Context: an optimization exercise on an open-source flow, tuned for small area, a short achievable clock period and few clock cycles per item. The choices shown serve that exercise and are no tape-out recipe. Where RTL was checked, it was by simulation tests only, not by an equivalence proof against the original. The series may have gaps, and a smaller design here may also do less where the tests do not look. The RTL of runs 2 to 6 and 11 to 13 was laid out without a check of its function.

$ cat flow/design.v
module Fib
(
  input  clk,
  input  reset,
  input signed [32-1 : 0] fib_n,
  output signed [64-1 : 0] fib_return,
  output  fib_busy,
  input  fib_req
);
  wire  clk_sig;
  wire  reset_sig;
  wire signed [32-1 : 0] fib_n_sig;
  reg signed [64-1 : 0] fib_return_sig;
  reg  fib_busy_sig;
  wire  fib_req_sig;
  reg signed [32-1 : 0] fib_n_0000;
  wire signed [32-1 : 0] fib_n_local = 0;
  reg signed [64-1 : 0] fib_cur_0001;
  reg signed [64-1 : 0] fib_next_0005;
  reg signed [32-1 : 0] fib_i_0009;
  reg  binary_expr_00012;
  reg signed [32-1 : 0] unary_expr_00015;
  reg signed [64-1 : 0] fib_tmp_0016;
  reg signed [64-1 : 0] binary_expr_00017;
  wire  fib_req_flag;
  wire  fib_req_local = 1'b0;
  wire  tmp_0001;
  localparam fib_method_IDLE = 32'd0;
  localparam fib_method_S_0000 = 32'd1;
  localparam fib_method_S_0001 = 32'd2;
  localparam fib_method_S_0002 = 32'd3;
  localparam fib_method_S_0005 = 32'd4;
  localparam fib_method_S_0006 = 32'd5;
  localparam fib_method_S_0007 = 32'd6;
  localparam fib_method_S_0008 = 32'd7;
  localparam fib_method_S_0009 = 32'd8;
  localparam fib_method_S_0010 = 32'd9;
  localparam fib_method_S_0011 = 32'd10;
  localparam fib_method_S_0012 = 32'd11;
  localparam fib_method_S_0014 = 32'd12;
  localparam fib_method_S_0015 = 32'd13;
  localparam fib_method_S_0016 = 32'd14;
  localparam fib_method_S_0017 = 32'd15;
  reg [31:0] fib_method;
  reg signed [32-1 : 0] fib_method_delay;
  reg  fib_req_flag_d;
  wire  fib_req_flag_edge;
  wire  tmp_0002;
  wire  tmp_0003;
  wire  tmp_0004;
  wire  tmp_0005;
  wire  tmp_0006;
  wire  tmp_0007;
  wire  tmp_0008;
  wire  tmp_0009;
  wire  tmp_0010;
  wire  tmp_0011;
  wire signed [32-1 : 0] tmp_0012;
  wire  tmp_0013;
  wire signed [32-1 : 0] tmp_0014;
  wire signed [64-1 : 0] tmp_0015;
  assign clk_sig = clk;
  assign reset_sig = reset;
  assign fib_n_sig = fib_n;
  assign fib_return = fib_return_sig;
  always @(posedge clk) begin
    if(reset == 1'b1) begin
      fib_return_sig <= 0;
    end else begin
      if (fib_method == fib_method_S_0016) begin
        fib_return_sig <= fib_cur_0001;
      end
    end
  end
  assign fib_busy = fib_busy_sig;
  always @(posedge clk) begin
    if(reset == 1'b1) begin
      fib_busy_sig <= 1'b1;
    end else begin
      if (fib_method == fib_method_S_0000) begin
        fib_busy_sig <= 1'b0;
      end else if (fib_method == fib_method_S_0001) begin
        fib_busy_sig <= tmp_0005;
      end
    end
  end
  assign fib_req_sig = fib_req;
  assign tmp_0001 = fib_req_local | fib_req_sig;
  assign tmp_0002 = ~fib_req_flag_d;
  assign tmp_0003 = fib_req_flag & tmp_0002;
  assign tmp_0004 = fib_req_flag | fib_req_flag_d;
  assign tmp_0005 = fib_req_flag | fib_req_flag_d;
  assign tmp_0006 = binary_expr_00012 == 1'b1 ? 1'b1 : 1'b0;
  assign tmp_0007 = binary_expr_00012 == 1'b0 ? 1'b1 : 1'b0;
  assign tmp_0008 = fib_method != fib_method_S_0000 ? 1'b1 : 1'b0;
  assign tmp_0009 = fib_method != fib_method_S_0001 ? 1'b1 : 1'b0;
  assign tmp_0010 = tmp_0009 & fib_req_flag_edge;
  assign tmp_0011 = tmp_0008 & tmp_0010;
  assign tmp_0012 = fib_req_sig == 1'b1 ? fib_n_sig : fib_n_local;
  assign tmp_0013 = fib_i_0009 < fib_n_0000 ? 1'b1 : 1'b0;
  assign tmp_0014 = fib_i_0009 + 32'sh00000001;
  assign tmp_0015 = fib_next_0005 + fib_tmp_0016;
  always @(posedge clk) begin
    if(reset == 1'b1) begin
      fib_method <= fib_method_IDLE;
      fib_method_delay <= 32'h0;
    end else begin
      case (fib_method)
        fib_method_IDLE : begin
          fib_method <= fib_method_S_0000;
        end
        fib_method_S_0000 : begin
          fib_method <= fib_method_S_0001;
        end
        fib_method_S_0001 : begin
          if (tmp_0004 == 1'b1) begin
            fib_method <= fib_method_S_0002;
          end
        end
        fib_method_S_0002 : begin
          fib_method <= fib_method_S_0005;
        end
        fib_method_S_0005 : begin
          fib_method <= fib_method_S_0006;
        end
        fib_method_S_0006 : begin
          if (tmp_0006 == 1'b1) begin
            fib_method <= fib_method_S_0011;
          end else if (tmp_0007 == 1'b1) begin
            fib_method <= fib_method_S_0007;
          end
        end
        fib_method_S_0007 : begin
          fib_method <= fib_method_S_0016;
        end
        fib_method_S_0008 : begin
          fib_method <= fib_method_S_0009;
        end
        fib_method_S_0009 : begin
          fib_method <= fib_method_S_0010;
        end
        fib_method_S_0010 : begin
          fib_method <= fib_method_S_0005;
        end
        fib_method_S_0011 : begin
          fib_method <= fib_method_S_0012;
        end
        fib_method_S_0012 : begin
          fib_method <= fib_method_S_0014;
        end
        fib_method_S_0014 : begin
          fib_method <= fib_method_S_0015;
        end
        fib_method_S_0015 : begin
          fib_method <= fib_method_S_0008;
        end
        fib_method_S_0016 : begin
          fib_method <= fib_method_S_0000;
        end
        fib_method_S_0017 : begin
          fib_method <= fib_method_S_0000;
        end
      endcase
      fib_req_flag_d <= fib_req_flag;
      if(tmp_0008 & tmp_0010 == 1'b1) begin
        fib_method <= fib_method_S_0001;
      end
    end
  end
  always @(posedge clk) begin
    if(reset == 1'b1) begin
      fib_n_0000 <= 0;
    end else begin
      if (fib_method == fib_method_S_0001) begin
        fib_n_0000 <= tmp_0012;
      end
    end
  end
  always @(posedge clk) begin
    if(reset == 1'b1) begin
      fib_cur_0001 <= 64'sh0000000000000000;
    end else begin
      if (fib_method == fib_method_S_0002) begin
        fib_cur_0001 <= 64'sh0000000000000000;
      end else if (fib_method == fib_method_S_0012) begin
        fib_cur_0001 <= fib_next_0005;
      end
    end
  end
  always @(posedge clk) begin
    if(reset == 1'b1) begin
      fib_next_0005 <= 64'sh0000000000000001;
    end else begin
      if (fib_method == fib_method_S_0002) begin
        fib_next_0005 <= 64'sh0000000000000001;
      end else if (fib_method == fib_method_S_0014) begin
        fib_next_0005 <= binary_expr_00017;
      end
    end
  end
  always @(posedge clk) begin
    if(reset == 1'b1) begin
      fib_i_0009 <= 32'sh00000000;
    end else begin
      if (fib_method == fib_method_S_0002) begin
        fib_i_0009 <= 32'sh00000000;
      end else if (fib_method == fib_method_S_0009) begin
        fib_i_0009 <= unary_expr_00015;
      end
    end
  end
  always @(posedge clk) begin
    if(reset == 1'b1) begin
      binary_expr_00012 <= 1'b0;
    end else begin
      if (fib_method == fib_method_S_0005) begin
        binary_expr_00012 <= tmp_0013;
      end
    end
  end
  always @(posedge clk) begin
    if(reset == 1'b1) begin
      unary_expr_00015 <= 0;
    end else begin
      if (fib_method == fib_method_S_0008) begin
        unary_expr_00015 <= tmp_0014;
      end
    end
  end
  always @(posedge clk) begin
    if(reset == 1'b1) begin
      fib_tmp_0016 <= 0;
    end else begin
      if (fib_method == fib_method_S_0011) begin
        fib_tmp_0016 <= fib_cur_0001;
      end
    end
  end
  always @(posedge clk) begin
    if(reset == 1'b1) begin
      binary_expr_00017 <= 0;
    end else begin
      if (fib_method == fib_method_S_0012) begin
        binary_expr_00017 <= tmp_0015;
      end
    end
  end
  assign fib_req_flag = tmp_0001;
  assign fib_req_flag_edge = tmp_0003;
endmodule
$ cat flow/run.sh
#!/bin/bash
# synth_recipe.tcl (not shown) runs the flow's synth.tcl, then flattens the netlist and writes it again
# the make line also repeats each setting of config.mk as NAME=value (left out here)
make -C /OpenROAD-flow-scripts/flow DESIGN_CONFIG=/design/flow/config.mk WORK_HOME=/design/flow/orfs CLKGATE_MAP_FILE= SYNTH_SCRIPT=/design/flow/synth_recipe.tcl finish
$ cat flow/config.mk
export PLATFORM = sky130hd
export DESIGN_NAME = Fib
export DESIGN_NICKNAME = Fib
export VERILOG_FILES = /design/flow/design.v
export SDC_FILE = /design/flow/constraint.sdc
export NUM_CORES = 4
export LEC_CHECK = 0
export CAP_MARGIN = 20
export CORE_MARGIN = 2
export CORE_UTILIZATION = 40
export SLEW_MARGIN = 20
$ cat flow/constraint.sdc
create_clock -name core_clock -period 5.0 [get_ports {clk}]
set_input_delay 1.0000 -clock core_clock [delete_from_list [all_inputs] [get_ports {clk}]]
set_output_delay 1.0000 -clock core_clock [all_outputs]
set_load 0.01 [all_outputs]
run_1/final_ir_drop.png
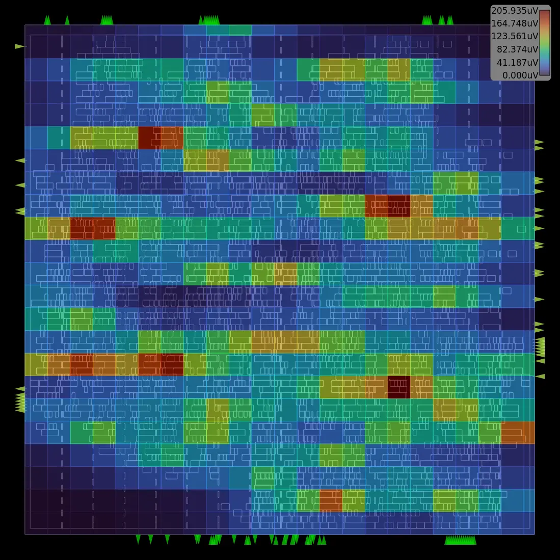

run_1/wire_density.png
Drawn at 1.5 px/um. The die is cut into 22 by 22 equal tiles; white is low, dark blue is high, scaled to the fullest tile. Values are wire area over tile area, all layers added.
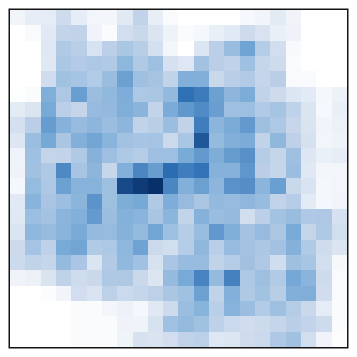
nearly empty tiles: 8.9%
densest ninth of the die: center
tiles over half the peak: 9.9%
fullest tile: 0.56
mean over tiles: 0.16
WL per Instance: 15.9 um
DR vias: 17101
WL final: 50900 um
GRT Util Overall: 0.203

==> out/metrics.csv, run 1 <==
metric;value;unit
Chip Height;225;um
total grt overflow;0;
Max FO, Critical Path;5;
Clock Skew;0.0158;ns
Die X;225;um
Non-CTS inverters;55;
top cell type's share of synthesized area;0.434;
Cells after Synth;2530;
Finish-stage setup viols;0;
n_taps;615;
Final min period;3.39;ns
area of the multi-input gates;10300;sq um
R2R depth;12;
crit-path leading delay family;compound AO/OA/AOI/OAI gates;
worst r2r src;fib_next_0005[0];
Final Wtd Congestion;0.851;
Netlist cell types;76;
Vias/cell;5.34;
M2 GR Usage;0.340;
hold path depth;2;
CTS tree;yes;
vias in the first global route;16647;
clk slew on worst S/H paths;0.06;ns
worst hold-check path type;flop to flop;
DRC violations left;0;
CP Capture Type;flop;
NonClk Buf Share;0.0521;
Max Clock Freq;0.295;GHz
Relative slew margins;0.297;
HP Start;unary_expr_00015[4];
arrival time of the worst setup path;3.85;ns
dominant class by area;multi-input combinational cells;
syn_nets;2661;
Synth Area in Simple Gates;0.222;
fin crit share;0.678;
1st-iter DRT viols;1058;
Data required, critical path;5.46;ns
grt met1 use;0.273;
CTS resizes;0;
Post-CTS Repair Setup Buffers;0;
outcome;complete, no violations;
commonest non-fill, non-tap cell in the layout;nand2_1;
Seq Cell Count;423;
Slew @ Worst Pin;1.05;ns
register area share after synthesis;0.435;
Seq cells post-synth;423;
Critical path buffers and inverters;0;
initial antenna violation count;1;
Root Buffer;clkbuf_16;
leading cell types in the layout, fill and taps excluded;nand2_1, a21oi_1, dfxtp_1;
CP startpoint kind;flop;
Filler cells;4761;
adder-cell share of the synthesized area;0.0621;
Largest stage delay, worst path;0.41;ns
Met3 Wirelength;2370;um
Reg2Reg Setup Slack;1.61;ns
IO Port Bufs;99;
Signal buffers;121;
syn avg cell area;7.70;sq um
largest family of logic cells by synthesized area;simple AND/OR/NAND/NOR gates;
mux share of post-synthesis cell area;0.00103;
Cell Area, Synth;19500;sq um
Synth-to-Final Area Change;16.3;%
Final Hold Fails;0;
depth of the CTS H-tree;2;
Testbench counts for the RTL of run 1, summed over its fixed seeds: cycles 446,377, requests 1,024.
run_1/final_placement.png
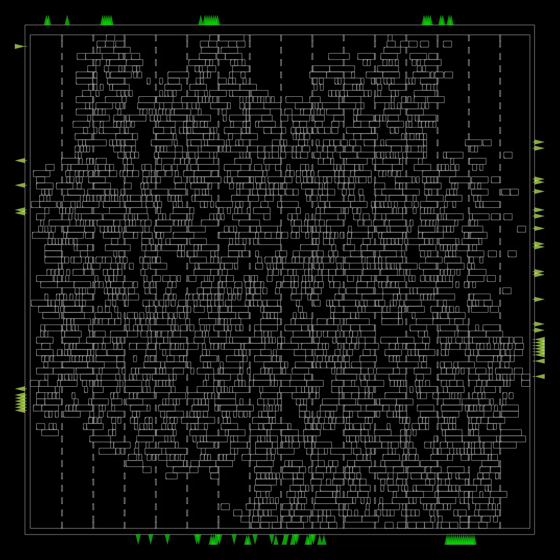
Core Util, Final: 0.472
core area: 47900 sq um
Seq/total area: 0.374

## Run 2: files that changed since run 1, shown whole
removed: flow/run.sh
==> flow/design.v <==
module Fib
(
  input  clk,
  input  reset,
  input signed [32-1 : 0] fib_n,
  output signed [64-1 : 0] fib_return,
  output  fib_busy,
  input  fib_req
);
  function [63:0] rom(input [6:0] a);
    reg [5:0] h; reg [15:0] l; integer k;
    begin
      for (k = 0; k < 6; k = k + 1) h[k] = (a[6:4] == k);
      for (k = 0; k < 16; k = k + 1) l[k] = (a[3:0] == k);
      rom[0] = (h[0] & |(l & 16'h6db6)) | (h[1] & |(l & 16'hb6db)) | (h[2] & |(l & 16'hdb6d)) | (h[3] & |(l & 16'h6db6)) | (h[4] & |(l & 16'hb6db)) | (h[5] & |(l & 16'h1b6d));
      rom[1] = (h[0] & |(l & 16'h8618)) | (h[1] & |(l & 16'h1861)) | (h[2] & |(l & 16'h6186)) | (h[3] & |(l & 16'h8618)) | (h[4] & |(l & 16'h1861)) | (h[5] & |(l & 16'h2186));
      rom[2] = (h[0] & |(l & 16'h5a0)) | (h[1] & |(l & 16'ha05a)) | (h[2] & |(l & 16'h5a05)) | (h[3] & |(l & 16'h5a0)) | (h[4] & |(l & 16'ha05a)) | (h[5] & |(l & 16'h1a05));
      rom[3] = (h[0] & |(l & 16'h68c0)) | (h[1] & |(l & 16'hc057)) | (h[2] & |(l & 16'h5768)) | (h[3] & |(l & 16'h68c0)) | (h[4] & |(l & 16'hc057)) | (h[5] & |(l & 16'h1768));
      rom[4] = (h[0] & |(l & 16'h5d00)) | (h[1] & |(l & 16'hb68f)) | (h[2] & |(l & 16'h5430)) | (h[3] & |(l & 16'h5d00)) | (h[4] & |(l & 16'hb68f)) | (h[5] & |(l & 16'h1430));
      rom[5] = (h[0] & |(l & 16'he600)) | (h[1] & |(l & 16'h75d2)) | (h[2] & |(l & 16'h8ef6)) | (h[3] & |(l & 16'h8bb6)) | (h[4] & |(l & 16'hc309)) | (h[5] & |(l & 16'h159b));
      rom[6] = (h[0] & |(l & 16'he800)) | (h[1] & |(l & 16'h98b9)) | (h[2] & |(l & 16'hd32e)) | (h[3] & |(l & 16'hd175)) | (h[4] & |(l & 16'hd9bc)) | (h[5] & |(l & 16'he17));
      rom[7] = (h[0] & |(l & 16'h3000)) | (h[1] & |(l & 16'ha0a1)) | (h[2] & |(l & 16'hb99e)) | (h[3] & |(l & 16'hd798)) | (h[4] & |(l & 16'hccb)) | (h[5] & |(l & 16'h1379));
      rom[8] = (h[0] & |(l & 16'h4000)) | (h[1] & |(l & 16'h1bc1)) | (h[2] & |(l & 16'h7a13)) | (h[3] & |(l & 16'h6216)) | (h[4] & |(l & 16'hbd0a)) | (h[5] & |(l & 16'h3997));
      rom[9] = (h[0] & |(l & 16'h8000)) | (h[1] & |(l & 16'hccb7)) | (h[2] & |(l & 16'h21a2)) | (h[3] & |(l & 16'h59a3)) | (h[4] & |(l & 16'hcbbc)) | (h[5] & |(l & 16'h3a14));
      rom[10] = (h[1] & |(l & 16'hbc2)) | (h[2] & |(l & 16'hf7af)) | (h[3] & |(l & 16'h8cc2)) | (h[4] & |(l & 16'h67a6)) | (h[5] & |(l & 16'h3ace));
      rom[11] = (h[1] & |(l & 16'hbcb4)) | (h[2] & |(l & 16'h2fa9)) | (h[3] & |(l & 16'h666f)) | (h[4] & |(l & 16'h5fa8)) | (h[5] & |(l & 16'h1708));
      rom[12] = (h[1] & |(l & 16'h7d18)) | (h[2] & |(l & 16'h2971)) | (h[3] & |(l & 16'h5e84)) | (h[4] & |(l & 16'h8970)) | (h[5] & |(l & 16'hf66));
      rom[13] = (h[1] & |(l & 16'h4ba0)) | (h[2] & |(l & 16'hf141)) | (h[3] & |(l & 16'he5de)) | (h[4] & |(l & 16'ha2d)) | (h[5] & |(l & 16'h2433));
      rom[14] = (h[1] & |(l & 16'h3cc0)) | (h[2] & |(l & 16'h415a)) | (h[3] & |(l & 16'h8508)) | (h[4] & |(l & 16'haf0)) | (h[5] & |(l & 16'h1ef4));
      rom[15] = (h[1] & |(l & 16'hfd00)) | (h[2] & |(l & 16'h5a3a)) | (h[3] & |(l & 16'h68d0)) | (h[4] & |(l & 16'hd1f6)) | (h[5] & |(l & 16'h132e));
      rom[16] = (h[1] & |(l & 16'h2600)) | (h[2] & |(l & 16'he197)) | (h[3] & |(l & 16'h5d0d)) | (h[4] & |(l & 16'hc98)) | (h[5] & |(l & 16'h22f3));
      rom[17] = (h[1] & |(l & 16'h2800)) | (h[2] & |(l & 16'h5a14)) | (h[3] & |(l & 16'h3d66)) | (h[4] & |(l & 16'h667b)) | (h[5] & |(l & 16'h2f2f));
      rom[18] = (h[1] & |(l & 16'hf000)) | (h[2] & |(l & 16'h3ace)) | (h[3] & |(l & 16'h2633)) | (h[4] & |(l & 16'he84c)) | (h[5] & |(l & 16'h32f2));
      rom[19] = (h[1] & |(l & 16'h4000)) | (h[2] & |(l & 16'h9708)) | (h[3] & |(l & 16'h4599)) | (h[4] & |(l & 16'h868b)) | (h[5] & |(l & 16'h3442));
      rom[20] = (h[1] & |(l & 16'h8000)) | (h[2] & |(l & 16'hcf66)) | (h[3] & |(l & 16'he8cc)) | (h[4] & |(l & 16'hb30a)) | (h[5] & |(l & 16'h2e82));
      rom[21] = (h[2] & |(l & 16'h6433)) | (h[3] & |(l & 16'h8666)) | (h[4] & |(l & 16'h740a)) | (h[5] & |(l & 16'h1eb4));
      rom[22] = (h[2] & |(l & 16'h5ef4)) | (h[3] & |(l & 16'h5e8)) | (h[4] & |(l & 16'h4367)) | (h[5] & |(l & 16'h1318));
      rom[23] = (h[2] & |(l & 16'h3e98)) | (h[3] & |(l & 16'hb3eb)) | (h[4] & |(l & 16'h82e9)) | (h[5] & |(l & 16'h1416));
      rom[24] = (h[2] & |(l & 16'hfea0)) | (h[3] & |(l & 16'hafea)) | (h[4] & |(l & 16'h287)) | (h[5] & |(l & 16'h15a3));
      rom[25] = (h[2] & |(l & 16'h25c0)) | (h[3] & |(l & 16'hc487)) | (h[4] & |(l & 16'h6f04)) | (h[5] & |(l & 16'h23af));
      rom[26] = (h[2] & |(l & 16'h4500)) | (h[3] & |(l & 16'hb3df)) | (h[4] & |(l & 16'h5f68)) | (h[5] & |(l & 16'h21f));
      rom[27] = (h[2] & |(l & 16'h5e00)) | (h[3] & |(l & 16'h74bf)) | (h[4] & |(l & 16'h8986)) | (h[5] & |(l & 16'h2c9));
      rom[28] = (h[2] & |(l & 16'h8800)) | (h[3] & |(l & 16'h43c9)) | (h[4] & |(l & 16'hd168)) | (h[5] & |(l & 16'h2bc));
      rom[29] = (h[2] & |(l & 16'hd000)) | (h[3] & |(l & 16'h34bc)) | (h[4] & |(l & 16'hceb)) | (h[5] & |(l & 16'h347d));
      rom[30] = (h[2] & |(l & 16'h6000)) | (h[3] & |(l & 16'h98a6)) | (h[4] & |(l & 16'hbd31)) | (h[5] & |(l & 16'h184b));
      rom[31] = (h[2] & |(l & 16'h8000)) | (h[3] & |(l & 16'hcd1e)) | (h[4] & |(l & 16'ha62c)) | (h[5] & |(l & 16'hde7));
      rom[32] = (h[3] & |(l & 16'h6613)) | (h[4] & |(l & 16'h7346)) | (h[5] & |(l & 16'hbe9));
      rom[33] = (h[3] & |(l & 16'he814)) | (h[4] & |(l & 16'h9985)) | (h[5] & |(l & 16'h3c87));
      rom[34] = (h[3] & |(l & 16'heb78)) | (h[4] & |(l & 16'h17b3)) | (h[5] & |(l & 16'h10b2));
      rom[35] = (h[3] & |(l & 16'h5c20)) | (h[4] & |(l & 16'h14c2)) | (h[5] & |(l & 16'h1674));
      rom[36] = (h[3] & |(l & 16'h8b40)) | (h[4] & |(l & 16'h1502)) | (h[5] & |(l & 16'he98));
      rom[37] = (h[3] & |(l & 16'hd180)) | (h[4] & |(l & 16'h78d9)) | (h[5] & |(l & 16'h87b));
      rom[38] = (h[3] & |(l & 16'hba00)) | (h[4] & |(l & 16'h4d0c)) | (h[5] & |(l & 16'h2697));
      rom[39] = (h[3] & |(l & 16'hcc00)) | (h[4] & |(l & 16'he60b)) | (h[5] & |(l & 16'h1ea2));
      rom[40] = (h[3] & |(l & 16'hd000)) | (h[4] & |(l & 16'h3367)) | (h[5] & |(l & 16'h3eaf));
      rom[41] = (h[3] & |(l & 16'h6000)) | (h[4] & |(l & 16'hf432)) | (h[5] & |(l & 16'h872));
      rom[42] = (h[3] & |(l & 16'h8000)) | (h[4] & |(l & 16'h4342)) | (h[5] & |(l & 16'h3df4));
      rom[43] = (h[4] & |(l & 16'h82ef)) | (h[5] & |(l & 16'h3d2e));
      rom[44] = (h[4] & |(l & 16'h284)) | (h[5] & |(l & 16'h10f3));
      rom[45] = (h[4] & |(l & 16'hb468)) | (h[5] & |(l & 16'h2099));
      rom[46] = (h[4] & |(l & 16'hc330)) | (h[5] & |(l & 16'h1bcc));
      rom[47] = (h[4] & |(l & 16'h6f40)) | (h[5] & |(l & 16'h3a66));
      rom[48] = (h[4] & |(l & 16'he980)) | (h[5] & |(l & 16'h3a85));
      rom[49] = (h[4] & |(l & 16'hea00)) | (h[5] & |(l & 16'h3ab3));
      rom[50] = (h[4] & |(l & 16'h5c00)) | (h[5] & |(l & 16'h21c2));
      rom[51] = (h[4] & |(l & 16'h5000)) | (h[5] & |(l & 16'h2cb4));
      rom[52] = (h[4] & |(l & 16'he000)) | (h[5] & |(l & 16'h675));
      rom[53] = (h[4] & |(l & 16'h8000)) | (h[5] & |(l & 16'h1e98));
      rom[54] = (h[5] & |(l & 16'h25cd));
      rom[55] = (h[5] & |(l & 16'h1e66));
      rom[56] = (h[5] & |(l & 16'h25e8));
      rom[57] = (h[5] & |(l & 16'h530));
      rom[58] = (h[5] & |(l & 16'h540));
      rom[59] = (h[5] & |(l & 16'h3380));
      rom[60] = (h[5] & |(l & 16'h200));
      rom[61] = (h[5] & |(l & 16'h3400));
      rom[62] = (h[5] & |(l & 16'h1800));
      rom[63] = (h[5] & |(l & 16'h2000));
    end
  endfunction
  reg  [63:0] cur, nxt;
  reg  [31:0] cnt;
  reg         busy;
  reg  [2:0]  ph;        
  reg  [1:0]  st;        
  reg         c;         
  reg         b;         
  wire neg  = fib_n[31];
  wire big  = ~neg & ((|fib_n[30:7]) | (fib_n[6:0] >= 7'd94));
  wire [63:0] tab = neg ? 64'h0 : rom(fib_n[6:0]);
  wire first = (ph == 3'd0);
  wire last  = (ph == 3'd7);
  wire [8:0] sum = nxt[7:0] + cur[7:0] + c;
  wire [7:0] nin = st[1] ? sum[7:0] : {7'd0, st[0] & first};
  wire [4:0] dec = {1'b0, cnt[3:0]} - b;
  wire       under = dec[4];
  always @(posedge clk) begin
    if (busy) begin
      cur <= {nxt[7:0], cur[63:8]};
    end else if (fib_req) begin
      cur <= tab;
    end
    nxt <= {nin, nxt[63:8]};
    if (busy)
      cnt <= {dec[3:0], cnt[31:4]};
    else
      cnt <= fib_n;
    c <= sum[8] & ~last;
    b <= busy & (last | under);
  end
  always @(posedge clk) begin
    if (reset) begin
      busy <= 1'b0;
      ph <= 3'd0;
      st <= 2'd0;
    end else if (busy) begin
      ph <= ph + 3'd1;
      if (last) begin
        if (st != 2'd2) st <= st + 2'd1;
        if (st == 2'd2 && under) busy <= 1'b0;
      end
    end else if (fib_req & big) begin
      busy <= 1'b1;
      ph <= 3'd0;
      st <= 2'd0;
    end
  end
  assign fib_return = cur;
  assign fib_busy = busy;
endmodule
==> flow/flow/run.sh <==
#!/bin/bash
set -euo pipefail
export BUFFER_PORTS_ARGS="-buffer_cell sky130_fd_sc_hd__buf_1"
bash standard.sh > standard_flow.log 2>&1
==> flow/standard.sh <==
#!/bin/bash
# synth_recipe.tcl (not shown) runs the flow's synth.tcl, then flattens the netlist and writes it again
# the make line also repeats each setting of config.mk as NAME=value (left out here)
make -C /OpenROAD-flow-scripts/flow DESIGN_CONFIG=/design/flow/config.mk WORK_HOME=/design/flow/orfs CLKGATE_MAP_FILE= SYNTH_SCRIPT=/design/flow/synth_recipe.tcl "${@:-finish}"
==> flow/config.mk <==
export PLATFORM = sky130hd
export DESIGN_NAME = Fib
export DESIGN_NICKNAME = Fib
export VERILOG_FILES = /design/flow/design.v
export SDC_FILE = /design/flow/constraint.sdc
export NUM_CORES = 4
export LEC_CHECK = 0
export ABC_AREA = 1
export CAP_MARGIN = 20
export CORE_MARGIN = 2
export CORE_UTILIZATION = 40
export CTS_BUF_LIST = sky130_fd_sc_hd__clkbuf_8
export SETUP_SLACK_MARGIN = 2.5
export SLEW_MARGIN = 20
==> run 2 against run 1 <==
Against the previous run: sequential share of layout area up 1.4 points; register-to-register slack gained 1.2 ns; area after synthesis decreased by 56%; via count fell by 43%; first-iteration DRC count is 51% higher; cell area down 54%; highest routed layer is now met4; cell count down 50%; routed wire length is 9.5% lower.
==> out/metrics.csv, run 2 <==
metric;value;unit;change
outcome;complete, no violations;;unchanged
n_taps;275;;was 615
Data required, critical path;5.14;ns;was 5.46 ns
Final min period;2.68;ns;was 3.39 ns
GRT Util Overall;0.407;;was 0.203
vias in the first global route;9366;;was 16647
adder-cell share of the synthesized area;0.0235;;was 0.0621
WL final;46100;um;was 50900 um
Max FO, Critical Path;11;;was 5
Met3 Wirelength;5460;um;was 2370 um
1st-iter DRT viols;1598;;was 1058
HP Start;nxt[62];;was unary_expr_00015[4]
Max Clock Freq;0.373;GHz;was 0.295 GHz
initial antenna violation count;1;;unchanged
grt met1 use;0.502;;was 0.273
CTS resizes;70;;was 0
M2 GR Usage;0.606;;was 0.340
Filler cells;2142;;was 4761
Chip Height;151;um;was 225 um
total grt overflow;0;;unchanged
CP startpoint kind;primary input;;was flop
arrival time of the worst setup path;2.83;ns;was 3.85 ns
Cells after Synth;1181;;was 2530
dominant class by area;multi-input combinational cells;;unchanged
IO Port Bufs;99;;unchanged
Non-CTS inverters;87;;was 55
Relative slew margins;0.344;;was 0.297
syn_nets;1231;;was 2661
syn avg cell area;7.30;sq um;was 7.70 sq um
Post-CTS Repair Setup Buffers;10;;was 0
Signal buffers;141;;was 121
worst r2r src;busy;;was fib_next_0005[0]
leading cell types in the layout, fill and taps excluded;nand2_1, dfxtp_1, o21ai_0;;was nand2_1, a21oi_1, dfxtp_1
Vias/cell;6.18;;was 5.34
Finish-stage setup viols;0;;unchanged
Netlist cell types;41;;was 76
register area share after synthesis;0.464;;was 0.435
worst hold-check path type;flop to flop;;unchanged
most instantiated cells after synthesis;nand2_1, o21ai_0, dfxtp_1;;was nand2_1, a21oi_1, dfxtp_1
Final Hold Fails;0;;unchanged
Synth Area in Simple Gates;0.309;;was 0.222
Seq cells post-synth;168;;was 423
Final Wtd Congestion;1.19;;was 0.851
final instance count without filler cells;1591;;was 3203
core area;21100;sq um;was 47900 sq um
Cell Area, Synth;8620;sq um;was 19500 sq um
fin crit share;0.536;;was 0.678
Critical path buffers and inverters;3;;was 0
NonClk Buf Share;0.0739;;was 0.0521
mux share of post-synthesis cell area;0;;was 0.00103
CP cell instances;buf_4 > inv_2 > nor2_2 > nand2_2 > nand2_1 > nor2_1 > inv_1 > o211ai_1 > nand4_1;;was ha_1 > fa_1 > a21oi_1 > nand4b_1 > a211oi_1 > nor2_1 > o211ai_2 > o21ai_2 > o2111ai_4 > a31o_2 > or2_1 > a32o_1
crit-path leading delay family;simple AND/OR/NAND/NOR gates;;was compound AO/OA/AOI/OAI gates
DR vias;9832;;was 17101
CTS tree;yes;;unchanged
depth of the CTS H-tree;4;;was 2
commonest non-fill, non-tap cell in the layout;nand2_1;;unchanged
largest family of logic cells by synthesized area;simple AND/OR/NAND/NOR gates;;unchanged
WL per Instance;29.0;um;was 15.9 um
run_2/final_ir_drop.png
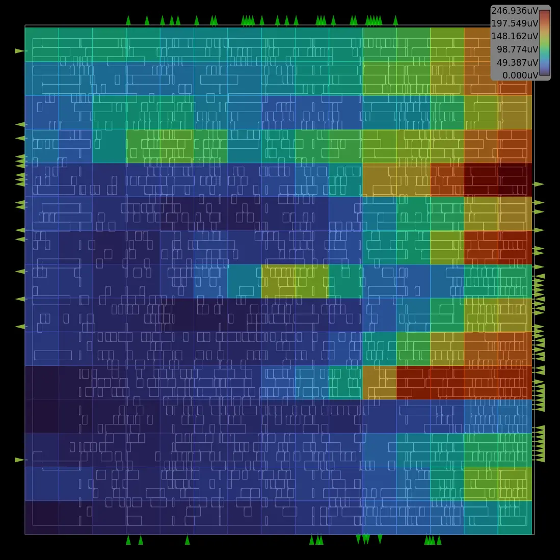

run_2/zoom.png
Region (25, 101) to (50, 126) um. Cells in gray, sequential cells in the stronger gray; small squares are vias.
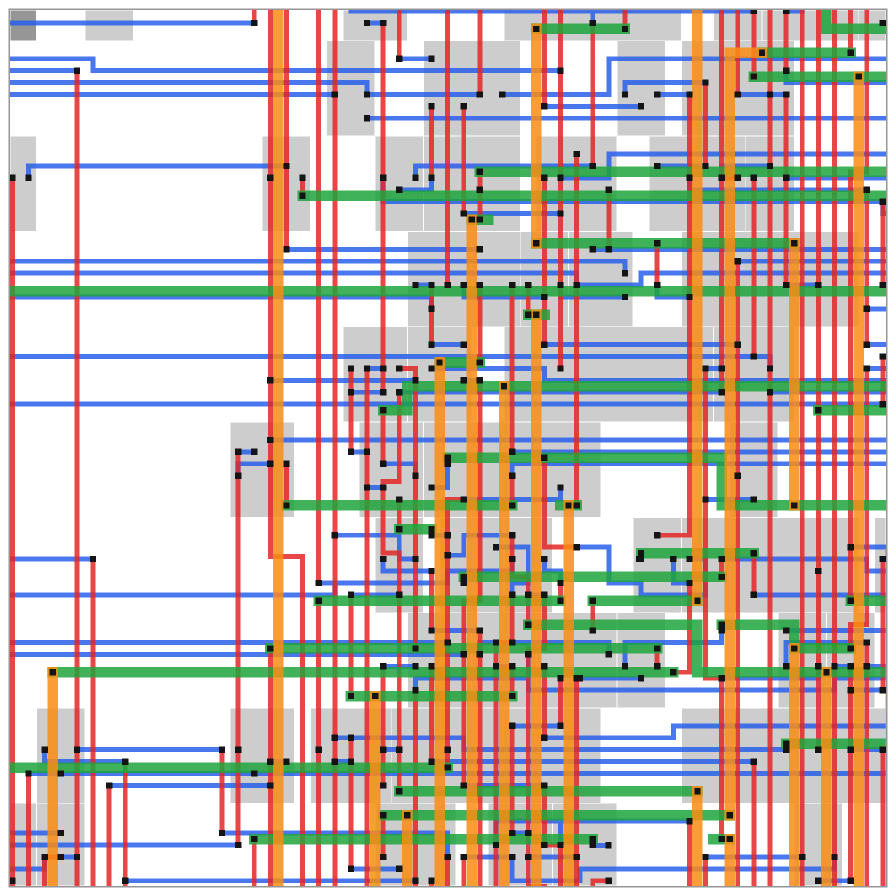
| color | layer |
|---|---|
| green | met3 |
| orange | met4 |
| blue | met1 |
| red | met2 |
cells with their middle in the window: 45
most frequent: nor2_1 (9), nand2_1 (7)
sequential cells in the window: 0

run_2/registers.png
Drawn at 2 px/um. Other sequential cells in the stronger gray, the rest of the logic in the fainter gray.
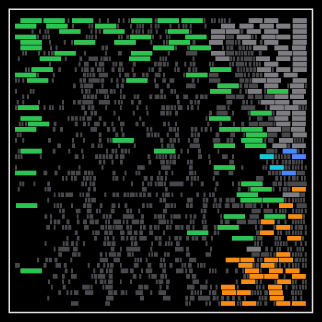
| color | signal | flops |
|---|---|---|
| blue | ph | 3 |
| cyan | st | 2 |
| orange | cnt | 32 |
| green | cur | 64 |
not colored: 67
Core Util, Final: 0.489
Seq/total area: 0.388
register area: 4010 sq um

==> run 2 -> run 3 <==
==> flow/flow/run.sh (replaced) <==
#!/bin/bash
set -euo pipefail
export BUFFER_PORTS_ARGS="-buffer_cell sky130_fd_sc_hd__buf_1"
export CTS_ARGS="-sink_clustering_enable -repair_clock_nets -buf_list sky130_fd_sc_hd__clkbuf_8 -dont_use_dummy_load"
bash standard.sh > standard_flow.log 2>&1
--- a/flow/config.mk
+++ b/flow/config.mk
@@ -9,6 +9,5 @@
 export CAP_MARGIN = 20
 export CORE_MARGIN = 2
 export CORE_UTILIZATION = 40
-export CTS_BUF_LIST = sky130_fd_sc_hd__clkbuf_8
 export SETUP_SLACK_MARGIN = 2.5
 export SLEW_MARGIN = 20
==> run 3 against run 2 <==
Against the previous run: still clean on timing, DRC and antenna; worst hold slack got worse by 0.027 ns; clock-buffer cell count fell by 1; clock skew rose by 0.014 ns; cell area fell by 1.2%; largest cell class unchanged; highest routed layer unchanged.
==> out/metrics.csv, run 3 <==
metric;value;unit;change
vias in the first global route;9375;;was 9366
Signal buffers;140;;was 141
adder-cell share of the synthesized area;0.0235;;unchanged
commonest non-fill, non-tap cell in the layout;nand2_1;;unchanged
Final Wtd Congestion;1.19;;unchanged
Die X;151;um;unchanged
M2 GR Usage;0.593;;was 0.606
Cells after Synth;1181;;unchanged
Relative slew margins;0.358;;was 0.344
Reg-to-Reg End;cur[33];;was cur[34]
DRC violations left;0;;unchanged
final instance count without filler cells;1575;;was 1591
endpoint with the worst hold slack;nxt[37];;was nxt[54]
Non-CTS inverters;87;;unchanged
most instantiated cells after synthesis;nand2_1, o21ai_0, dfxtp_1;;unchanged
IO Port Bufs;99;;unchanged
Critical Path Source;fib_n[3];;was fib_n[0]
Largest stage delay, worst path;0.32;ns;about the same
XOR/XNOR Fraction of Synth Area;0.00102;;unchanged
critical path's slowest cell;o211ai_1;;was nand4_1
Data required, critical path;5.10;ns;was 5.14 ns
Critical path buffers and inverters;4;;was 3
final-layout clock-cell area share;0.0229;;was 0.0412
Netlist cell types;41;;unchanged
arrival time of the worst setup path;2.72;ns;was 2.83 ns
NonClk Buf Share;0.0742;;was 0.0739
Finish-stage setup viols;0;;unchanged
worst hold-check path type;flop to flop;;unchanged
CTS resizes;81;;was 70
Final Hold Fails;0;;unchanged
Cell Area, Synth;8620;sq um;unchanged
Setup WS post-layout;2.38;ns;was 2.32 ns
Seq/total area;0.393;;was 0.388
total grt overflow;0;;unchanged
Clock Skew;0.0371;ns;was 0.0226 ns
Max Cap Violations;0;;unchanged
CP startpoint kind;primary input;;unchanged
worst r2r src;busy;;unchanged
largest family of logic cells by synthesized area;simple AND/OR/NAND/NOR gates;;unchanged
Seq cells post-synth;168;;unchanged
outcome;complete, no violations;;unchanged
placed cells;1535;;unchanged
dominant class by area;multi-input combinational cells;;unchanged
GRT Util Overall;0.403;;was 0.407
fin crit share;0.525;;was 0.536
clk slew on worst S/H paths;0.10;ns;was 0.11 ns
initial antenna violation count;0;;was 1
end of the critical path;cur[32];;unchanged
R2R depth;3;;was 6
Post-CTS Repair Setup Buffers;12;;was 10
Final min period;2.62;ns;was 2.68 ns
1st-iter DRT viols;1482;;was 1598
Crit. path cell count;10;;was 9
CP Capture Type;flop;;unchanged
mux share of post-synthesis cell area;0;;unchanged
Met3 Wirelength;5570;um;was 5460 um
most area-hungry cell type in the Yosys netlist;dfxtp_1;;unchanged
CTS tree;yes;;unchanged
Synth-to-Final Area Change;18.2;%;was 19.7%
Max Used Layer;met4;;unchanged
Seq Cell Count;168;;unchanged
CP cell instances;buf_6 > inv_6 > nor2_4 > clkbuf_2 > nand2_4 > nand2_1 > nor2_2 > inv_1 > o211ai_1 > nand4_1;;was buf_4 > inv_2 > nor2_2 > nand2_2 > nand2_1 > nor2_1 > inv_1 > o211ai_1 > nand4_1
crit-path leading delay family;simple AND/OR/NAND/NOR gates;;unchanged
hold path depth;0;;unchanged
Regs by FF count;cur x64, nxt x64, cnt x32;;unchanged
Reg2Reg Setup Slack;2.75;ns;was 2.78 ns
area of the multi-input gates;4480;sq um;was 4420 sq um
WL per Instance;29.2;um;was 29.0 um
leading cell types in the layout, fill and taps excluded;nand2_1, dfxtp_1, o21ai_0;;unchanged
Root Buffer;clkbuf_8;;unchanged
grt met1 use;0.495;;was 0.502
syn avg cell area;7.30;sq um;unchanged
top cell type's share of synthesized area;0.241;;unchanged
HP Start;nxt[45];;was nxt[62]
pre-CTS WS;0.921;ns;unchanged
depth of the CTS H-tree;4;;unchanged
register area share after synthesis;0.464;;unchanged
Vias/cell;6.31;;was 6.18
Max FO, Critical Path;13;;was 11
Max Clock Freq;0.381;GHz;was 0.373 GHz
Synth Area in Simple Gates;0.309;;unchanged
Chip Height;151;um;unchanged
register area;4010;sq um;unchanged
syn_nets;1231;;unchanged
Initial Utilization;0.409;;unchanged
#MultiIn Comb;887;;was 888
Slew @ Worst Pin;0.962;ns;was 0.983 ns
run_3/final_ir_drop.png
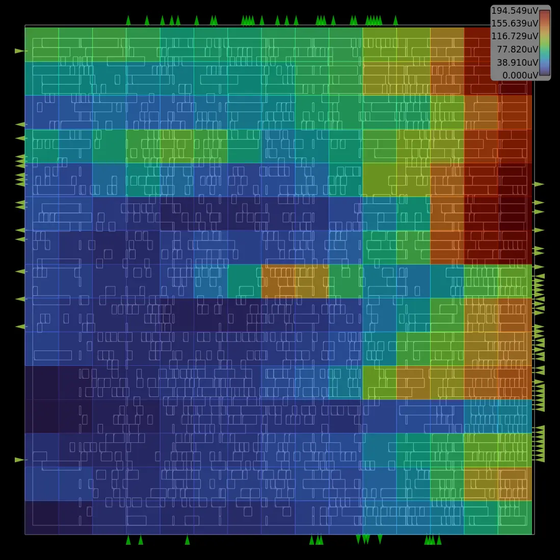

run_3/final_placement.png
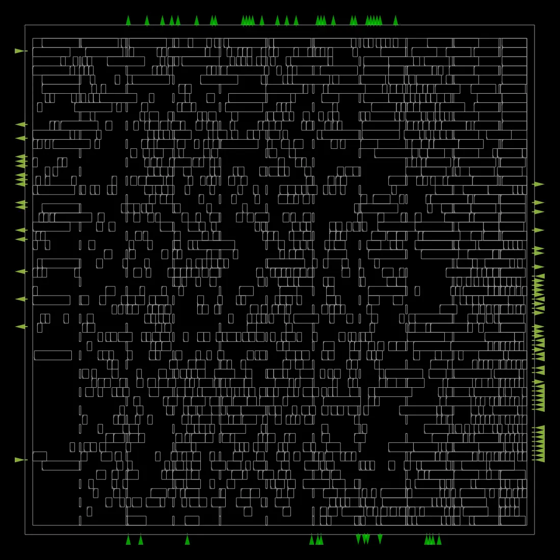
core area: 21100 sq um
Filler cells: 2172
Core Util, Final: 0.484
n_taps: 275
FP Rows: 53

run_3/met3.png
Drawn at 2 px/um. Cells faint in the background.
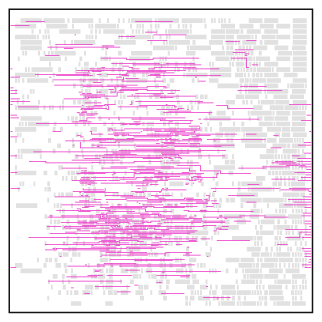
nets with wire on the layer: 277
main direction: horizontal
share of all routed wire: 12%
DR vias: 9940
WL final: 46000 um

==> run 3 -> run 4 <==
--- a/flow/config.mk
+++ b/flow/config.mk
@@ -9,5 +9,5 @@
 export CAP_MARGIN = 20
 export CORE_MARGIN = 2
 export CORE_UTILIZATION = 40
-export SETUP_SLACK_MARGIN = 2.5
+export SETUP_SLACK_MARGIN = 3.0
 export SLEW_MARGIN = 20
==> run 4 against run 3 <==
Against the previous run: still clean; cell area rose by 31%; worst hold slack worse by 0.013 ns; sequential cell count did not move.
==> out/metrics.csv, run 4 <==
metric;value;unit;change
outcome;complete, no violations;;unchanged
n_taps;275;;unchanged
Regs by FF count;cur x64, nxt x64, cnt x32;;unchanged
Chip Height;151;um;unchanged
most instantiated cells after synthesis;nand2_1, o21ai_0, dfxtp_1;;unchanged
CP cell instances;buf_2 > inv_1 > nand2_2 > inv_1 > nand2_1 > nand3_1 > nor2_1 > nand3_1 > o21ai_2 > nand2_1;;was buf_6 > inv_6 > nor2_4 > clkbuf_2 > nand2_4 > nand2_1 > nor2_2 > inv_1 > o211ai_1 > nand4_1
core area;21100;sq um;unchanged
WL per Instance;29.8;um;was 29.2 um
Critical Path Source;fib_n[6];;was fib_n[3]
Setup WS post-layout;2.60;ns;was 2.38 ns
Cell Area, Synth;8620;sq um;unchanged
Reg-to-Reg End;nxt[62];;was cur[33]
Critical path buffers and inverters;3;;was 4
Finish-stage setup viols;0;;unchanged
commonest non-fill, non-tap cell in the layout;nand2_1;;unchanged
Slew @ Worst Pin;0.673;ns;was 0.962 ns
total grt overflow;0;;unchanged
IO Port Bufs;99;;unchanged
Max Clock Freq;0.417;GHz;was 0.381 GHz
Largest stage delay, worst path;0.24;ns;was 0.32 ns
HP Start;nxt[39];;was nxt[45]
initial antenna violation count;0;;unchanged
Netlist cell types;41;;unchanged
mux share of post-synthesis cell area;0;;unchanged
worst r2r src;cur[0];;was busy
Seq Cell Count;168;;unchanged
Final Hold Fails;0;;unchanged
grt met1 use;0.541;;was 0.495
vias in the first global route;10145;;was 9375
hold path depth;0;;unchanged
DRC violations left;0;;unchanged
register area share after synthesis;0.464;;unchanged
critical path's slowest cell;nand2_2;;was o211ai_1
R2R depth;11;;was 3
Cells after Synth;1181;;unchanged
adder-cell share of the synthesized area;0.0235;;unchanged
CTS resizes;357;;was 81
Core Util, Final;0.634;;was 0.484
Max Cap Violations;0;;unchanged
Die X;151;um;unchanged
Synth-to-Final Area Change;55.1;%;was 18.2%
crit-path leading delay family;simple AND/OR/NAND/NOR gates;;unchanged
Vias/cell;6.30;;was 6.31
Non-CTS inverters;88;;was 87
area of the multi-input gates;5800;sq um;was 4480 sq um
Post-CTS Repair Setup Buffers;131;;was 12
Crit. path cell count;10;;unchanged
Max FO, Critical Path;6;;was 13
endpoint with the worst hold slack;nxt[31];;was nxt[37]
FP Rows;53;;unchanged
Reg2Reg Setup Slack;3.06;ns;was 2.75 ns
end of the critical path;cur[5];;was cur[32]
Final Wtd Congestion;1.14;;was 1.19
CTS tree;yes;;unchanged
Seq cells post-synth;168;;unchanged
leading cell types in the layout, fill and taps excluded;nand2_1, buf_4, dfxtp_1;;was nand2_1, dfxtp_1, o21ai_0
NonClk Buf Share;0.187;;was 0.0742
arrival time of the worst setup path;2.63;ns;was 2.72 ns
syn avg cell area;7.30;sq um;unchanged
Clock Skew;0.0497;ns;was 0.0371 ns
CP Capture Type;flop;;unchanged
Relative slew margins;0.551;;was 0.358
GRT Util Overall;0.444;;was 0.403
Max Used Layer;met4;;unchanged
Initial Utilization;0.409;;unchanged
syn_nets;1231;;unchanged
Data required, critical path;5.24;ns;was 5.10 ns
Signal buffers;297;;was 140
most area-hungry cell type in the Yosys netlist;dfxtp_1;;unchanged
final instance count without filler cells;1734;;was 1575
run_4/met3.png
Drawn at 2 px/um. Cells faint in the background.
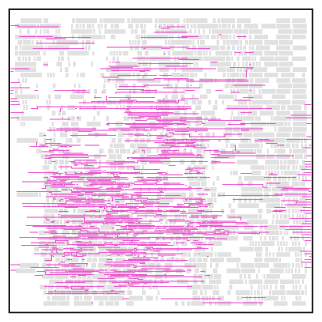
nets with wire on the layer: 364
share of all routed wire: 13%
wire length on this layer: 6710 um
longest straight run: 69.0 um
DR vias: 10923
WL final: 51600 um
met3 Track Usage GR: 0.135

run_4/final_placement.png
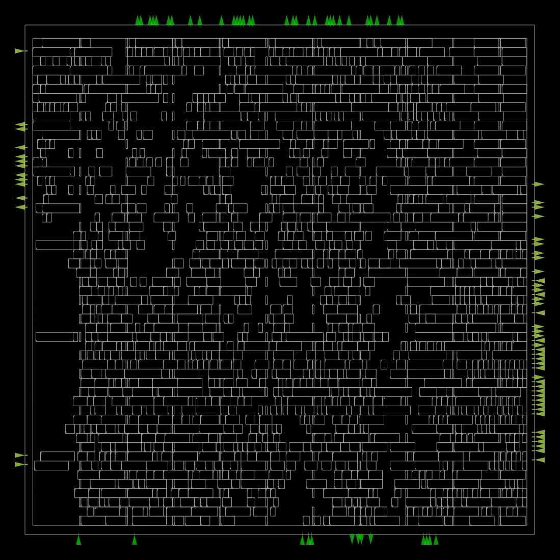
Filler cells: 1774
Seq/total area: 0.300

run_4/zoom.png
Region (25, 101) to (50, 126) um. Cells in gray, sequential cells in the stronger gray; small squares are vias.
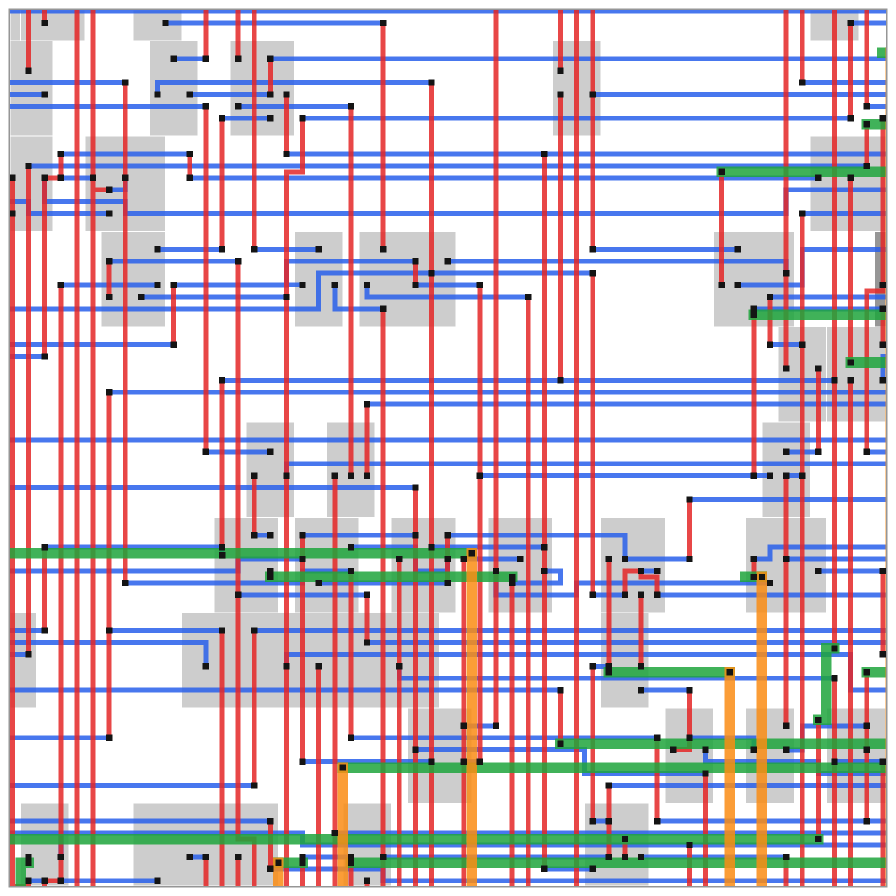
| color | layer |
|---|---|
| green | met3 |
| blue | met1 |
| orange | met4 |
| red | met2 |
cells with their middle in the window: 31
sequential cells in the window: 0
most frequent: nand2_1 (8), nor2_1 (5), o21ai_1 (4)

==> run 4 -> run 5 <==
--- a/flow/design.v
+++ b/flow/design.v
@@ -78,6 +78,7 @@
       rom[63] = (h[5] & |(l & 16'h2000));
     end
   endfunction
+  wire [63:0] romv = rom(fib_n[6:0]);
   reg  [63:0] cur, nxt;
   reg  [31:0] cnt;
   reg         busy;
@@ -87,7 +88,7 @@
   reg         b;         
   wire neg  = fib_n[31];
   wire big  = ~neg & ((|fib_n[30:7]) | (fib_n[6:0] >= 7'd94));
-  wire [63:0] tab = neg ? 64'h0 : rom(fib_n[6:0]);
+  wire [63:0] tab = neg ? 64'h0 : romv;
   wire first = (ph == 3'd0);
   wire last  = (ph == 3'd7);
   wire [8:0] sum = nxt[7:0] + cur[7:0] + c;
@@ -95,11 +96,9 @@
   wire [4:0] dec = {1'b0, cnt[3:0]} - b;
   wire       under = dec[4];
   always @(posedge clk) begin
-    if (busy) begin
-      cur <= {nxt[7:0], cur[63:8]};
-    end else if (fib_req) begin
-      cur <= tab;
-    end
+    cur <= ({64{busy}} & {nxt[7:0], cur[63:8]})
+         | ({64{~busy & fib_req}} & tab)
+         | ({64{~busy & ~fib_req}} & cur);
     nxt <= {nin, nxt[63:8]};
     if (busy)
       cnt <= {dec[3:0], cnt[31:4]};
==> flow/flow/run.sh (replaced) <==
#!/bin/bash
set -euo pipefail
export BUFFER_PORTS_ARGS="-buffer_cell sky130_fd_sc_hd__buf_1"
export CTS_ARGS="-sink_clustering_enable -repair_clock_nets -dont_use_dummy_load"
bash standard.sh > standard_flow.log 2>&1
--- a/flow/config.mk
+++ b/flow/config.mk
@@ -9,5 +9,6 @@
 export CAP_MARGIN = 20
 export CORE_MARGIN = 2
 export CORE_UTILIZATION = 40
-export SETUP_SLACK_MARGIN = 3.0
+export PLACE_DENSITY = 0.85
+export SETUP_SLACK_MARGIN = 2.5
 export SLEW_MARGIN = 20
==> run 5 against run 4 <==
Against the previous run: cell area decreased by 24%; highest routed layer unchanged; register-to-register slack got worse by 0.32 ns; area after synthesis decreased by 4.0%; critical path type unchanged; first-iteration DRC count decreased by 1.7%; global-route usage decreased by 3.0 points.
==> out/metrics.csv, run 5 <==
metric;value;unit;change
outcome;complete, no violations;;unchanged
M2 GR Usage;0.615;;was 0.668
XOR/XNOR Fraction of Synth Area;0.00212;;was 0.00102
crit-path leading delay family;simple AND/OR/NAND/NOR gates;;unchanged
Reg2Reg Setup Slack;2.74;ns;was 3.06 ns
CP Capture Type;flop;;unchanged
Crit. path cell count;9;;was 10
leading cell types in the layout, fill and taps excluded;nand2_1, dfxtp_1, o21ai_0;;was nand2_1, buf_4, dfxtp_1
initial antenna violation count;1;;was 0
CTS tree;yes;;unchanged
worst r2r src;busy;;was cur[0]
largest family of logic cells by synthesized area;simple AND/OR/NAND/NOR gates;;unchanged
Max Cap Violations;0;;unchanged
Reg-to-Reg End;cur[38];;was nxt[62]
mux share of post-synthesis cell area;0;;unchanged
placed cells;1565;;was 1529
top cell type's share of synthesized area;0.406;;was 0.241
Post-CTS Repair Setup Buffers;12;;was 131
WL final;45400;um;was 51600 um
adder-cell share of the synthesized area;0.0245;;was 0.0235
worst hold-check path type;flop to flop;;unchanged
n_taps;270;;was 275
Synth Area in Simple Gates;0.315;;was 0.309
1st-iter DRT viols;1477;;was 1502
Max Used Layer;met4;;unchanged
Clock Skew;0.0268;ns;was 0.0497 ns
CP startpoint kind;primary input;;unchanged
dominant class by area;multi-input combinational cells;;unchanged
Root Buffer;clkbuf_16;;was clkbuf_8
Final Wtd Congestion;1.16;;was 1.14
Vias/cell;6.25;;was 6.30
met3 Track Usage GR;0.104;;was 0.135
clk slew on worst S/H paths;0.08;ns;was 0.12 ns
pre-CTS WS;1.37;ns;was 1.17 ns
Met3 Wirelength;4990;um;was 6710 um
Seq Cell Count;168;;unchanged
Regs by FF count;cur x64, nxt x64, cnt x32;;unchanged
area of the multi-input gates;4750;sq um;was 5800 sq um
most instantiated cells after synthesis;nand2_1, dfxtp_1, o21ai_0;;was nand2_1, o21ai_0, dfxtp_1
final-layout clock-cell area share;0.0420;;was 0.0175
Critical path buffers and inverters;2;;was 3
DRC violations left;0;;unchanged
fin crit share;0.518;;was 0.480
commonest non-fill, non-tap cell in the layout;nand2_1;;unchanged
most area-hungry cell type in the Yosys netlist;dfxtp_1;;unchanged
CP cell instances;buf_4 > nand2_1 > nor2_2 > inv_1 > nand2_1 > nor2_1 > nand3_1 > a22oi_1 > o21ai_1;;was buf_2 > inv_1 > nand2_2 > inv_1 > nand2_1 > nand3_1 > nor2_1 > nand3_1 > o21ai_2 > nand2_1
Data required, critical path;5.34;ns;was 5.24 ns
NonClk Buf Share;0.0875;;was 0.187
Max Clock Freq;0.386;GHz;was 0.417 GHz
Cells after Synth;1209;;was 1181
syn avg cell area;6.85;sq um;was 7.30 sq um
Non-CTS inverters;88;;unchanged
Slew @ Worst Pin;0.697;ns;was 0.673 ns
Max FO, Critical Path;13;;was 6
Cell Area, Synth;8280;sq um;was 8620 sq um
Critical Path Source;fib_n[3];;was fib_n[6]
Largest stage delay, worst path;0.37;ns;was 0.24 ns
vias in the first global route;9634;;was 10145
endpoint with the worst hold slack;nxt[23];;was nxt[31]
depth of the CTS H-tree;4;;unchanged
WL per Instance;28.2;um;was 29.8 um
total grt overflow;0;;unchanged
CTS resizes;49;;was 357
R2R depth;6;;was 11
DR vias;10070;;was 10923
Relative slew margins;0.534;;was 0.551
critical path's slowest cell;nor2_2;;was nand2_2
hold path depth;0;;unchanged
#MultiIn Comb;906;;was 889
run_5/final_placement.png
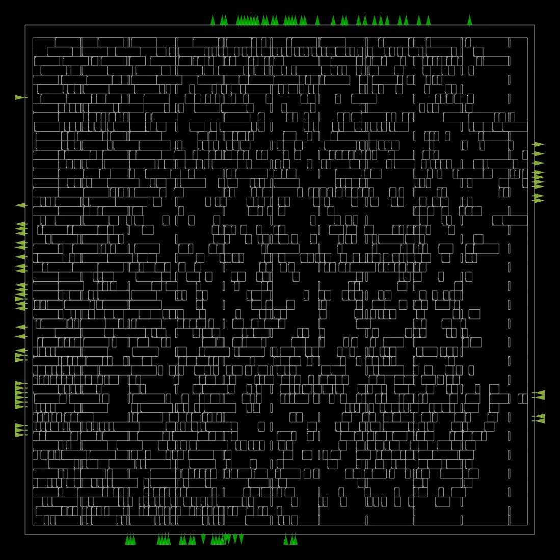
core area: 20300 sq um
FP Rows: 52
final instance count without filler cells: 1610
Core Util, Final: 0.499
Filler cells: 2096

run_5/drive_strength.png
Drawn at 3 px/um.
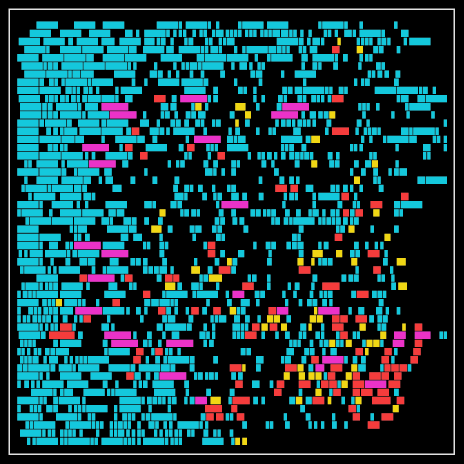
| color | size | cells | most used |
|---|---|---|---|
| magenta | drive 6 and up | 27 | clkbuf_16 |
| cyan | drive 1 or less | 1156 | nand2_1 |
| red | drive 3 to 4 | 95 | buf_4 |
| yellow | drive 2 | 62 | nand2_2 |
post-route cell area: 10100 sq um
Synth-to-Final Area Change: 22.2%
Setup WS post-layout: 2.41 ns
Signal buffers: 161

run_5/registers.png
Drawn at 2 px/um. Other sequential cells in the stronger gray, the rest of the logic in the fainter gray.
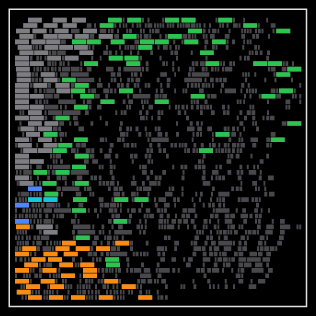
| color | signal | flops |
|---|---|---|
| orange | cnt | 32 |
| green | cur | 64 |
| blue | ph | 3 |
| cyan | st | 2 |
Seq/total area: 0.333
register area: 3370 sq um

==> run 5 -> run 6 <==
--- a/flow/config.mk
+++ b/flow/config.mk
@@ -10,5 +10,5 @@
 export CORE_MARGIN = 2
 export CORE_UTILIZATION = 40
 export PLACE_DENSITY = 0.85
-export SETUP_SLACK_MARGIN = 2.5
+export SETUP_SLACK_MARGIN = 2.6
 export SLEW_MARGIN = 20
==> run 6 against run 5 <==
Against the previous run: clock-buffer cell count is the same; worst setup slack gained 0.10 ns; critical path depth shrank 1; maximum frequency up 4.0%; cell count rose by 1.4%; sequential share of layout area fell by 1.3 points; still clean; via count grew 0.70%.
==> out/metrics.csv, run 6 <==
metric;value;unit;change
FP Rows;52;;unchanged
pre-CTS WS;1.37;ns;unchanged
most instantiated cells after synthesis;nand2_1, dfxtp_1, o21ai_0;;unchanged
grt met1 use;0.531;;was 0.528
Netlist cell types;45;;unchanged
clk slew on worst S/H paths;0.08;ns;about the same
Non-CTS inverters;88;;unchanged
Final Wtd Congestion;1.16;;unchanged
depth of the CTS H-tree;4;;unchanged
Max Used Layer;met5;;was met4
adder-cell share of the synthesized area;0.0245;;unchanged
Seq/total area;0.319;;was 0.333
IO Port Bufs;99;;unchanged
R2R depth;11;;was 6
Die X;148;um;unchanged
critical path's slowest cell;o21ai_0;;was nor2_2
worst hold-check path type;flop to flop;;unchanged
Final Hold Fails;0;;unchanged
Synth-to-Final Area Change;27.4;%;was 22.2%
register area;3370;sq um;unchanged
Critical Path Source;fib_n[3];;unchanged
Setup WS post-layout;2.51;ns;was 2.41 ns
Crit. path cell count;8;;was 9
hold path depth;0;;unchanged
n_taps;270;;unchanged
post-route cell area;10500;sq um;was 10100 sq um
Max Cap Violations;0;;unchanged
fin crit share;0.498;;was 0.518
1st-iter DRT viols;1581;;was 1477
dominant class by area;multi-input combinational cells;;unchanged
register area share after synthesis;0.406;;unchanged
Vias/cell;6.21;;was 6.25
Data required, critical path;5.35;ns;was 5.34 ns
area of the multi-input gates;4930;sq um;was 4750 sq um
Max FO, Critical Path;13;;unchanged
NonClk Buf Share;0.106;;was 0.0875
placed cells;1565;;unchanged
vias in the first global route;9629;;was 9634
outcome;complete, no violations;;unchanged
Signal buffers;182;;was 161
Critical path buffers and inverters;1;;was 2
worst r2r src;cur[0];;was busy
Regs by FF count;cur x64, nxt x64, cnt x32;;unchanged
leading cell types in the layout, fill and taps excluded;nand2_1, dfxtp_1, o21ai_0;;unchanged
Max Clock Freq;0.402;GHz;was 0.386 GHz
mux share of post-synthesis cell area;0;;unchanged
Relative slew margins;0.511;;was 0.534
DRC violations left;0;;unchanged
crit-path leading delay family;simple AND/OR/NAND/NOR gates;;unchanged
Reg-to-Reg End;nxt[62];;was cur[38]
WL per Instance;28.2;um;about the same
Post-CTS Repair Setup Buffers;15;;was 12
XOR/XNOR Fraction of Synth Area;0.00212;;unchanged
Synth Area in Simple Gates;0.315;;unchanged
Cell Area, Synth;8280;sq um;unchanged
syn_nets;1259;;unchanged
largest family of logic cells by synthesized area;simple AND/OR/NAND/NOR gates;;unchanged
Slew @ Worst Pin;0.733;ns;was 0.697 ns
#MultiIn Comb;906;;unchanged
Finish-stage setup viols;0;;unchanged
final-layout clock-cell area share;0.0403;;was 0.0420
Initial Utilization;0.408;;unchanged
commonest non-fill, non-tap cell in the layout;nand2_1;;unchanged
run_6/final_ir_drop.png
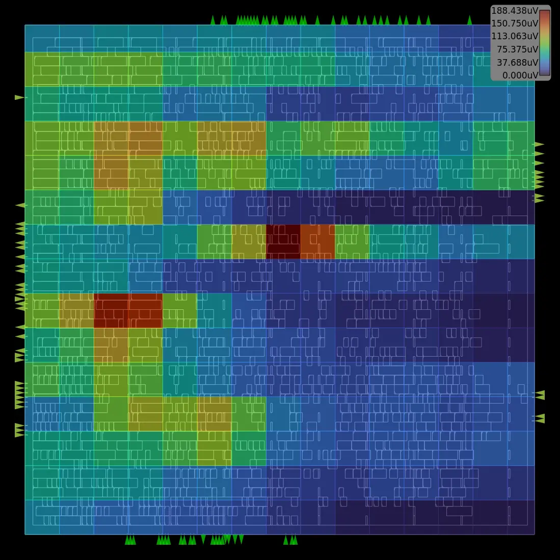

run_6/final_placement.png
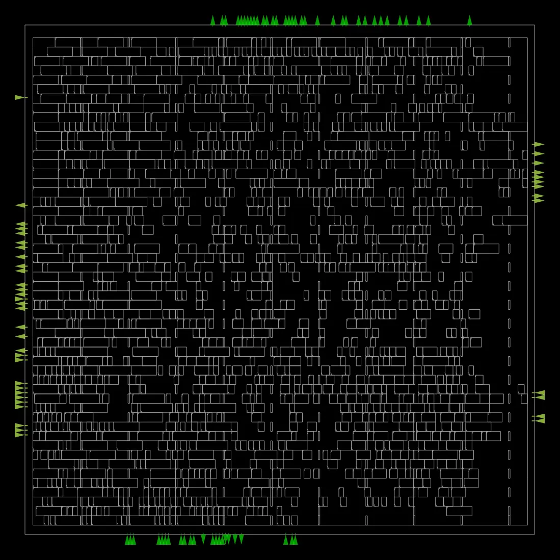
Filler cells: 2055
Core Util, Final: 0.520
final instance count without filler cells: 1632
Seq Cell Count: 168

run_6/met3.png
Drawn at 2 px/um. Cells faint in the background.
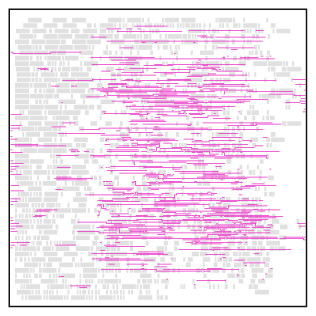
DR vias: 10140
met3 Track Usage GR: 0.112
WL final: 46100 um

## Run 7: files that changed since run 6, shown whole
removed: flow/flow/run.sh
removed: flow/standard.sh
==> flow/design.v <==
module Fib
(
  input  clk,
  input  reset,
  input signed [32-1 : 0] fib_n,
  output signed [64-1 : 0] fib_return,
  output  fib_busy,
  input  fib_req
);
  function [63:0] rom(input [6:0] a);
    case (a)
      7'd0: rom = 64'h0000000000000000;
      7'd1: rom = 64'h0000000000000001;
      7'd2: rom = 64'h0000000000000001;
      7'd3: rom = 64'h0000000000000002;
      7'd4: rom = 64'h0000000000000003;
      7'd5: rom = 64'h0000000000000005;
      7'd6: rom = 64'h0000000000000008;
      7'd7: rom = 64'h000000000000000d;
      7'd8: rom = 64'h0000000000000015;
      7'd9: rom = 64'h0000000000000022;
      7'd10: rom = 64'h0000000000000037;
      7'd11: rom = 64'h0000000000000059;
      7'd12: rom = 64'h0000000000000090;
      7'd13: rom = 64'h00000000000000e9;
      7'd14: rom = 64'h0000000000000179;
      7'd15: rom = 64'h0000000000000262;
      7'd16: rom = 64'h00000000000003db;
      7'd17: rom = 64'h000000000000063d;
      7'd18: rom = 64'h0000000000000a18;
      7'd19: rom = 64'h0000000000001055;
      7'd20: rom = 64'h0000000000001a6d;
      7'd21: rom = 64'h0000000000002ac2;
      7'd22: rom = 64'h000000000000452f;
      7'd23: rom = 64'h0000000000006ff1;
      7'd24: rom = 64'h000000000000b520;
      7'd25: rom = 64'h0000000000012511;
      7'd26: rom = 64'h000000000001da31;
      7'd27: rom = 64'h000000000002ff42;
      7'd28: rom = 64'h000000000004d973;
      7'd29: rom = 64'h000000000007d8b5;
      7'd30: rom = 64'h00000000000cb228;
      7'd31: rom = 64'h0000000000148add;
      7'd32: rom = 64'h0000000000213d05;
      7'd33: rom = 64'h000000000035c7e2;
      7'd34: rom = 64'h00000000005704e7;
      7'd35: rom = 64'h00000000008cccc9;
      7'd36: rom = 64'h0000000000e3d1b0;
      7'd37: rom = 64'h0000000001709e79;
      7'd38: rom = 64'h0000000002547029;
      7'd39: rom = 64'h0000000003c50ea2;
      7'd40: rom = 64'h0000000006197ecb;
      7'd41: rom = 64'h0000000009de8d6d;
      7'd42: rom = 64'h000000000ff80c38;
      7'd43: rom = 64'h0000000019d699a5;
      7'd44: rom = 64'h0000000029cea5dd;
      7'd45: rom = 64'h0000000043a53f82;
      7'd46: rom = 64'h000000006d73e55f;
      7'd47: rom = 64'h00000000b11924e1;
      7'd48: rom = 64'h000000011e8d0a40;
      7'd49: rom = 64'h00000001cfa62f21;
      7'd50: rom = 64'h00000002ee333961;
      7'd51: rom = 64'h00000004bdd96882;
      7'd52: rom = 64'h00000007ac0ca1e3;
      7'd53: rom = 64'h0000000c69e60a65;
      7'd54: rom = 64'h0000001415f2ac48;
      7'd55: rom = 64'h000000207fd8b6ad;
      7'd56: rom = 64'h0000003495cb62f5;
      7'd57: rom = 64'h0000005515a419a2;
      7'd58: rom = 64'h00000089ab6f7c97;
      7'd59: rom = 64'h000000dec1139639;
      7'd60: rom = 64'h000001686c8312d0;
      7'd61: rom = 64'h000002472d96a909;
      7'd62: rom = 64'h000003af9a19bbd9;
      7'd63: rom = 64'h000005f6c7b064e2;
      7'd64: rom = 64'h000009a661ca20bb;
      7'd65: rom = 64'h00000f9d297a859d;
      7'd66: rom = 64'h000019438b44a658;
      7'd67: rom = 64'h000028e0b4bf2bf5;
      7'd68: rom = 64'h000042244003d24d;
      7'd69: rom = 64'h00006b04f4c2fe42;
      7'd70: rom = 64'h0000ad2934c6d08f;
      7'd71: rom = 64'h0001182e2989ced1;
      7'd72: rom = 64'h0001c5575e509f60;
      7'd73: rom = 64'h0002dd8587da6e31;
      7'd74: rom = 64'h0004a2dce62b0d91;
      7'd75: rom = 64'h000780626e057bc2;
      7'd76: rom = 64'h000c233f54308953;
      7'd77: rom = 64'h0013a3a1c2360515;
      7'd78: rom = 64'h001fc6e116668e68;
      7'd79: rom = 64'h00336a82d89c937d;
      7'd80: rom = 64'h00533163ef0321e5;
      7'd81: rom = 64'h00869be6c79fb562;
      7'd82: rom = 64'h00d9cd4ab6a2d747;
      7'd83: rom = 64'h016069317e428ca9;
      7'd84: rom = 64'h023a367c34e563f0;
      7'd85: rom = 64'h039a9fadb327f099;
      7'd86: rom = 64'h05d4d629e80d5489;
      7'd87: rom = 64'h096f75d79b354522;
      7'd88: rom = 64'h0f444c01834299ab;
      7'd89: rom = 64'h18b3c1d91e77decd;
      7'd90: rom = 64'h27f80ddaa1ba7878;
      7'd91: rom = 64'h40abcfb3c0325745;
      7'd92: rom = 64'h68a3dd8e61eccfbd;
      7'd93: rom = 64'ha94fad42221f2702;
      default: rom = 64'h0;
    endcase
  endfunction
  reg  [63:0] cur, nxt;
  reg  [31:0] cnt;
  reg         busy;
  reg  [2:0]  ph;        
  reg  [1:0]  st;        
  reg         c;         
  reg         b;         
  wire neg  = fib_n[31];
  wire big  = ~neg & ((|fib_n[30:7]) | (fib_n[6:0] >= 7'd94));
  wire [63:0] tab = neg ? 64'h0 : rom(fib_n[6:0]);
  wire first = (ph == 3'd0);
  wire last  = (ph == 3'd7);
  wire [8:0] sum = nxt[7:0] + cur[7:0] + (c & ~first);
  wire [7:0] nin = st[1] ? sum[7:0] : {7'd0, st[0] & first};
  wire       bin = first ? st != 2'd0 : b;
  wire [4:0] dec = {1'b0, cnt[3:0]} - bin;
  wire       under = dec[4];
  always @(posedge clk) begin
    if (busy) begin
      cur <= {nxt[7:0], cur[63:8]};
    end else if (fib_req) begin
      cur <= tab;
    end
    nxt <= {nin, nxt[63:8]};
    if (busy)
      cnt <= {dec[3:0], cnt[31:4]};
    else
      cnt <= fib_n;
    c <= sum[8];
    b <= under;
  end
  always @(posedge clk) begin
    if (reset) begin
      busy <= 1'b0;
      ph <= 3'd0;
      st <= 2'd0;
    end else if (busy) begin
      ph <= ph + 3'd1;
      if (last) begin
        if (st != 2'd2) st <= st + 2'd1;
        if (st == 2'd2 && under) busy <= 1'b0;
      end
    end else if (fib_req & big) begin
      busy <= 1'b1;
      ph <= 3'd0;
      st <= 2'd0;
    end
  end
  assign fib_return = cur;
  assign fib_busy = busy;
endmodule
==> flow/run.sh <==
#!/bin/bash
# synth_recipe.tcl (not shown) runs the flow's synth.tcl, then flattens the netlist and writes it again
# the make line also repeats each setting of config.mk as NAME=value (left out here)
make -C /OpenROAD-flow-scripts/flow DESIGN_CONFIG=/design/flow/config.mk WORK_HOME=/design/flow/orfs CLKGATE_MAP_FILE= SYNTH_SCRIPT=/design/flow/synth_recipe.tcl finish
==> flow/config.mk <==
export PLATFORM = sky130hd
export DESIGN_NAME = Fib
export DESIGN_NICKNAME = Fib
export VERILOG_FILES = /design/flow/design.v
export SDC_FILE = /design/flow/constraint.sdc
export NUM_CORES = 4
export LEC_CHECK = 0
export CAP_MARGIN = 20
export CORE_MARGIN = 2
export CORE_UTILIZATION = 40
export SLEW_MARGIN = 20
==> run 7 against run 6 <==
Against the previous run: the flow now stops in 1_2_yosys.
==> out/metrics.csv, run 7 <==
metric;value;unit;change
First Err;ERROR: TCL interpreter returned an error: Source files actually used in the design:;;
outcome;stopped before the end;;was complete, no violations
Ys Warns;1;;unchanged
Fail Step;1_2_yosys;;
Testbench counts for the RTL of run 7, summed over its fixed seeds: cycles 1,024, requests 1,024.
==> run 7 -> run 8 <==
--- a/flow/config.mk
+++ b/flow/config.mk
@@ -5,7 +5,11 @@
 export SDC_FILE = /design/flow/constraint.sdc
 export NUM_CORES = 4
 export LEC_CHECK = 0
+export ABC_AREA = 0
+export ABC_CLOCK_PERIOD_IN_PS = 2500
 export CAP_MARGIN = 20
 export CORE_MARGIN = 2
 export CORE_UTILIZATION = 40
+export SETUP_SLACK_MARGIN = 2.5
 export SLEW_MARGIN = 20
+export SYNTH_MEMORY_MAX_BITS = 16384
==> run 8 against run 7 <==
Against the previous run: the run now finishes clean.
==> out/metrics.csv, run 8 <==
metric;value;unit;change
outcome;complete, no violations;;was stopped before the end
critical path's slowest cell;and3b_1;;
end of the critical path;cur[3];;
DRC violations left;0;;
Largest stage delay, worst path;0.48;ns;
top cell type's share of synthesized area;0.210;;
Cells after Synth;1129;;
dominant class by area;multi-input combinational cells;;
most instantiated cells after synthesis;dfxtp_1, o21ai_0, nand2_1;;
vias in the first global route;10319;;
Final min period;2.76;ns;
M2 GR Usage;0.562;;
commonest non-fill, non-tap cell in the layout;dfxtp_1;;
crit-path leading delay family;compound AO/OA/AOI/OAI gates;;
Post-CTS Repair Setup Buffers;50;;
fin crit share;0.552;;
IO Port Bufs;99;;
Vias/cell;6.83;;
grt met1 use;0.498;;
Synth Area in Simple Gates;0.180;;
CP cell instances;buf_6 > buf_4 > and3b_1 > a221oi_1 > o211ai_1 > a22o_1;;
Final Hold Fails;0;;
initial antenna violation count;1;;
endpoint with the worst hold slack;nxt[33];;
clk slew on worst S/H paths;0.08;ns;
Setup WS post-layout;2.24;ns;
Regs by FF count;cur x64, nxt x64, cnt x32;;
final instance count without filler cells;1599;;
Core Util, Final;0.560;;
Data required, critical path;5.26;ns;
Netlist cell types;75;;
Crit. path cell count;6;;
Max FO, Critical Path;44;;
placed cells;1491;;
pre-CTS WS;0.733;ns;
Finish-stage setup viols;0;;
Synth-to-Final Area Change;37.4;%;
Relative slew margins;0.389;;
Slew @ Worst Pin;0.916;ns;
most area-hungry cell type in the Yosys netlist;dfxtp_1;;
Reg2Reg Setup Slack;2.64;ns;
syn avg cell area;8.78;sq um;
area of the multi-input gates;6160;sq um;
FP Rows;57;;
GRT Util Overall;0.392;;
R2R depth;11;;
register area share after synthesis;0.404;;
mux share of post-synthesis cell area;0.0428;;
run_8/final_ir_drop.png
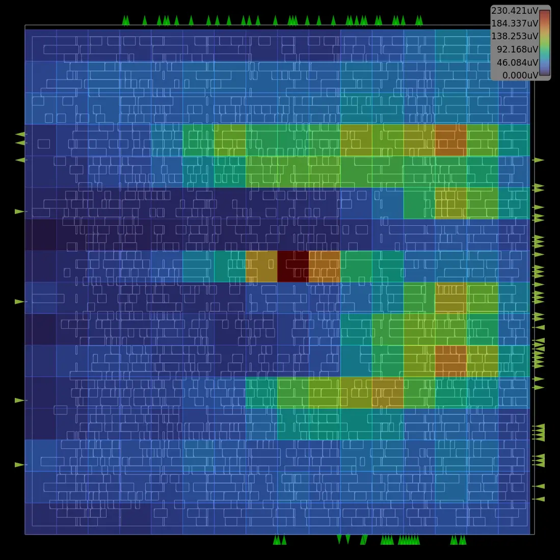

run_8/met3.png
Drawn at 2 px/um. Cells faint in the background.
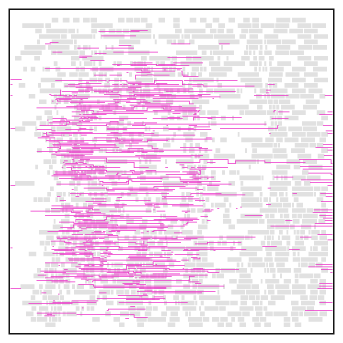
share of all routed wire: 13%
main direction: horizontal
wire length on this layer: 6840 um
met3 Track Usage GR: 0.128
DR vias: 10915
WL final: 52200 um

run_8/registers.png
Drawn at 2 px/um. Other sequential cells in the stronger gray, the rest of the logic in the fainter gray.
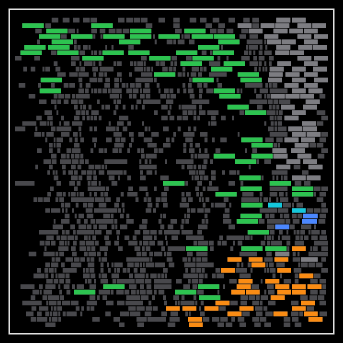
Seq/total area: 0.294

==> run 8 -> run 9 <==
--- a/flow/config.mk
+++ b/flow/config.mk
@@ -5,8 +5,7 @@
 export SDC_FILE = /design/flow/constraint.sdc
 export NUM_CORES = 4
 export LEC_CHECK = 0
-export ABC_AREA = 0
-export ABC_CLOCK_PERIOD_IN_PS = 2500
+export ABC_AREA = 1
 export CAP_MARGIN = 20
 export CORE_MARGIN = 2
 export CORE_UTILIZATION = 40
==> run 9 against run 8 <==
Against the previous run: sequential share of layout area is 1.8 points higher; cell count rose by 12%; register-to-register slack lost 0.06 ns; still clean.
==> out/metrics.csv, run 9 <==
metric;value;unit;change
largest family of logic cells by synthesized area;simple AND/OR/NAND/NOR gates;;was compound AO/OA/AOI/OAI gates
Slew @ Worst Pin;0.734;ns;was 0.916 ns
CTS tree;yes;;unchanged
depth of the CTS H-tree;4;;unchanged
Reg2Reg Setup Slack;2.58;ns;was 2.64 ns
pre-CTS WS;0.677;ns;was 0.733 ns
NonClk Buf Share;0.139;;was 0.168
initial antenna violation count;1;;unchanged
Clock Skew;0.0206;ns;was 0.0167 ns
total grt overflow;0;;unchanged
commonest non-fill, non-tap cell in the layout;nand2_1;;was dfxtp_1
register area share after synthesis;0.421;;was 0.404
M2 GR Usage;0.635;;was 0.562
Synth-to-Final Area Change;35.3;%;was 37.4%
Regs by FF count;cur x64, nxt x64, cnt x32;;unchanged
Reg-to-Reg End;nxt[62];;was c
Largest stage delay, worst path;0.27;ns;was 0.48 ns
Max Cap Violations;0;;unchanged
IO Port Bufs;99;;unchanged
GRT Util Overall;0.419;;was 0.392
Max FO, Critical Path;25;;was 44
R2R depth;16;;was 11
Final min period;2.61;ns;was 2.76 ns
vias in the first global route;10692;;was 10319
Cells after Synth;1323;;was 1129
CTS resizes;200;;was 146
end of the critical path;cur[46];;was cur[3]
n_taps;319;;was 324
Cell Area, Synth;9500;sq um;was 9920 sq um
Signal buffers;181;;was 221
outcome;complete, no violations;;unchanged
Max Used Layer;met5;;unchanged
endpoint with the worst hold slack;nxt[2];;was nxt[33]
Final Wtd Congestion;1.17;;was 1.13
DRC violations left;0;;unchanged
Critical Path Source;fib_n[2];;was fib_n[4]
HP Start;nxt[10];;was nxt[41]
Crit. path cell count;9;;was 6
CP cell instances;clkdlybuf4s15_2 > buf_8 > inv_16 > ha_1 > nor2_2 > nor2_1 > o21ai_0 > nand2_1 > o21ai_2;;was buf_6 > buf_4 > and3b_1 > a221oi_1 > o211ai_1 > a22o_1
Relative slew margins;0.511;;was 0.389
critical path's slowest cell;nor2_2;;was and3b_1
Filler cells;2261;;was 2196
Max Clock Freq;0.384;GHz;was 0.362 GHz
CP startpoint kind;primary input;;unchanged
final-layout clock-cell area share;0.0468;;was 0.0465
CP Capture Type;flop;;unchanged
1st-iter DRT viols;1844;;was 2110
hold path depth;0;;unchanged
Critical path buffers and inverters;3;;was 2
Chip Height;158;um;was 161 um
core area;23400;sq um;was 24300 sq um
arrival time of the worst setup path;2.86;ns;was 3.02 ns
mux share of post-synthesis cell area;0;;was 0.0428
#MultiIn Comb;986;;was 828
top cell type's share of synthesized area;0.219;;was 0.210
crit-path leading delay family;simple AND/OR/NAND/NOR gates;;was compound AO/OA/AOI/OAI gates
Post-CTS Repair Setup Buffers;31;;was 50
placed cells;1708;;was 1491
run_9/zoom.png
Region (27, 106) to (52, 131) um. Cells in gray, sequential cells in the stronger gray; small squares are vias.
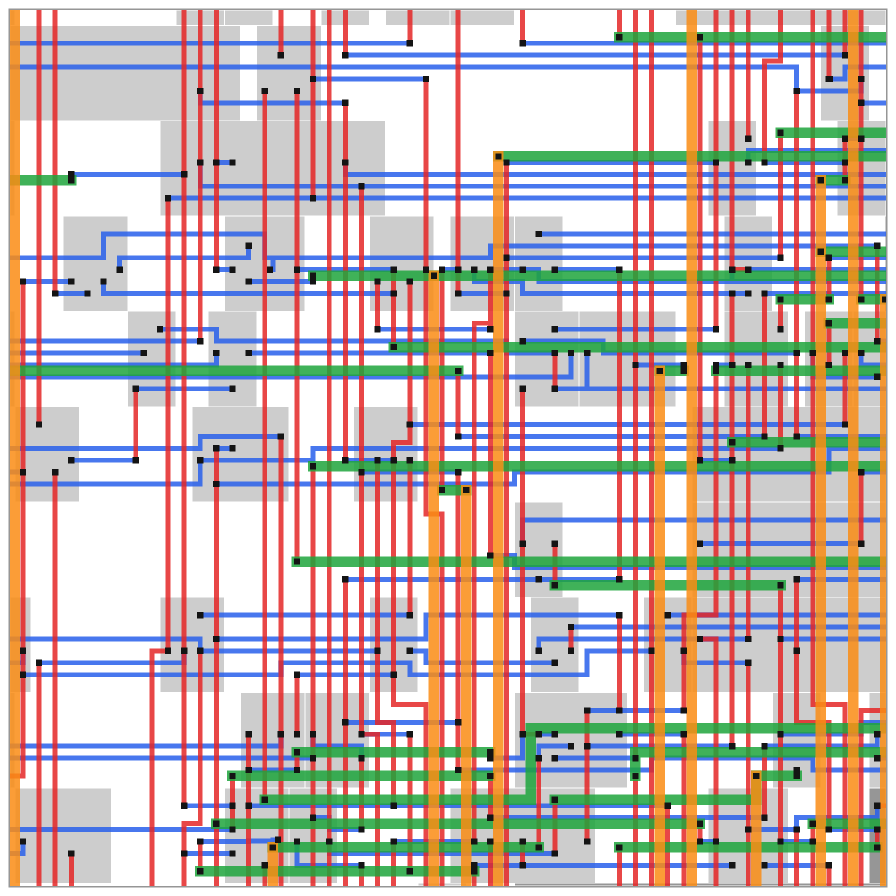

run_9/registers.png
Drawn at 2 px/um. Other sequential cells in the stronger gray, the rest of the logic in the fainter gray.
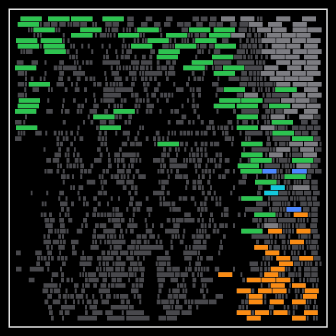
| color | signal | flops |
|---|---|---|
| orange | cnt | 32 |
| blue | ph | 3 |
| green | cur | 64 |
| cyan | st | 2 |
register area: 4010 sq um
Core Util, Final: 0.550
Seq/total area: 0.312

run_9/met3.png
Drawn at 2 px/um. Cells faint in the background.
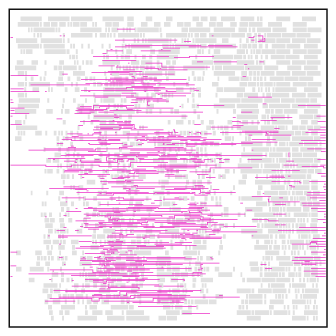
nets with wire on the layer: 341
share of all routed wire: 12%
WL final: 52200 um
met3 Track Usage GR: 0.128
DR vias: 11178

==> run 9 -> run 10 <==
--- a/flow/config.mk
+++ b/flow/config.mk
@@ -9,6 +9,5 @@
 export CAP_MARGIN = 20
 export CORE_MARGIN = 2
 export CORE_UTILIZATION = 40
-export SETUP_SLACK_MARGIN = 2.5
 export SLEW_MARGIN = 20
 export SYNTH_MEMORY_MAX_BITS = 16384
==> run 10 against run 9 <==
Against the previous run: worst setup slack lost 1.3 ns; synthesized cell count unchanged; cell count is 3.2% lower; first-iteration DRC count fell by 7.4%; utilization shrank 6.4 points; sequential cell count stayed put; routed wire length down 8.6%; area after synthesis did not move; maximum frequency is 33% lower.
==> out/metrics.csv, run 10 <==
metric;value;unit;change
end of the critical path;cur[33];;was cur[46]
CTS resizes;0;;was 200
commonest non-fill, non-tap cell in the layout;nand2_1;;unchanged
Largest stage delay, worst path;0.54;ns;was 0.27 ns
Filler cells;2405;;was 2261
crit-path leading delay family;simple AND/OR/NAND/NOR gates;;unchanged
Clock Skew;0.0200;ns;was 0.0206 ns
Critical Path Source;fib_n[0];;was fib_n[2]
1st-iter DRT viols;1707;;was 1844
post-route cell area;11400;sq um;was 12900 sq um
register area share after synthesis;0.421;;unchanged
syn avg cell area;7.18;sq um;unchanged
Critical path buffers and inverters;4;;was 3
Signal buffers;125;;was 181
layout cell share with drive strength beyond 1;0.0874;;was 0.220
WL final;47700;um;was 52200 um
M2 GR Usage;0.575;;was 0.635
Non-CTS inverters;108;;was 110
Final Wtd Congestion;1.22;;was 1.17
leading cell types in the layout, fill and taps excluded;nand2_1, nand3_1, dfxtp_1;;unchanged
Slew @ Worst Pin;0.961;ns;was 0.734 ns
depth of the CTS H-tree;4;;unchanged
final-layout clock-cell area share;0.0510;;was 0.0468
Max Clock Freq;0.258;GHz;was 0.384 GHz
Data required, critical path;5.17;ns;was 5.25 ns
RSZ-0062 raised after global routing;no;;was yes
initial antenna violation count;1;;unchanged
Ys Warns;1;;unchanged
FP Rows;56;;unchanged
largest family of logic cells by synthesized area;simple AND/OR/NAND/NOR gates;;unchanged
n_taps;319;;unchanged
Synth Area in Simple Gates;0.315;;unchanged
clk slew on worst S/H paths;0.08;ns;was 0.09 ns
first-pass GRT wire length;67800;um;was 73800 um
CP startpoint kind;primary input;;unchanged
Final Hold Fails;0;;unchanged
adder-cell share of the synthesized area;0.0463;;unchanged
Die X;158;um;unchanged
Root Buffer;clkbuf_16;;unchanged
Crit. path cell count;12;;was 9
final setup TNS;0;ns;unchanged
grt met1 use;0.468;;was 0.506
endpoint with the worst hold slack;nxt[37];;was nxt[2]
worst r2r src;busy;;was ph[0]
met3 Track Usage GR;0.128;;about the same
outcome;complete, no violations;;unchanged
DR vias;10523;;was 11178
total grt overflow;0;;unchanged
area of the multi-input gates;4800;sq um;was 5570 sq um
CP cell instances;clkdlybuf4s50_1 > buf_4 > inv_1 > ha_1 > nor2_1 > inv_2 > nand2_1 > nand2_1 > a31oi_1 > o21ai_1 > nand2_1 > nand2_1;;was clkdlybuf4s15_2 > buf_8 > inv_16 > ha_1 > nor2_2 > nor2_1 > o21ai_0 > nand2_1 > o21ai_2
XOR/XNOR Fraction of Synth Area;0.000922;;unchanged
top cell type's share of synthesized area;0.219;;unchanged
critical path's slowest cell;nor2_1;;was nor2_2
fin crit share;0.775;;was 0.521
CTS sink count;168;;unchanged
Cells after Synth;1323;;unchanged
Max FO, Critical Path;12;;was 25
Reg2Reg Setup Slack;2.18;ns;was 2.58 ns
Cell Area, Synth;9500;sq um;unchanged
Final min period;3.88;ns;was 2.61 ns
hold path depth;0;;unchanged
CTS tree;yes;;unchanged
Max Cap Violations;0;;unchanged
final instance count without filler cells;1739;;was 1797
arrival time of the worst setup path;4.05;ns;was 2.86 ns
DRC violations left;0;;unchanged
Finish-stage setup viols;0;;unchanged
mux share of post-synthesis cell area;0;;unchanged
Regs by FF count;cur x64, nxt x64, cnt x32;;unchanged
R2R depth;3;;was 16
worst hold-check path type;flop to flop;;unchanged
Post-CTS Repair Setup Buffers;0;;was 31
Chip Height;158;um;unchanged
GRT Util Overall;0.384;;was 0.419
Relative slew margins;0.358;;was 0.511
Initial Utilization;0.406;;unchanged
Hold Buf Count CTS;0;;unchanged
NonClk Buf Share;0.103;;was 0.139
Reg-to-Reg End;cur[35];;was nxt[62]
Setup WS post-layout;1.12;ns;was 2.39 ns
IO Port Bufs;99;;unchanged
dominant class by area;multi-input combinational cells;;unchanged
Vias/cell;6.05;;was 6.22
Netlist cell types;43;;unchanged
vias in the first global route;9905;;was 10692
most area-hungry cell type in the Yosys netlist;dfxtp_1;;unchanged
syn_nets;1392;;unchanged
core area;23400;sq um;unchanged
Max Used Layer;met4;;was met5
placed cells;1706;;was 1708
Seq Cell Count;168;;unchanged
most instantiated cells after synthesis;nand2_1, nand3_1, dfxtp_1;;unchanged
Seq cells post-synth;168;;unchanged
HP Start;nxt[45];;was nxt[10]
pre-CTS WS;0.916;ns;was 0.677 ns
Synth-to-Final Area Change;19.6;%;was 35.3%
diode count;1;;unchanged
#MultiIn Comb;986;;unchanged
Met3 Wirelength;6140;um;was 6280 um
run_10/final_ir_drop.png
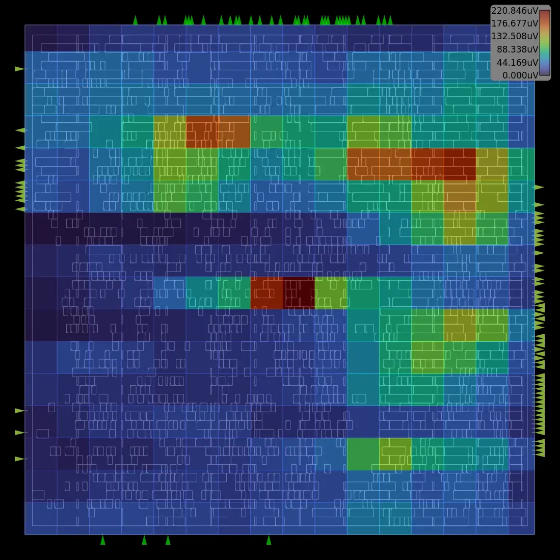

run_10/registers.png
Drawn at 2 px/um. Other sequential cells in the stronger gray, the rest of the logic in the fainter gray.
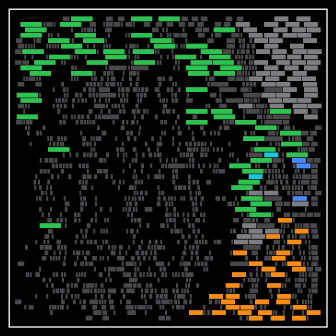
| color | signal | flops |
|---|---|---|
| cyan | st | 2 |
| orange | cnt | 32 |
| green | cur | 64 |
| blue | ph | 3 |
not colored: 67
Seq/total area: 0.353
register area: 4010 sq um
Core Util, Final: 0.486

run_10/zoom.png
Region (27, 106) to (52, 131) um. Cells in gray, sequential cells in the stronger gray; small squares are vias.
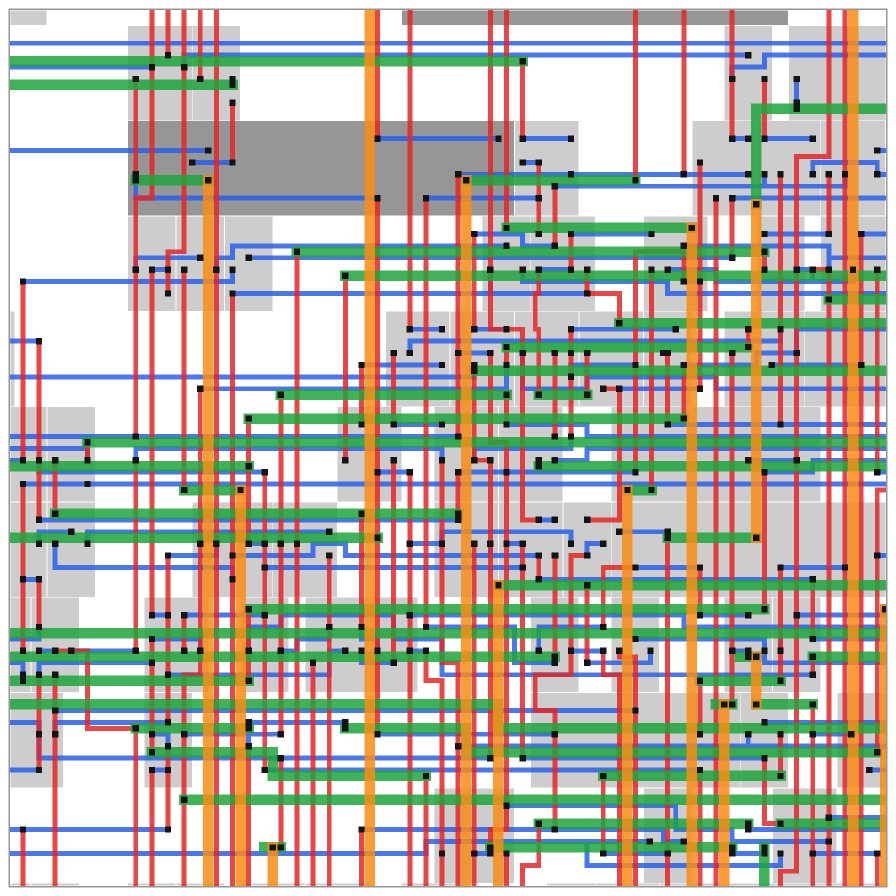
| color | layer |
|---|---|
| green | met3 |
| red | met2 |
| blue | met1 |
| orange | met4 |
most frequent: nand2_1 (17), nand3_1 (8), o21ai_1 (7)
sequential cells in the window: 1
cells with their middle in the window: 54
netlist names of flops here include: cur (1)

==> run 10 -> run 11 <==
--- a/flow/design.v
+++ b/flow/design.v
@@ -118,10 +118,9 @@
   wire [63:0] tab = neg ? 64'h0 : rom(fib_n[6:0]);
   wire first = (ph == 3'd0);
   wire last  = (ph == 3'd7);
-  wire [8:0] sum = nxt[7:0] + cur[7:0] + (c & ~first);
+  wire [8:0] sum = nxt[7:0] + cur[7:0] + c;
   wire [7:0] nin = st[1] ? sum[7:0] : {7'd0, st[0] & first};
-  wire       bin = first ? st != 2'd0 : b;
-  wire [4:0] dec = {1'b0, cnt[3:0]} - bin;
+  wire [4:0] dec = {1'b0, cnt[3:0]} - b;
   wire       under = dec[4];
   always @(posedge clk) begin
     if (busy) begin
@@ -134,8 +133,8 @@
       cnt <= {dec[3:0], cnt[31:4]};
     else
       cnt <= fib_n;
-    c <= sum[8];
-    b <= under;
+    c <= sum[8] & ~last;
+    b <= busy & (last | under);
   end
   always @(posedge clk) begin
     if (reset) begin
==> flow/flow/run.sh (new file) <==
#!/bin/bash
set -euo pipefail
export BUFFER_PORTS_ARGS="-buffer_cell sky130_fd_sc_hd__buf_1"
bash standard.sh > standard_flow.log 2>&1
==> flow/standard.sh (new file) <==
#!/bin/bash
# synth_recipe.tcl (not shown) runs the flow's synth.tcl, then flattens the netlist and writes it again
# the make line also repeats each setting of config.mk as NAME=value (left out here)
make -C /OpenROAD-flow-scripts/flow DESIGN_CONFIG=/design/flow/config.mk WORK_HOME=/design/flow/orfs CLKGATE_MAP_FILE= SYNTH_SCRIPT=/design/flow/synth_recipe.tcl "${@:-finish}"
--- a/flow/config.mk
+++ b/flow/config.mk
@@ -9,5 +9,6 @@
 export CAP_MARGIN = 20
 export CORE_MARGIN = 2
 export CORE_UTILIZATION = 40
+export SETUP_SLACK_MARGIN = 2.5
 export SLEW_MARGIN = 20
 export SYNTH_MEMORY_MAX_BITS = 16384
removed: flow/run.sh
==> run 11 against run 10 <==
Against the previous run: still clean; cell area is 2.0% higher; worst hold slack better by 0.010 ns; register-to-register slack gained 0.54 ns; non-clock buffer count is 29 higher; worst setup slack improved by 1.3 ns; sequential cell count stayed put; clock skew barely moved; highest routed layer unchanged.
==> out/metrics.csv, run 11 <==
metric;value;unit;change
syn avg cell area;7.20;sq um;was 7.18 sq um
Cells after Synth;1321;;was 1323
Relative slew margins;0.375;;was 0.358
Slew @ Worst Pin;0.938;ns;was 0.961 ns
leading cell types in the layout, fill and taps excluded;nand2_1, nand3_1, dfxtp_1;;unchanged
largest family of logic cells by synthesized area;simple AND/OR/NAND/NOR gates;;unchanged
Finish-stage setup viols;0;;unchanged
DRC violations left;0;;unchanged
critical path's slowest cell;o211ai_1;;was nor2_1
Reg-to-Reg End;nxt[62];;was cur[35]
fin crit share;0.515;;was 0.775
Hold Buf Count CTS;0;;unchanged
M2 GR Usage;0.619;;was 0.575
Final Wtd Congestion;1.12;;was 1.22
mux share of post-synthesis cell area;0;;unchanged
placed cells;1713;;was 1706
total grt overflow;0;;unchanged
CTS tree;yes;;unchanged
Seq cells post-synth;168;;unchanged
Regs by FF count;cur x64, nxt x64, cnt x32;;unchanged
IO Port Bufs;99;;unchanged
GRT Util Overall;0.401;;was 0.384
grt met1 use;0.491;;was 0.468
worst r2r src;cur[0];;was busy
Max Clock Freq;0.388;GHz;was 0.258 GHz
most area-hungry cell type in the Yosys netlist;dfxtp_1;;unchanged
Data required, critical path;5.19;ns;was 5.17 ns
Post-CTS Repair Setup Buffers;3;;was 0
WL per Instance;28.4;um;was 27.4 um
Max Cap Violations;0;;unchanged
CP Capture Type;flop;;unchanged
vias in the first global route;9914;;was 9905
n_taps;319;;unchanged
Met3 Wirelength;5540;um;was 6140 um
Non-CTS inverters;102;;was 108
Synth Area in Simple Gates;0.323;;was 0.315
DR vias;10572;;was 10523
outcome;complete, no violations;;unchanged
arrival time of the worst setup path;2.77;ns;was 4.05 ns
Seq Cell Count;168;;unchanged
Vias/cell;5.99;;was 6.05
end of the critical path;cur[34];;was cur[33]
post-route cell area;11600;sq um;was 11400 sq um
WL final;50000;um;was 47700 um
Final Hold Fails;0;;unchanged
register area;4010;sq um;unchanged
Synth-to-Final Area Change;21.9;%;was 19.6%
adder-cell share of the synthesized area;0.0437;;was 0.0463
final setup TNS;0;ns;unchanged
depth of the CTS H-tree;4;;unchanged
clk slew on worst S/H paths;0.08;ns;about the same
Setup WS post-layout;2.42;ns;was 1.12 ns
CP startpoint kind;primary input;;unchanged
1st-iter DRT viols;1626;;was 1707
Max Used Layer;met4;;unchanged
register area share after synthesis;0.421;;about the same
Die X;158;um;about the same
Largest stage delay, worst path;0.35;ns;was 0.54 ns
pre-CTS WS;0.960;ns;was 0.916 ns
first-pass GRT wire length;69900;um;was 67800 um
CP cell instances;buf_12 > clkinvlp_4 > buf_8 > ha_4 > nor2_4 > inv_4 > nand2_2 > o211ai_1 > o211ai_1 > nand2_1 > nand2_1;;was clkdlybuf4s50_1 > buf_4 > inv_1 > ha_1 > nor2_1 > inv_2 > nand2_1 > nand2_1 > a31oi_1 > o21ai_1 > nand2_1 > nand2_1
endpoint with the worst hold slack;nxt[40];;was nxt[37]
Final min period;2.58;ns;was 3.88 ns
final instance count without filler cells;1764;;was 1739
run_11/registers.png
Drawn at 2 px/um. Other sequential cells in the stronger gray, the rest of the logic in the fainter gray.
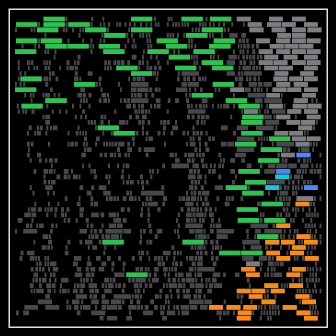
Core Util, Final: 0.495
Seq/total area: 0.346

run_11/final_placement.png
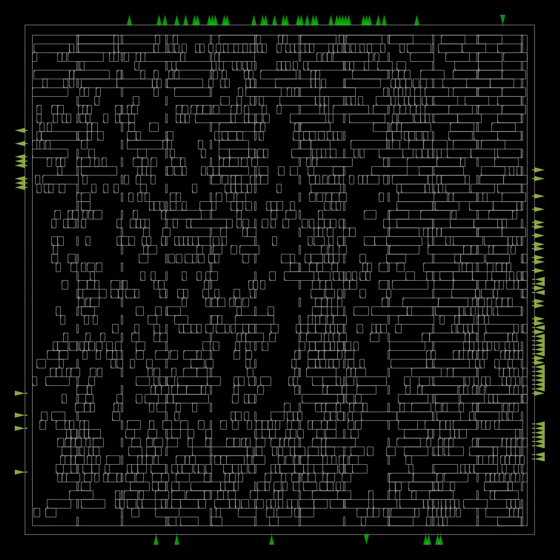
Filler cells: 2400
FP Rows: 56

run_11/zoom.png
Region (27, 106) to (52, 131) um. Cells in gray, sequential cells in the stronger gray; small squares are vias.
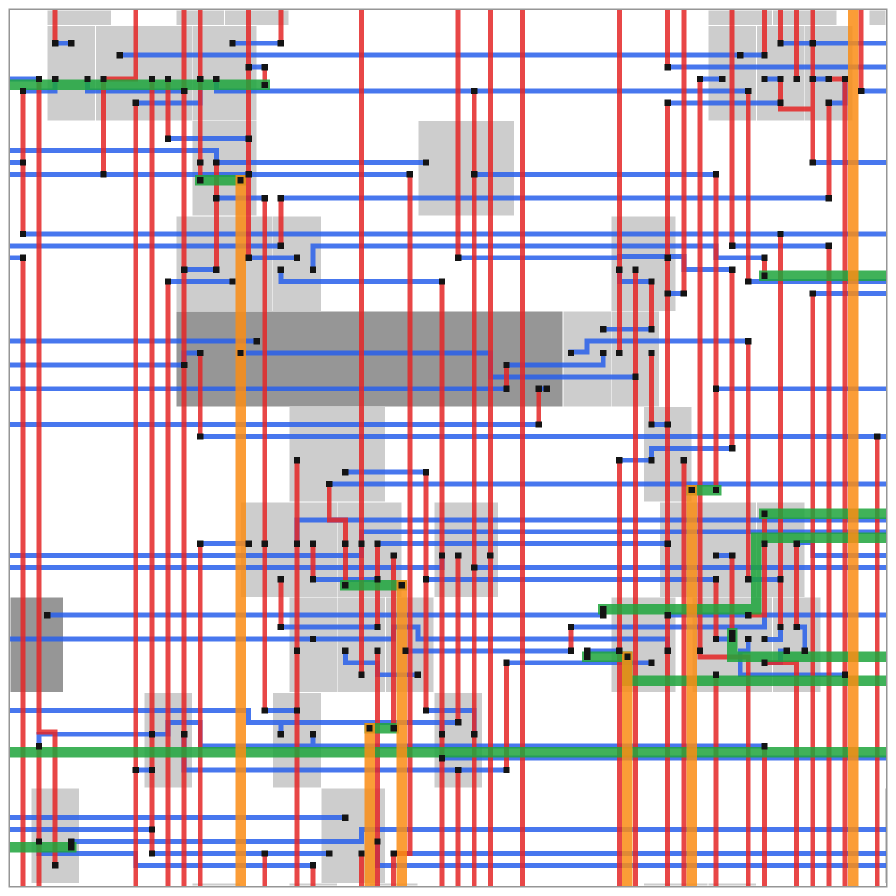
| color | layer |
|---|---|
| green | met3 |
| blue | met1 |
| orange | met4 |
| red | met2 |
netlist names of flops here include: cur (1)
cells with their middle in the window: 32
most frequent: nand2_1 (9), nor2_1 (4), buf_4 (4)
sequential cells in the window: 1

==> run 11 -> run 12 <==
==> flow/flow/run.sh (replaced) <==
#!/bin/bash
set -euo pipefail
export BUFFER_PORTS_ARGS="-buffer_cell sky130_fd_sc_hd__buf_2"
bash standard.sh > standard_flow.log 2>&1
==> run 12 against run 11 <==
Against the previous run: clock-buffer cell count is the same; sequential share of layout area shrank 0.17 points; maximum frequency grew 1.2%; register-to-register slack lost 0.11 ns; worst hold slack gained 0.0017 ns; highest routed layer is now met5.
==> out/metrics.csv, run 12 <==
metric;value;unit;change
outcome;complete, no violations;;unchanged
initial antenna violation count;1;;was 2
leading cell types in the layout, fill and taps excluded;nand2_1, nand3_1, dfxtp_1;;unchanged
n_taps;319;;unchanged
RSZ-0062 raised after global routing;yes;;unchanged
final instance count without filler cells;1749;;was 1764
Critical Path Source;fib_n[3];;was fib_n[0]
HP Start;nxt[37];;was nxt[48]
Initial Utilization;0.406;;unchanged
Reg2Reg Setup Slack;2.61;ns;was 2.72 ns
CP startpoint kind;primary input;;unchanged
hold path depth;0;;unchanged
adder-cell share of the synthesized area;0.0437;;unchanged
diode count;0;;unchanged
Max FO, Critical Path;27;;was 12
Synth Area in Simple Gates;0.323;;unchanged
#MultiIn Comb;989;;unchanged
CP cell instances;buf_2 > buf_6 > buf_16 > nand2_2 > inv_1 > nand2_1 > nand3_1 > nand2_1 > o21ai_1 > nand2_1;;was buf_12 > clkinvlp_4 > buf_8 > ha_4 > nor2_4 > inv_4 > nand2_2 > o211ai_1 > o211ai_1 > nand2_1 > nand2_1
Final min period;2.54;ns;was 2.58 ns
Filler cells;2427;;was 2400
register area share after synthesis;0.421;;unchanged
WL per Instance;27.1;um;was 28.4 um
Max Cap Violations;0;;unchanged
Hold Buf Count CTS;0;;unchanged
depth of the CTS H-tree;4;;unchanged
Largest stage delay, worst path;0.30;ns;was 0.35 ns
CP Capture Type;flop;;unchanged
worst r2r src;busy;;was cur[0]
Finish-stage setup viols;0;;unchanged
total grt overflow;0;;unchanged
most instantiated cells after synthesis;nand2_1, nand3_1, nor2_1;;unchanged
arrival time of the worst setup path;2.72;ns;was 2.77 ns
Max Clock Freq;0.393;GHz;was 0.388 GHz
met1 WL;18200;um;was 18900 um
mux share of post-synthesis cell area;0;;unchanged
Reg-to-Reg End;cur[54];;was nxt[62]
1st-iter DRT viols;1514;;was 1626
Non-CTS inverters;102;;unchanged
FP Rows;56;;unchanged
CTS resizes;81;;was 77
Root Buffer;clkbuf_16;;unchanged
first-pass GRT wire length;66700;um;was 69900 um
Regs by FF count;cur x64, nxt x64, cnt x32;;unchanged
Clock Skew;0.0311;ns;was 0.0195 ns
pre-CTS WS;1.36;ns;was 0.960 ns
most area-hungry cell type in the Yosys netlist;dfxtp_1;;unchanged
commonest non-fill, non-tap cell in the layout;nand2_1;;unchanged
Met3 Wirelength;5230;um;was 5540 um
Cell Area, Synth;9510;sq um;unchanged
top cell type's share of synthesized area;0.219;;unchanged
dominant class by area;multi-input combinational cells;;unchanged
DRC violations left;0;;unchanged
syn avg cell area;7.20;sq um;unchanged
Cells after Synth;1321;;unchanged
Netlist cell types;46;;unchanged
Critical path buffers and inverters;4;;unchanged
Vias/cell;6.00;;was 5.99
final setup TNS;0;ns;unchanged
clk slew on worst S/H paths;0.08;ns;about the same
Seq Cell Count;168;;unchanged
area of the multi-input gates;5230;sq um;was 5210 sq um
Max Used Layer;met5;;was met4
register area;4010;sq um;unchanged
Die X;158;um;unchanged
CTS sink count;168;;unchanged
M2 GR Usage;0.559;;was 0.619
GRT Util Overall;0.376;;was 0.401
end of the critical path;cur[23];;was cur[34]
Seq/total area;0.344;;was 0.346
Final Hold Fails;0;;unchanged
placed cells;1694;;was 1713
R2R depth;5;;was 11
Seq cells post-synth;168;;unchanged
crit-path leading delay family;buffers and inverters;;was compound AO/OA/AOI/OAI gates
Chip Height;158;um;unchanged
Core Util, Final;0.498;;was 0.495
fin crit share;0.509;;was 0.515
largest family of logic cells by synthesized area;simple AND/OR/NAND/NOR gates;;unchanged
Slew @ Worst Pin;0.846;ns;was 0.938 ns
syn_nets;1388;;unchanged
XOR/XNOR Fraction of Synth Area;0.000921;;unchanged
critical path's slowest cell;buf_6;;was o211ai_1
IO Port Bufs;99;;unchanged
grt met1 use;0.483;;was 0.491
Data required, critical path;5.18;ns;was 5.19 ns
layout cell share with drive strength beyond 1;0.221;;was 0.162
Compound-Gate Fraction of Synth Area;0.136;;unchanged
Crit. path cell count;10;;was 11
endpoint with the worst hold slack;nxt[29];;was nxt[40]
NonClk Buf Share;0.0821;;was 0.0784
vias in the first global route;9723;;was 9914
run_12/met3.png
Drawn at 2 px/um. Cells faint in the background.
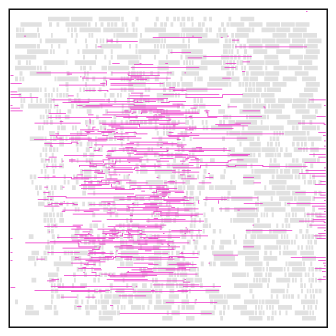
nets with wire on the layer: 278
share of all routed wire: 11%
main direction: horizontal
longest straight run: 56.1 um
WL final: 47300 um
met3 Track Usage GR: 0.0898
DR vias: 10492

run_12/zoom.png
Region (27, 106) to (52, 131) um. Cells in gray, sequential cells in the stronger gray; small squares are vias.
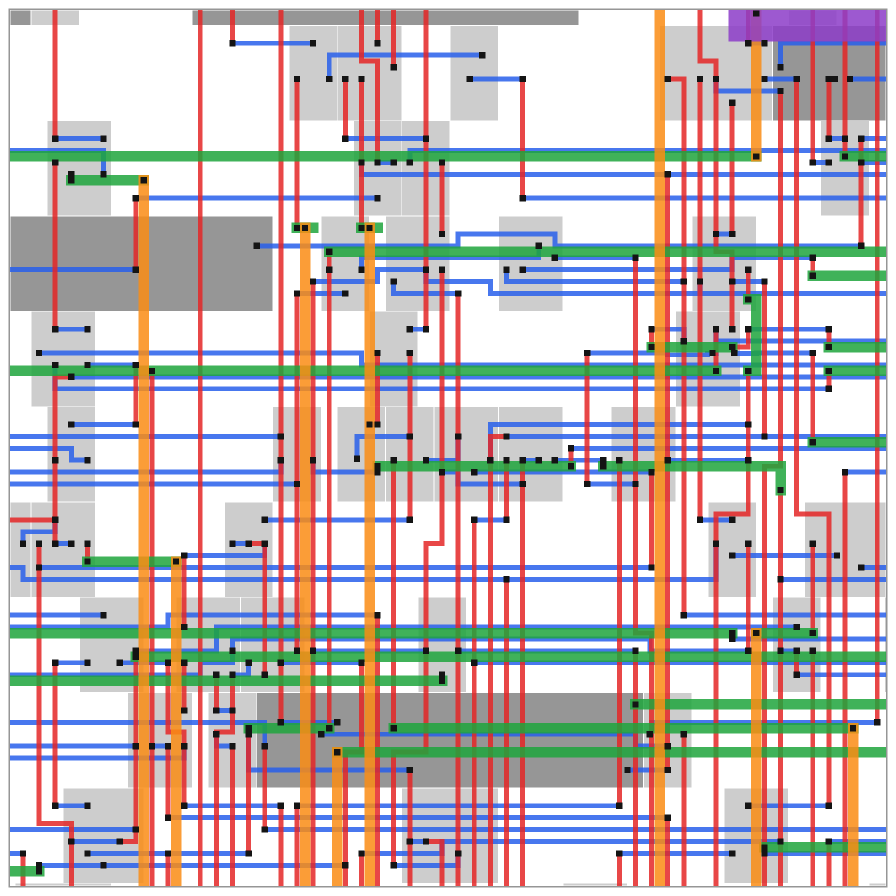
| color | layer |
|---|---|
| orange | met4 |
| red | met2 |
| green | met3 |
| blue | met1 |
| purple | met5 |
netlist names of flops here include: cur (2)
most frequent: nand2_1 (15), nand3_1 (10), o21ai_0 (3)
sequential cells in the window: 2
cells with their middle in the window: 39

run_12/drive_strength.png
Drawn at 3 px/um.
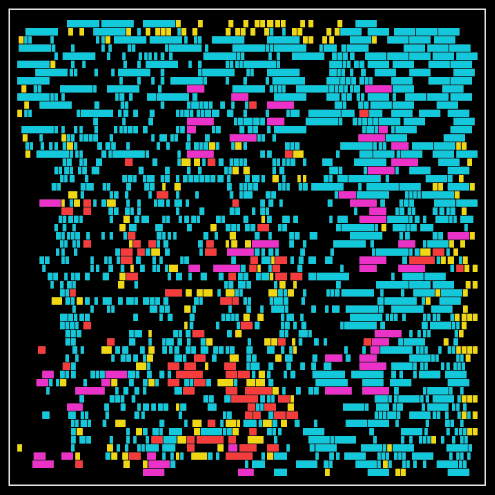
| color | size | cells | most used |
|---|---|---|---|
| red | drive 3 to 4 | 75 | buf_4 |
| cyan | drive 1 or less | 1114 | nand2_1 |
| magenta | drive 6 and up | 50 | clkbuf_16 |
| yellow | drive 2 | 191 | buf_2 |
Synth-to-Final Area Change: 22.5%
Signal buffers: 139
post-route cell area: 11600 sq um
Setup WS post-layout: 2.46 ns

## Run 13: large edit since run 12, in outline
flow/design.v: 158 -> 1180 lines; modules unchanged: 0
  Fib: edited, 158 -> 1180 lines
==> flow/flow/run.sh (replaced) <==
#!/bin/bash
set -euo pipefail
export BUFFER_PORTS_ARGS="-buffer_cell sky130_fd_sc_hd__buf_1"
export CTS_ARGS="-sink_clustering_enable -repair_clock_nets -buf_list sky130_fd_sc_hd__clkbuf_8 -dont_use_dummy_load"
bash standard.sh > standard_flow.log 2>&1
--- a/flow/config.mk
+++ b/flow/config.mk
@@ -12,3 +12,2 @@
 export SETUP_SLACK_MARGIN = 2.5
 export SLEW_MARGIN = 20
-export SYNTH_MEMORY_MAX_BITS = 16384
==> run 13 against run 12 <==
Against the previous run: still clean; critical path depth is 2 lower; maximum frequency down 2.5%; cell area decreased by 10%; area after synthesis fell by 9.3%; largest cell class unchanged; clock-buffer cell count unchanged.
==> out/metrics.csv, run 13 <==
metric;value;unit;change
Filler cells;2217;;was 2427
DP Area;9330;sq um;was 10300 sq um
end of the critical path;cur[6];;was cur[23]
Final min period;2.61;ns;was 2.54 ns
Regs by FF count;cur x64, nxt x64, cnt x32;;unchanged
worst r2r src;busy;;unchanged
Cell Area, Synth;8630;sq um;was 9510 sq um
M2 GR Usage;0.574;;was 0.559
critical path's slowest cell;o21ai_1;;was buf_6
Max Used Layer;met4;;was met5
arrival time of the worst setup path;2.90;ns;was 2.72 ns
Crit. path cell count;8;;was 10
largest family of logic cells by synthesized area;simple AND/OR/NAND/NOR gates;;unchanged
Max Cap Violations;0;;unchanged
NonClk Buf Share;0.0857;;was 0.0821
GRT Util Overall;0.384;;was 0.376
clk slew on worst S/H paths;0.12;ns;was 0.08 ns
grt met1 use;0.493;;was 0.483
grt peak-use layer;met2;;unchanged
initial antenna violation count;0;;was 1
Slew @ Worst Pin;0.909;ns;was 0.846 ns
total grt overflow;0;;unchanged
Post-CTS Repair Setup Buffers;18;;was 7
CTS sink count;168;;unchanged
CP Capture Type;flop;;unchanged
endpoint with the worst hold slack;nxt[51];;was nxt[29]
most area-hungry cell type in the Yosys netlist;dfxtp_1;;unchanged
placed cells;1540;;was 1694
RSZ-0062 raised after global routing;yes;;unchanged
Ys Warns;8;;was 1
dominant class by area;multi-input combinational cells;;unchanged
Largest stage delay, worst path;0.48;ns;was 0.30 ns
Initial Utilization;0.409;;was 0.406
R2R depth;9;;was 5
WL per Instance;27.2;um;was 27.1 um
Compound-Gate Fraction of Synth Area;0.140;;was 0.136
Max Clock Freq;0.383;GHz;was 0.393 GHz
Met3 Wirelength;4570;um;was 5230 um
final-layout clock-cell area share;0.0224;;was 0.0549
fin crit share;0.522;;was 0.509
CTS tree;yes;;unchanged
DRC violations left;0;;unchanged
area of the multi-input gates;4450;sq um;was 5230 sq um
top cell type's share of synthesized area;0.241;;was 0.219
core area;21100;sq um;was 23400 sq um
pre-CTS WS;1.12;ns;was 1.36 ns
Finish-stage setup viols;0;;unchanged
commonest non-fill, non-tap cell in the layout;nand2_1;;unchanged
vias in the first global route;8927;;was 9723
Die X;151;um;was 158 um
outcome;complete, no violations;;unchanged
Netlist cell types;37;;was 46
1st-iter DRT viols;1426;;was 1514
worst hold-check path type;flop to flop;;unchanged
Max FO, Critical Path;14;;was 27
Non-CTS inverters;121;;was 102
Final Hold Fails;0;;unchanged
syn_nets;1245;;was 1388
Cells after Synth;1190;;was 1321
#MultiIn Comb;861;;was 989
Data required, critical path;5.29;ns;was 5.18 ns
CP cell instances;buf_4 > nor2_4 > nand2_1 > o21ai_1 > o21ai_0 > nand2_1 > nor2_1 > a21oi_1;;was buf_2 > buf_6 > buf_16 > nand2_2 > inv_1 > nand2_1 > nand3_1 > nand2_1 > o21ai_1 > nand2_1
depth of the CTS H-tree;4;;unchanged
Seq/total area;0.383;;was 0.344
layout cell share with drive strength beyond 1;0.150;;was 0.221
Clock Skew;0.0428;ns;was 0.0311 ns
Reg-to-Reg End;cur[5];;was cur[54]
final instance count without filler cells;1601;;was 1749
mux share of post-synthesis cell area;0;;unchanged
register area share after synthesis;0.464;;was 0.421
most instantiated cells after synthesis;nand2_1, nor2_1, o21ai_0;;was nand2_1, nand3_1, nor2_1
first-pass GRT wire length;61200;um;was 66700 um
Seq Cell Count;168;;unchanged
Critical Path Source;fib_n[3];;unchanged
adder-cell share of the synthesized area;0.0307;;was 0.0437
crit-path leading delay family;compound AO/OA/AOI/OAI gates;;was buffers and inverters
Critical path buffers and inverters;1;;was 4
FP Rows;53;;was 56
leading cell types in the layout, fill and taps excluded;nand2_1, nor2_1, o21ai_0;;was nand2_1, nand3_1, dfxtp_1
Core Util, Final;0.495;;was 0.498
n_taps;275;;was 319
met1 WL;16900;um;was 18200 um
Vias/cell;5.88;;was 6.00
CTS resizes;101;;was 81
prevailing post-synth register cell;dfxtp_1;;unchanged
Synth Area in Simple Gates;0.291;;was 0.323
HP Start;nxt[59];;was nxt[37]
run_13/zoom.png
Region (25, 101) to (50, 126) um. Cells in gray, sequential cells in the stronger gray; small squares are vias.
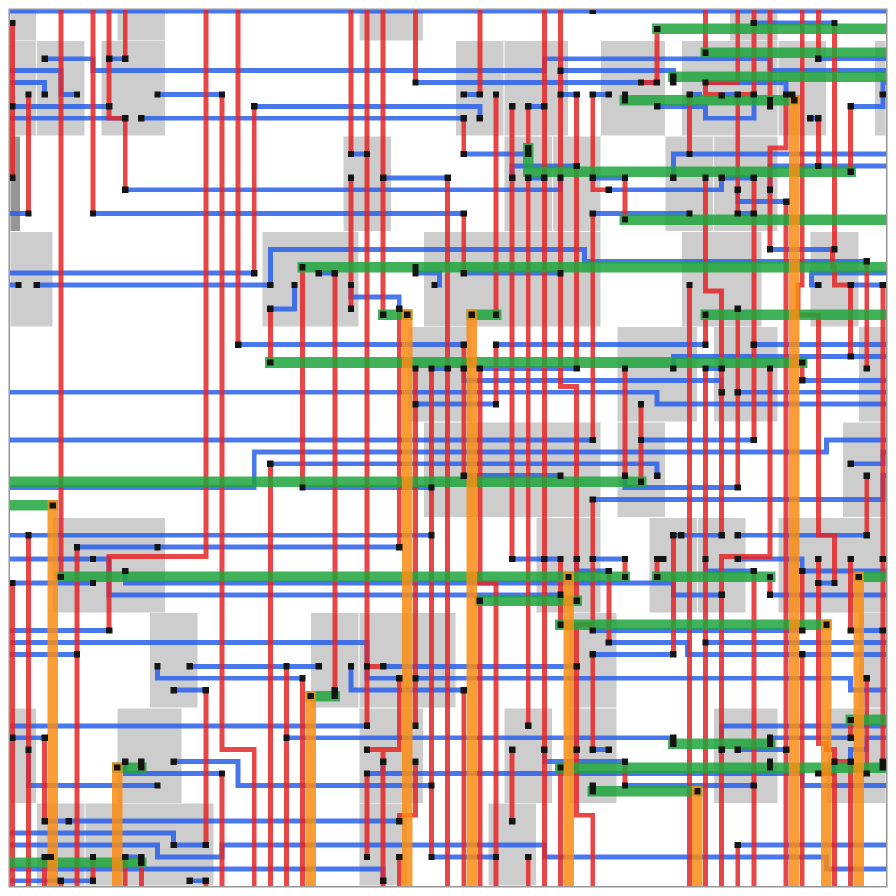
| color | layer |
|---|---|
| green | met3 |
| orange | met4 |
| blue | met1 |
| red | met2 |
cells with their middle in the window: 43
sequential cells in the window: 0
most frequent: nand2_1 (12), o21ai_0 (7)

run_13/drive_strength.png
Drawn at 3 px/um.
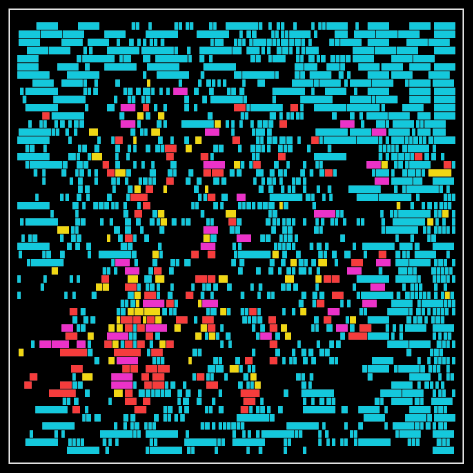
Setup WS post-layout: 2.39 ns
Signal buffers: 159
post-route cell area: 10400 sq um
Synth-to-Final Area Change: 21.1%

run_13/met3.png
Drawn at 2 px/um. Cells faint in the background.
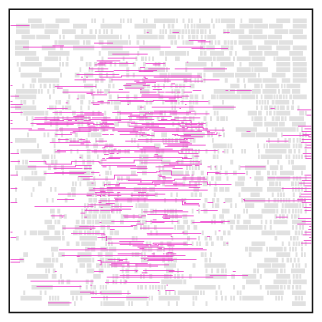
nets with wire on the layer: 255
longest straight run: 80.0 um
wire length on this layer: 4570 um
share of all routed wire: 11%
main direction: horizontal
WL final: 43500 um
DR vias: 9419
met3 Track Usage GR: 0.0982


==> layout pictures side by side <==
Supply voltage drop heat map.
image #1
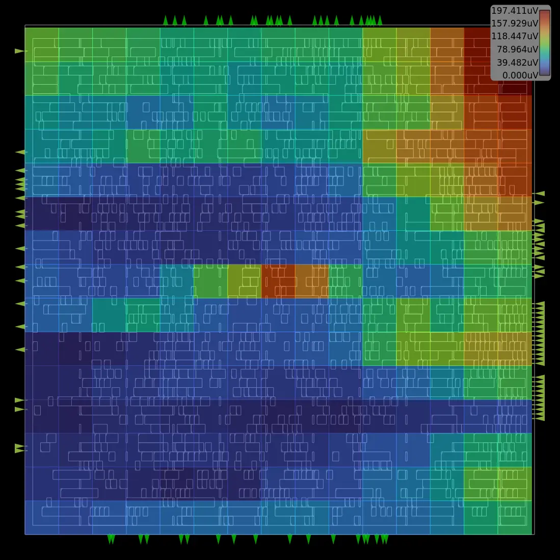
image #2
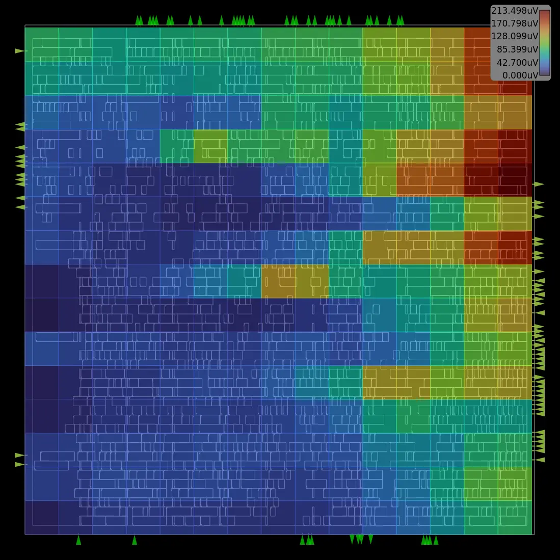
image #3
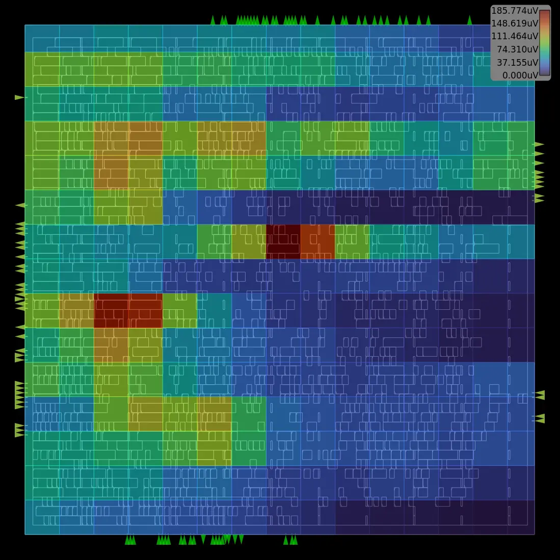
run 4: image #2
run 5: image #3
run 13: image #1

what the ideal ports hide:
The results above use ideal ports. As a check the final layouts listed here were re-extracted and re-timed, cells and wires unchanged.
Step 1: set_driving_cell puts a clkbuf_16 on clk and a buf_2 on each other input, an assumption about the parent block.
Step 2, shift: input delay + t, output delay - t, t = (earliest + latest rising clock arrival at the registers) / 2. This alone moves slack from input paths to output paths.
Three values: ideal ports, drivers, drivers and shift; two values: the first two.
run	t, ns	setup slack, ns	hold slack, ns	worst setup path at the end	pins driven straight from the clock port
run 1	0.624	1.612 / 1.612 / 1.371	0.449 / 0.449 / 0.449	input to register	1
run 2	0.517	2.318 / 2.345 / 1.828	0.327 / 0.327 / 0.327	input to register	1
run 3	0.489	2.375 / 2.389 / 1.899	0.299 / 0.299 / 0.299	input to register	1
run 4	0.488	2.602 / 2.590 / 2.102	0.286 / 0.286 / 0.286	input to register	1
run 5	0.464	2.410 / 2.417 / 1.953	0.316 / 0.316 / 0.316	input to register	1
run 6	0.469	2.510 / 2.518 / 2.049	0.313 / 0.313 / 0.313	input to register	1
run 8	0.489	2.239 / 2.254 / 1.765	0.326 / 0.326 / 0.326	input to register	1
run 9	0.487	2.393 / 2.423 / 1.935	0.309 / 0.309 / 0.309	input to register	1
run 10	0.477	1.124 / 1.154 / 0.677	0.313 / 0.313 / 0.313	input to register	1
run 11	0.483	2.425 / 2.427 / 1.944	0.323 / 0.323 / 0.323	input to register	1
run 12	0.478	2.456 / 2.481 / 2.003	0.325 / 0.325 / 0.325	input to register	1
run 13	0.500	2.389 / 2.413 / 1.913	0.282 / 0.282 / 0.282	input to register	1
After both steps every run listed still meets setup and hold. The setup slack of run 4, which loses most, moves by -0.012 ns with the drivers and by -0.500 ns with both steps.
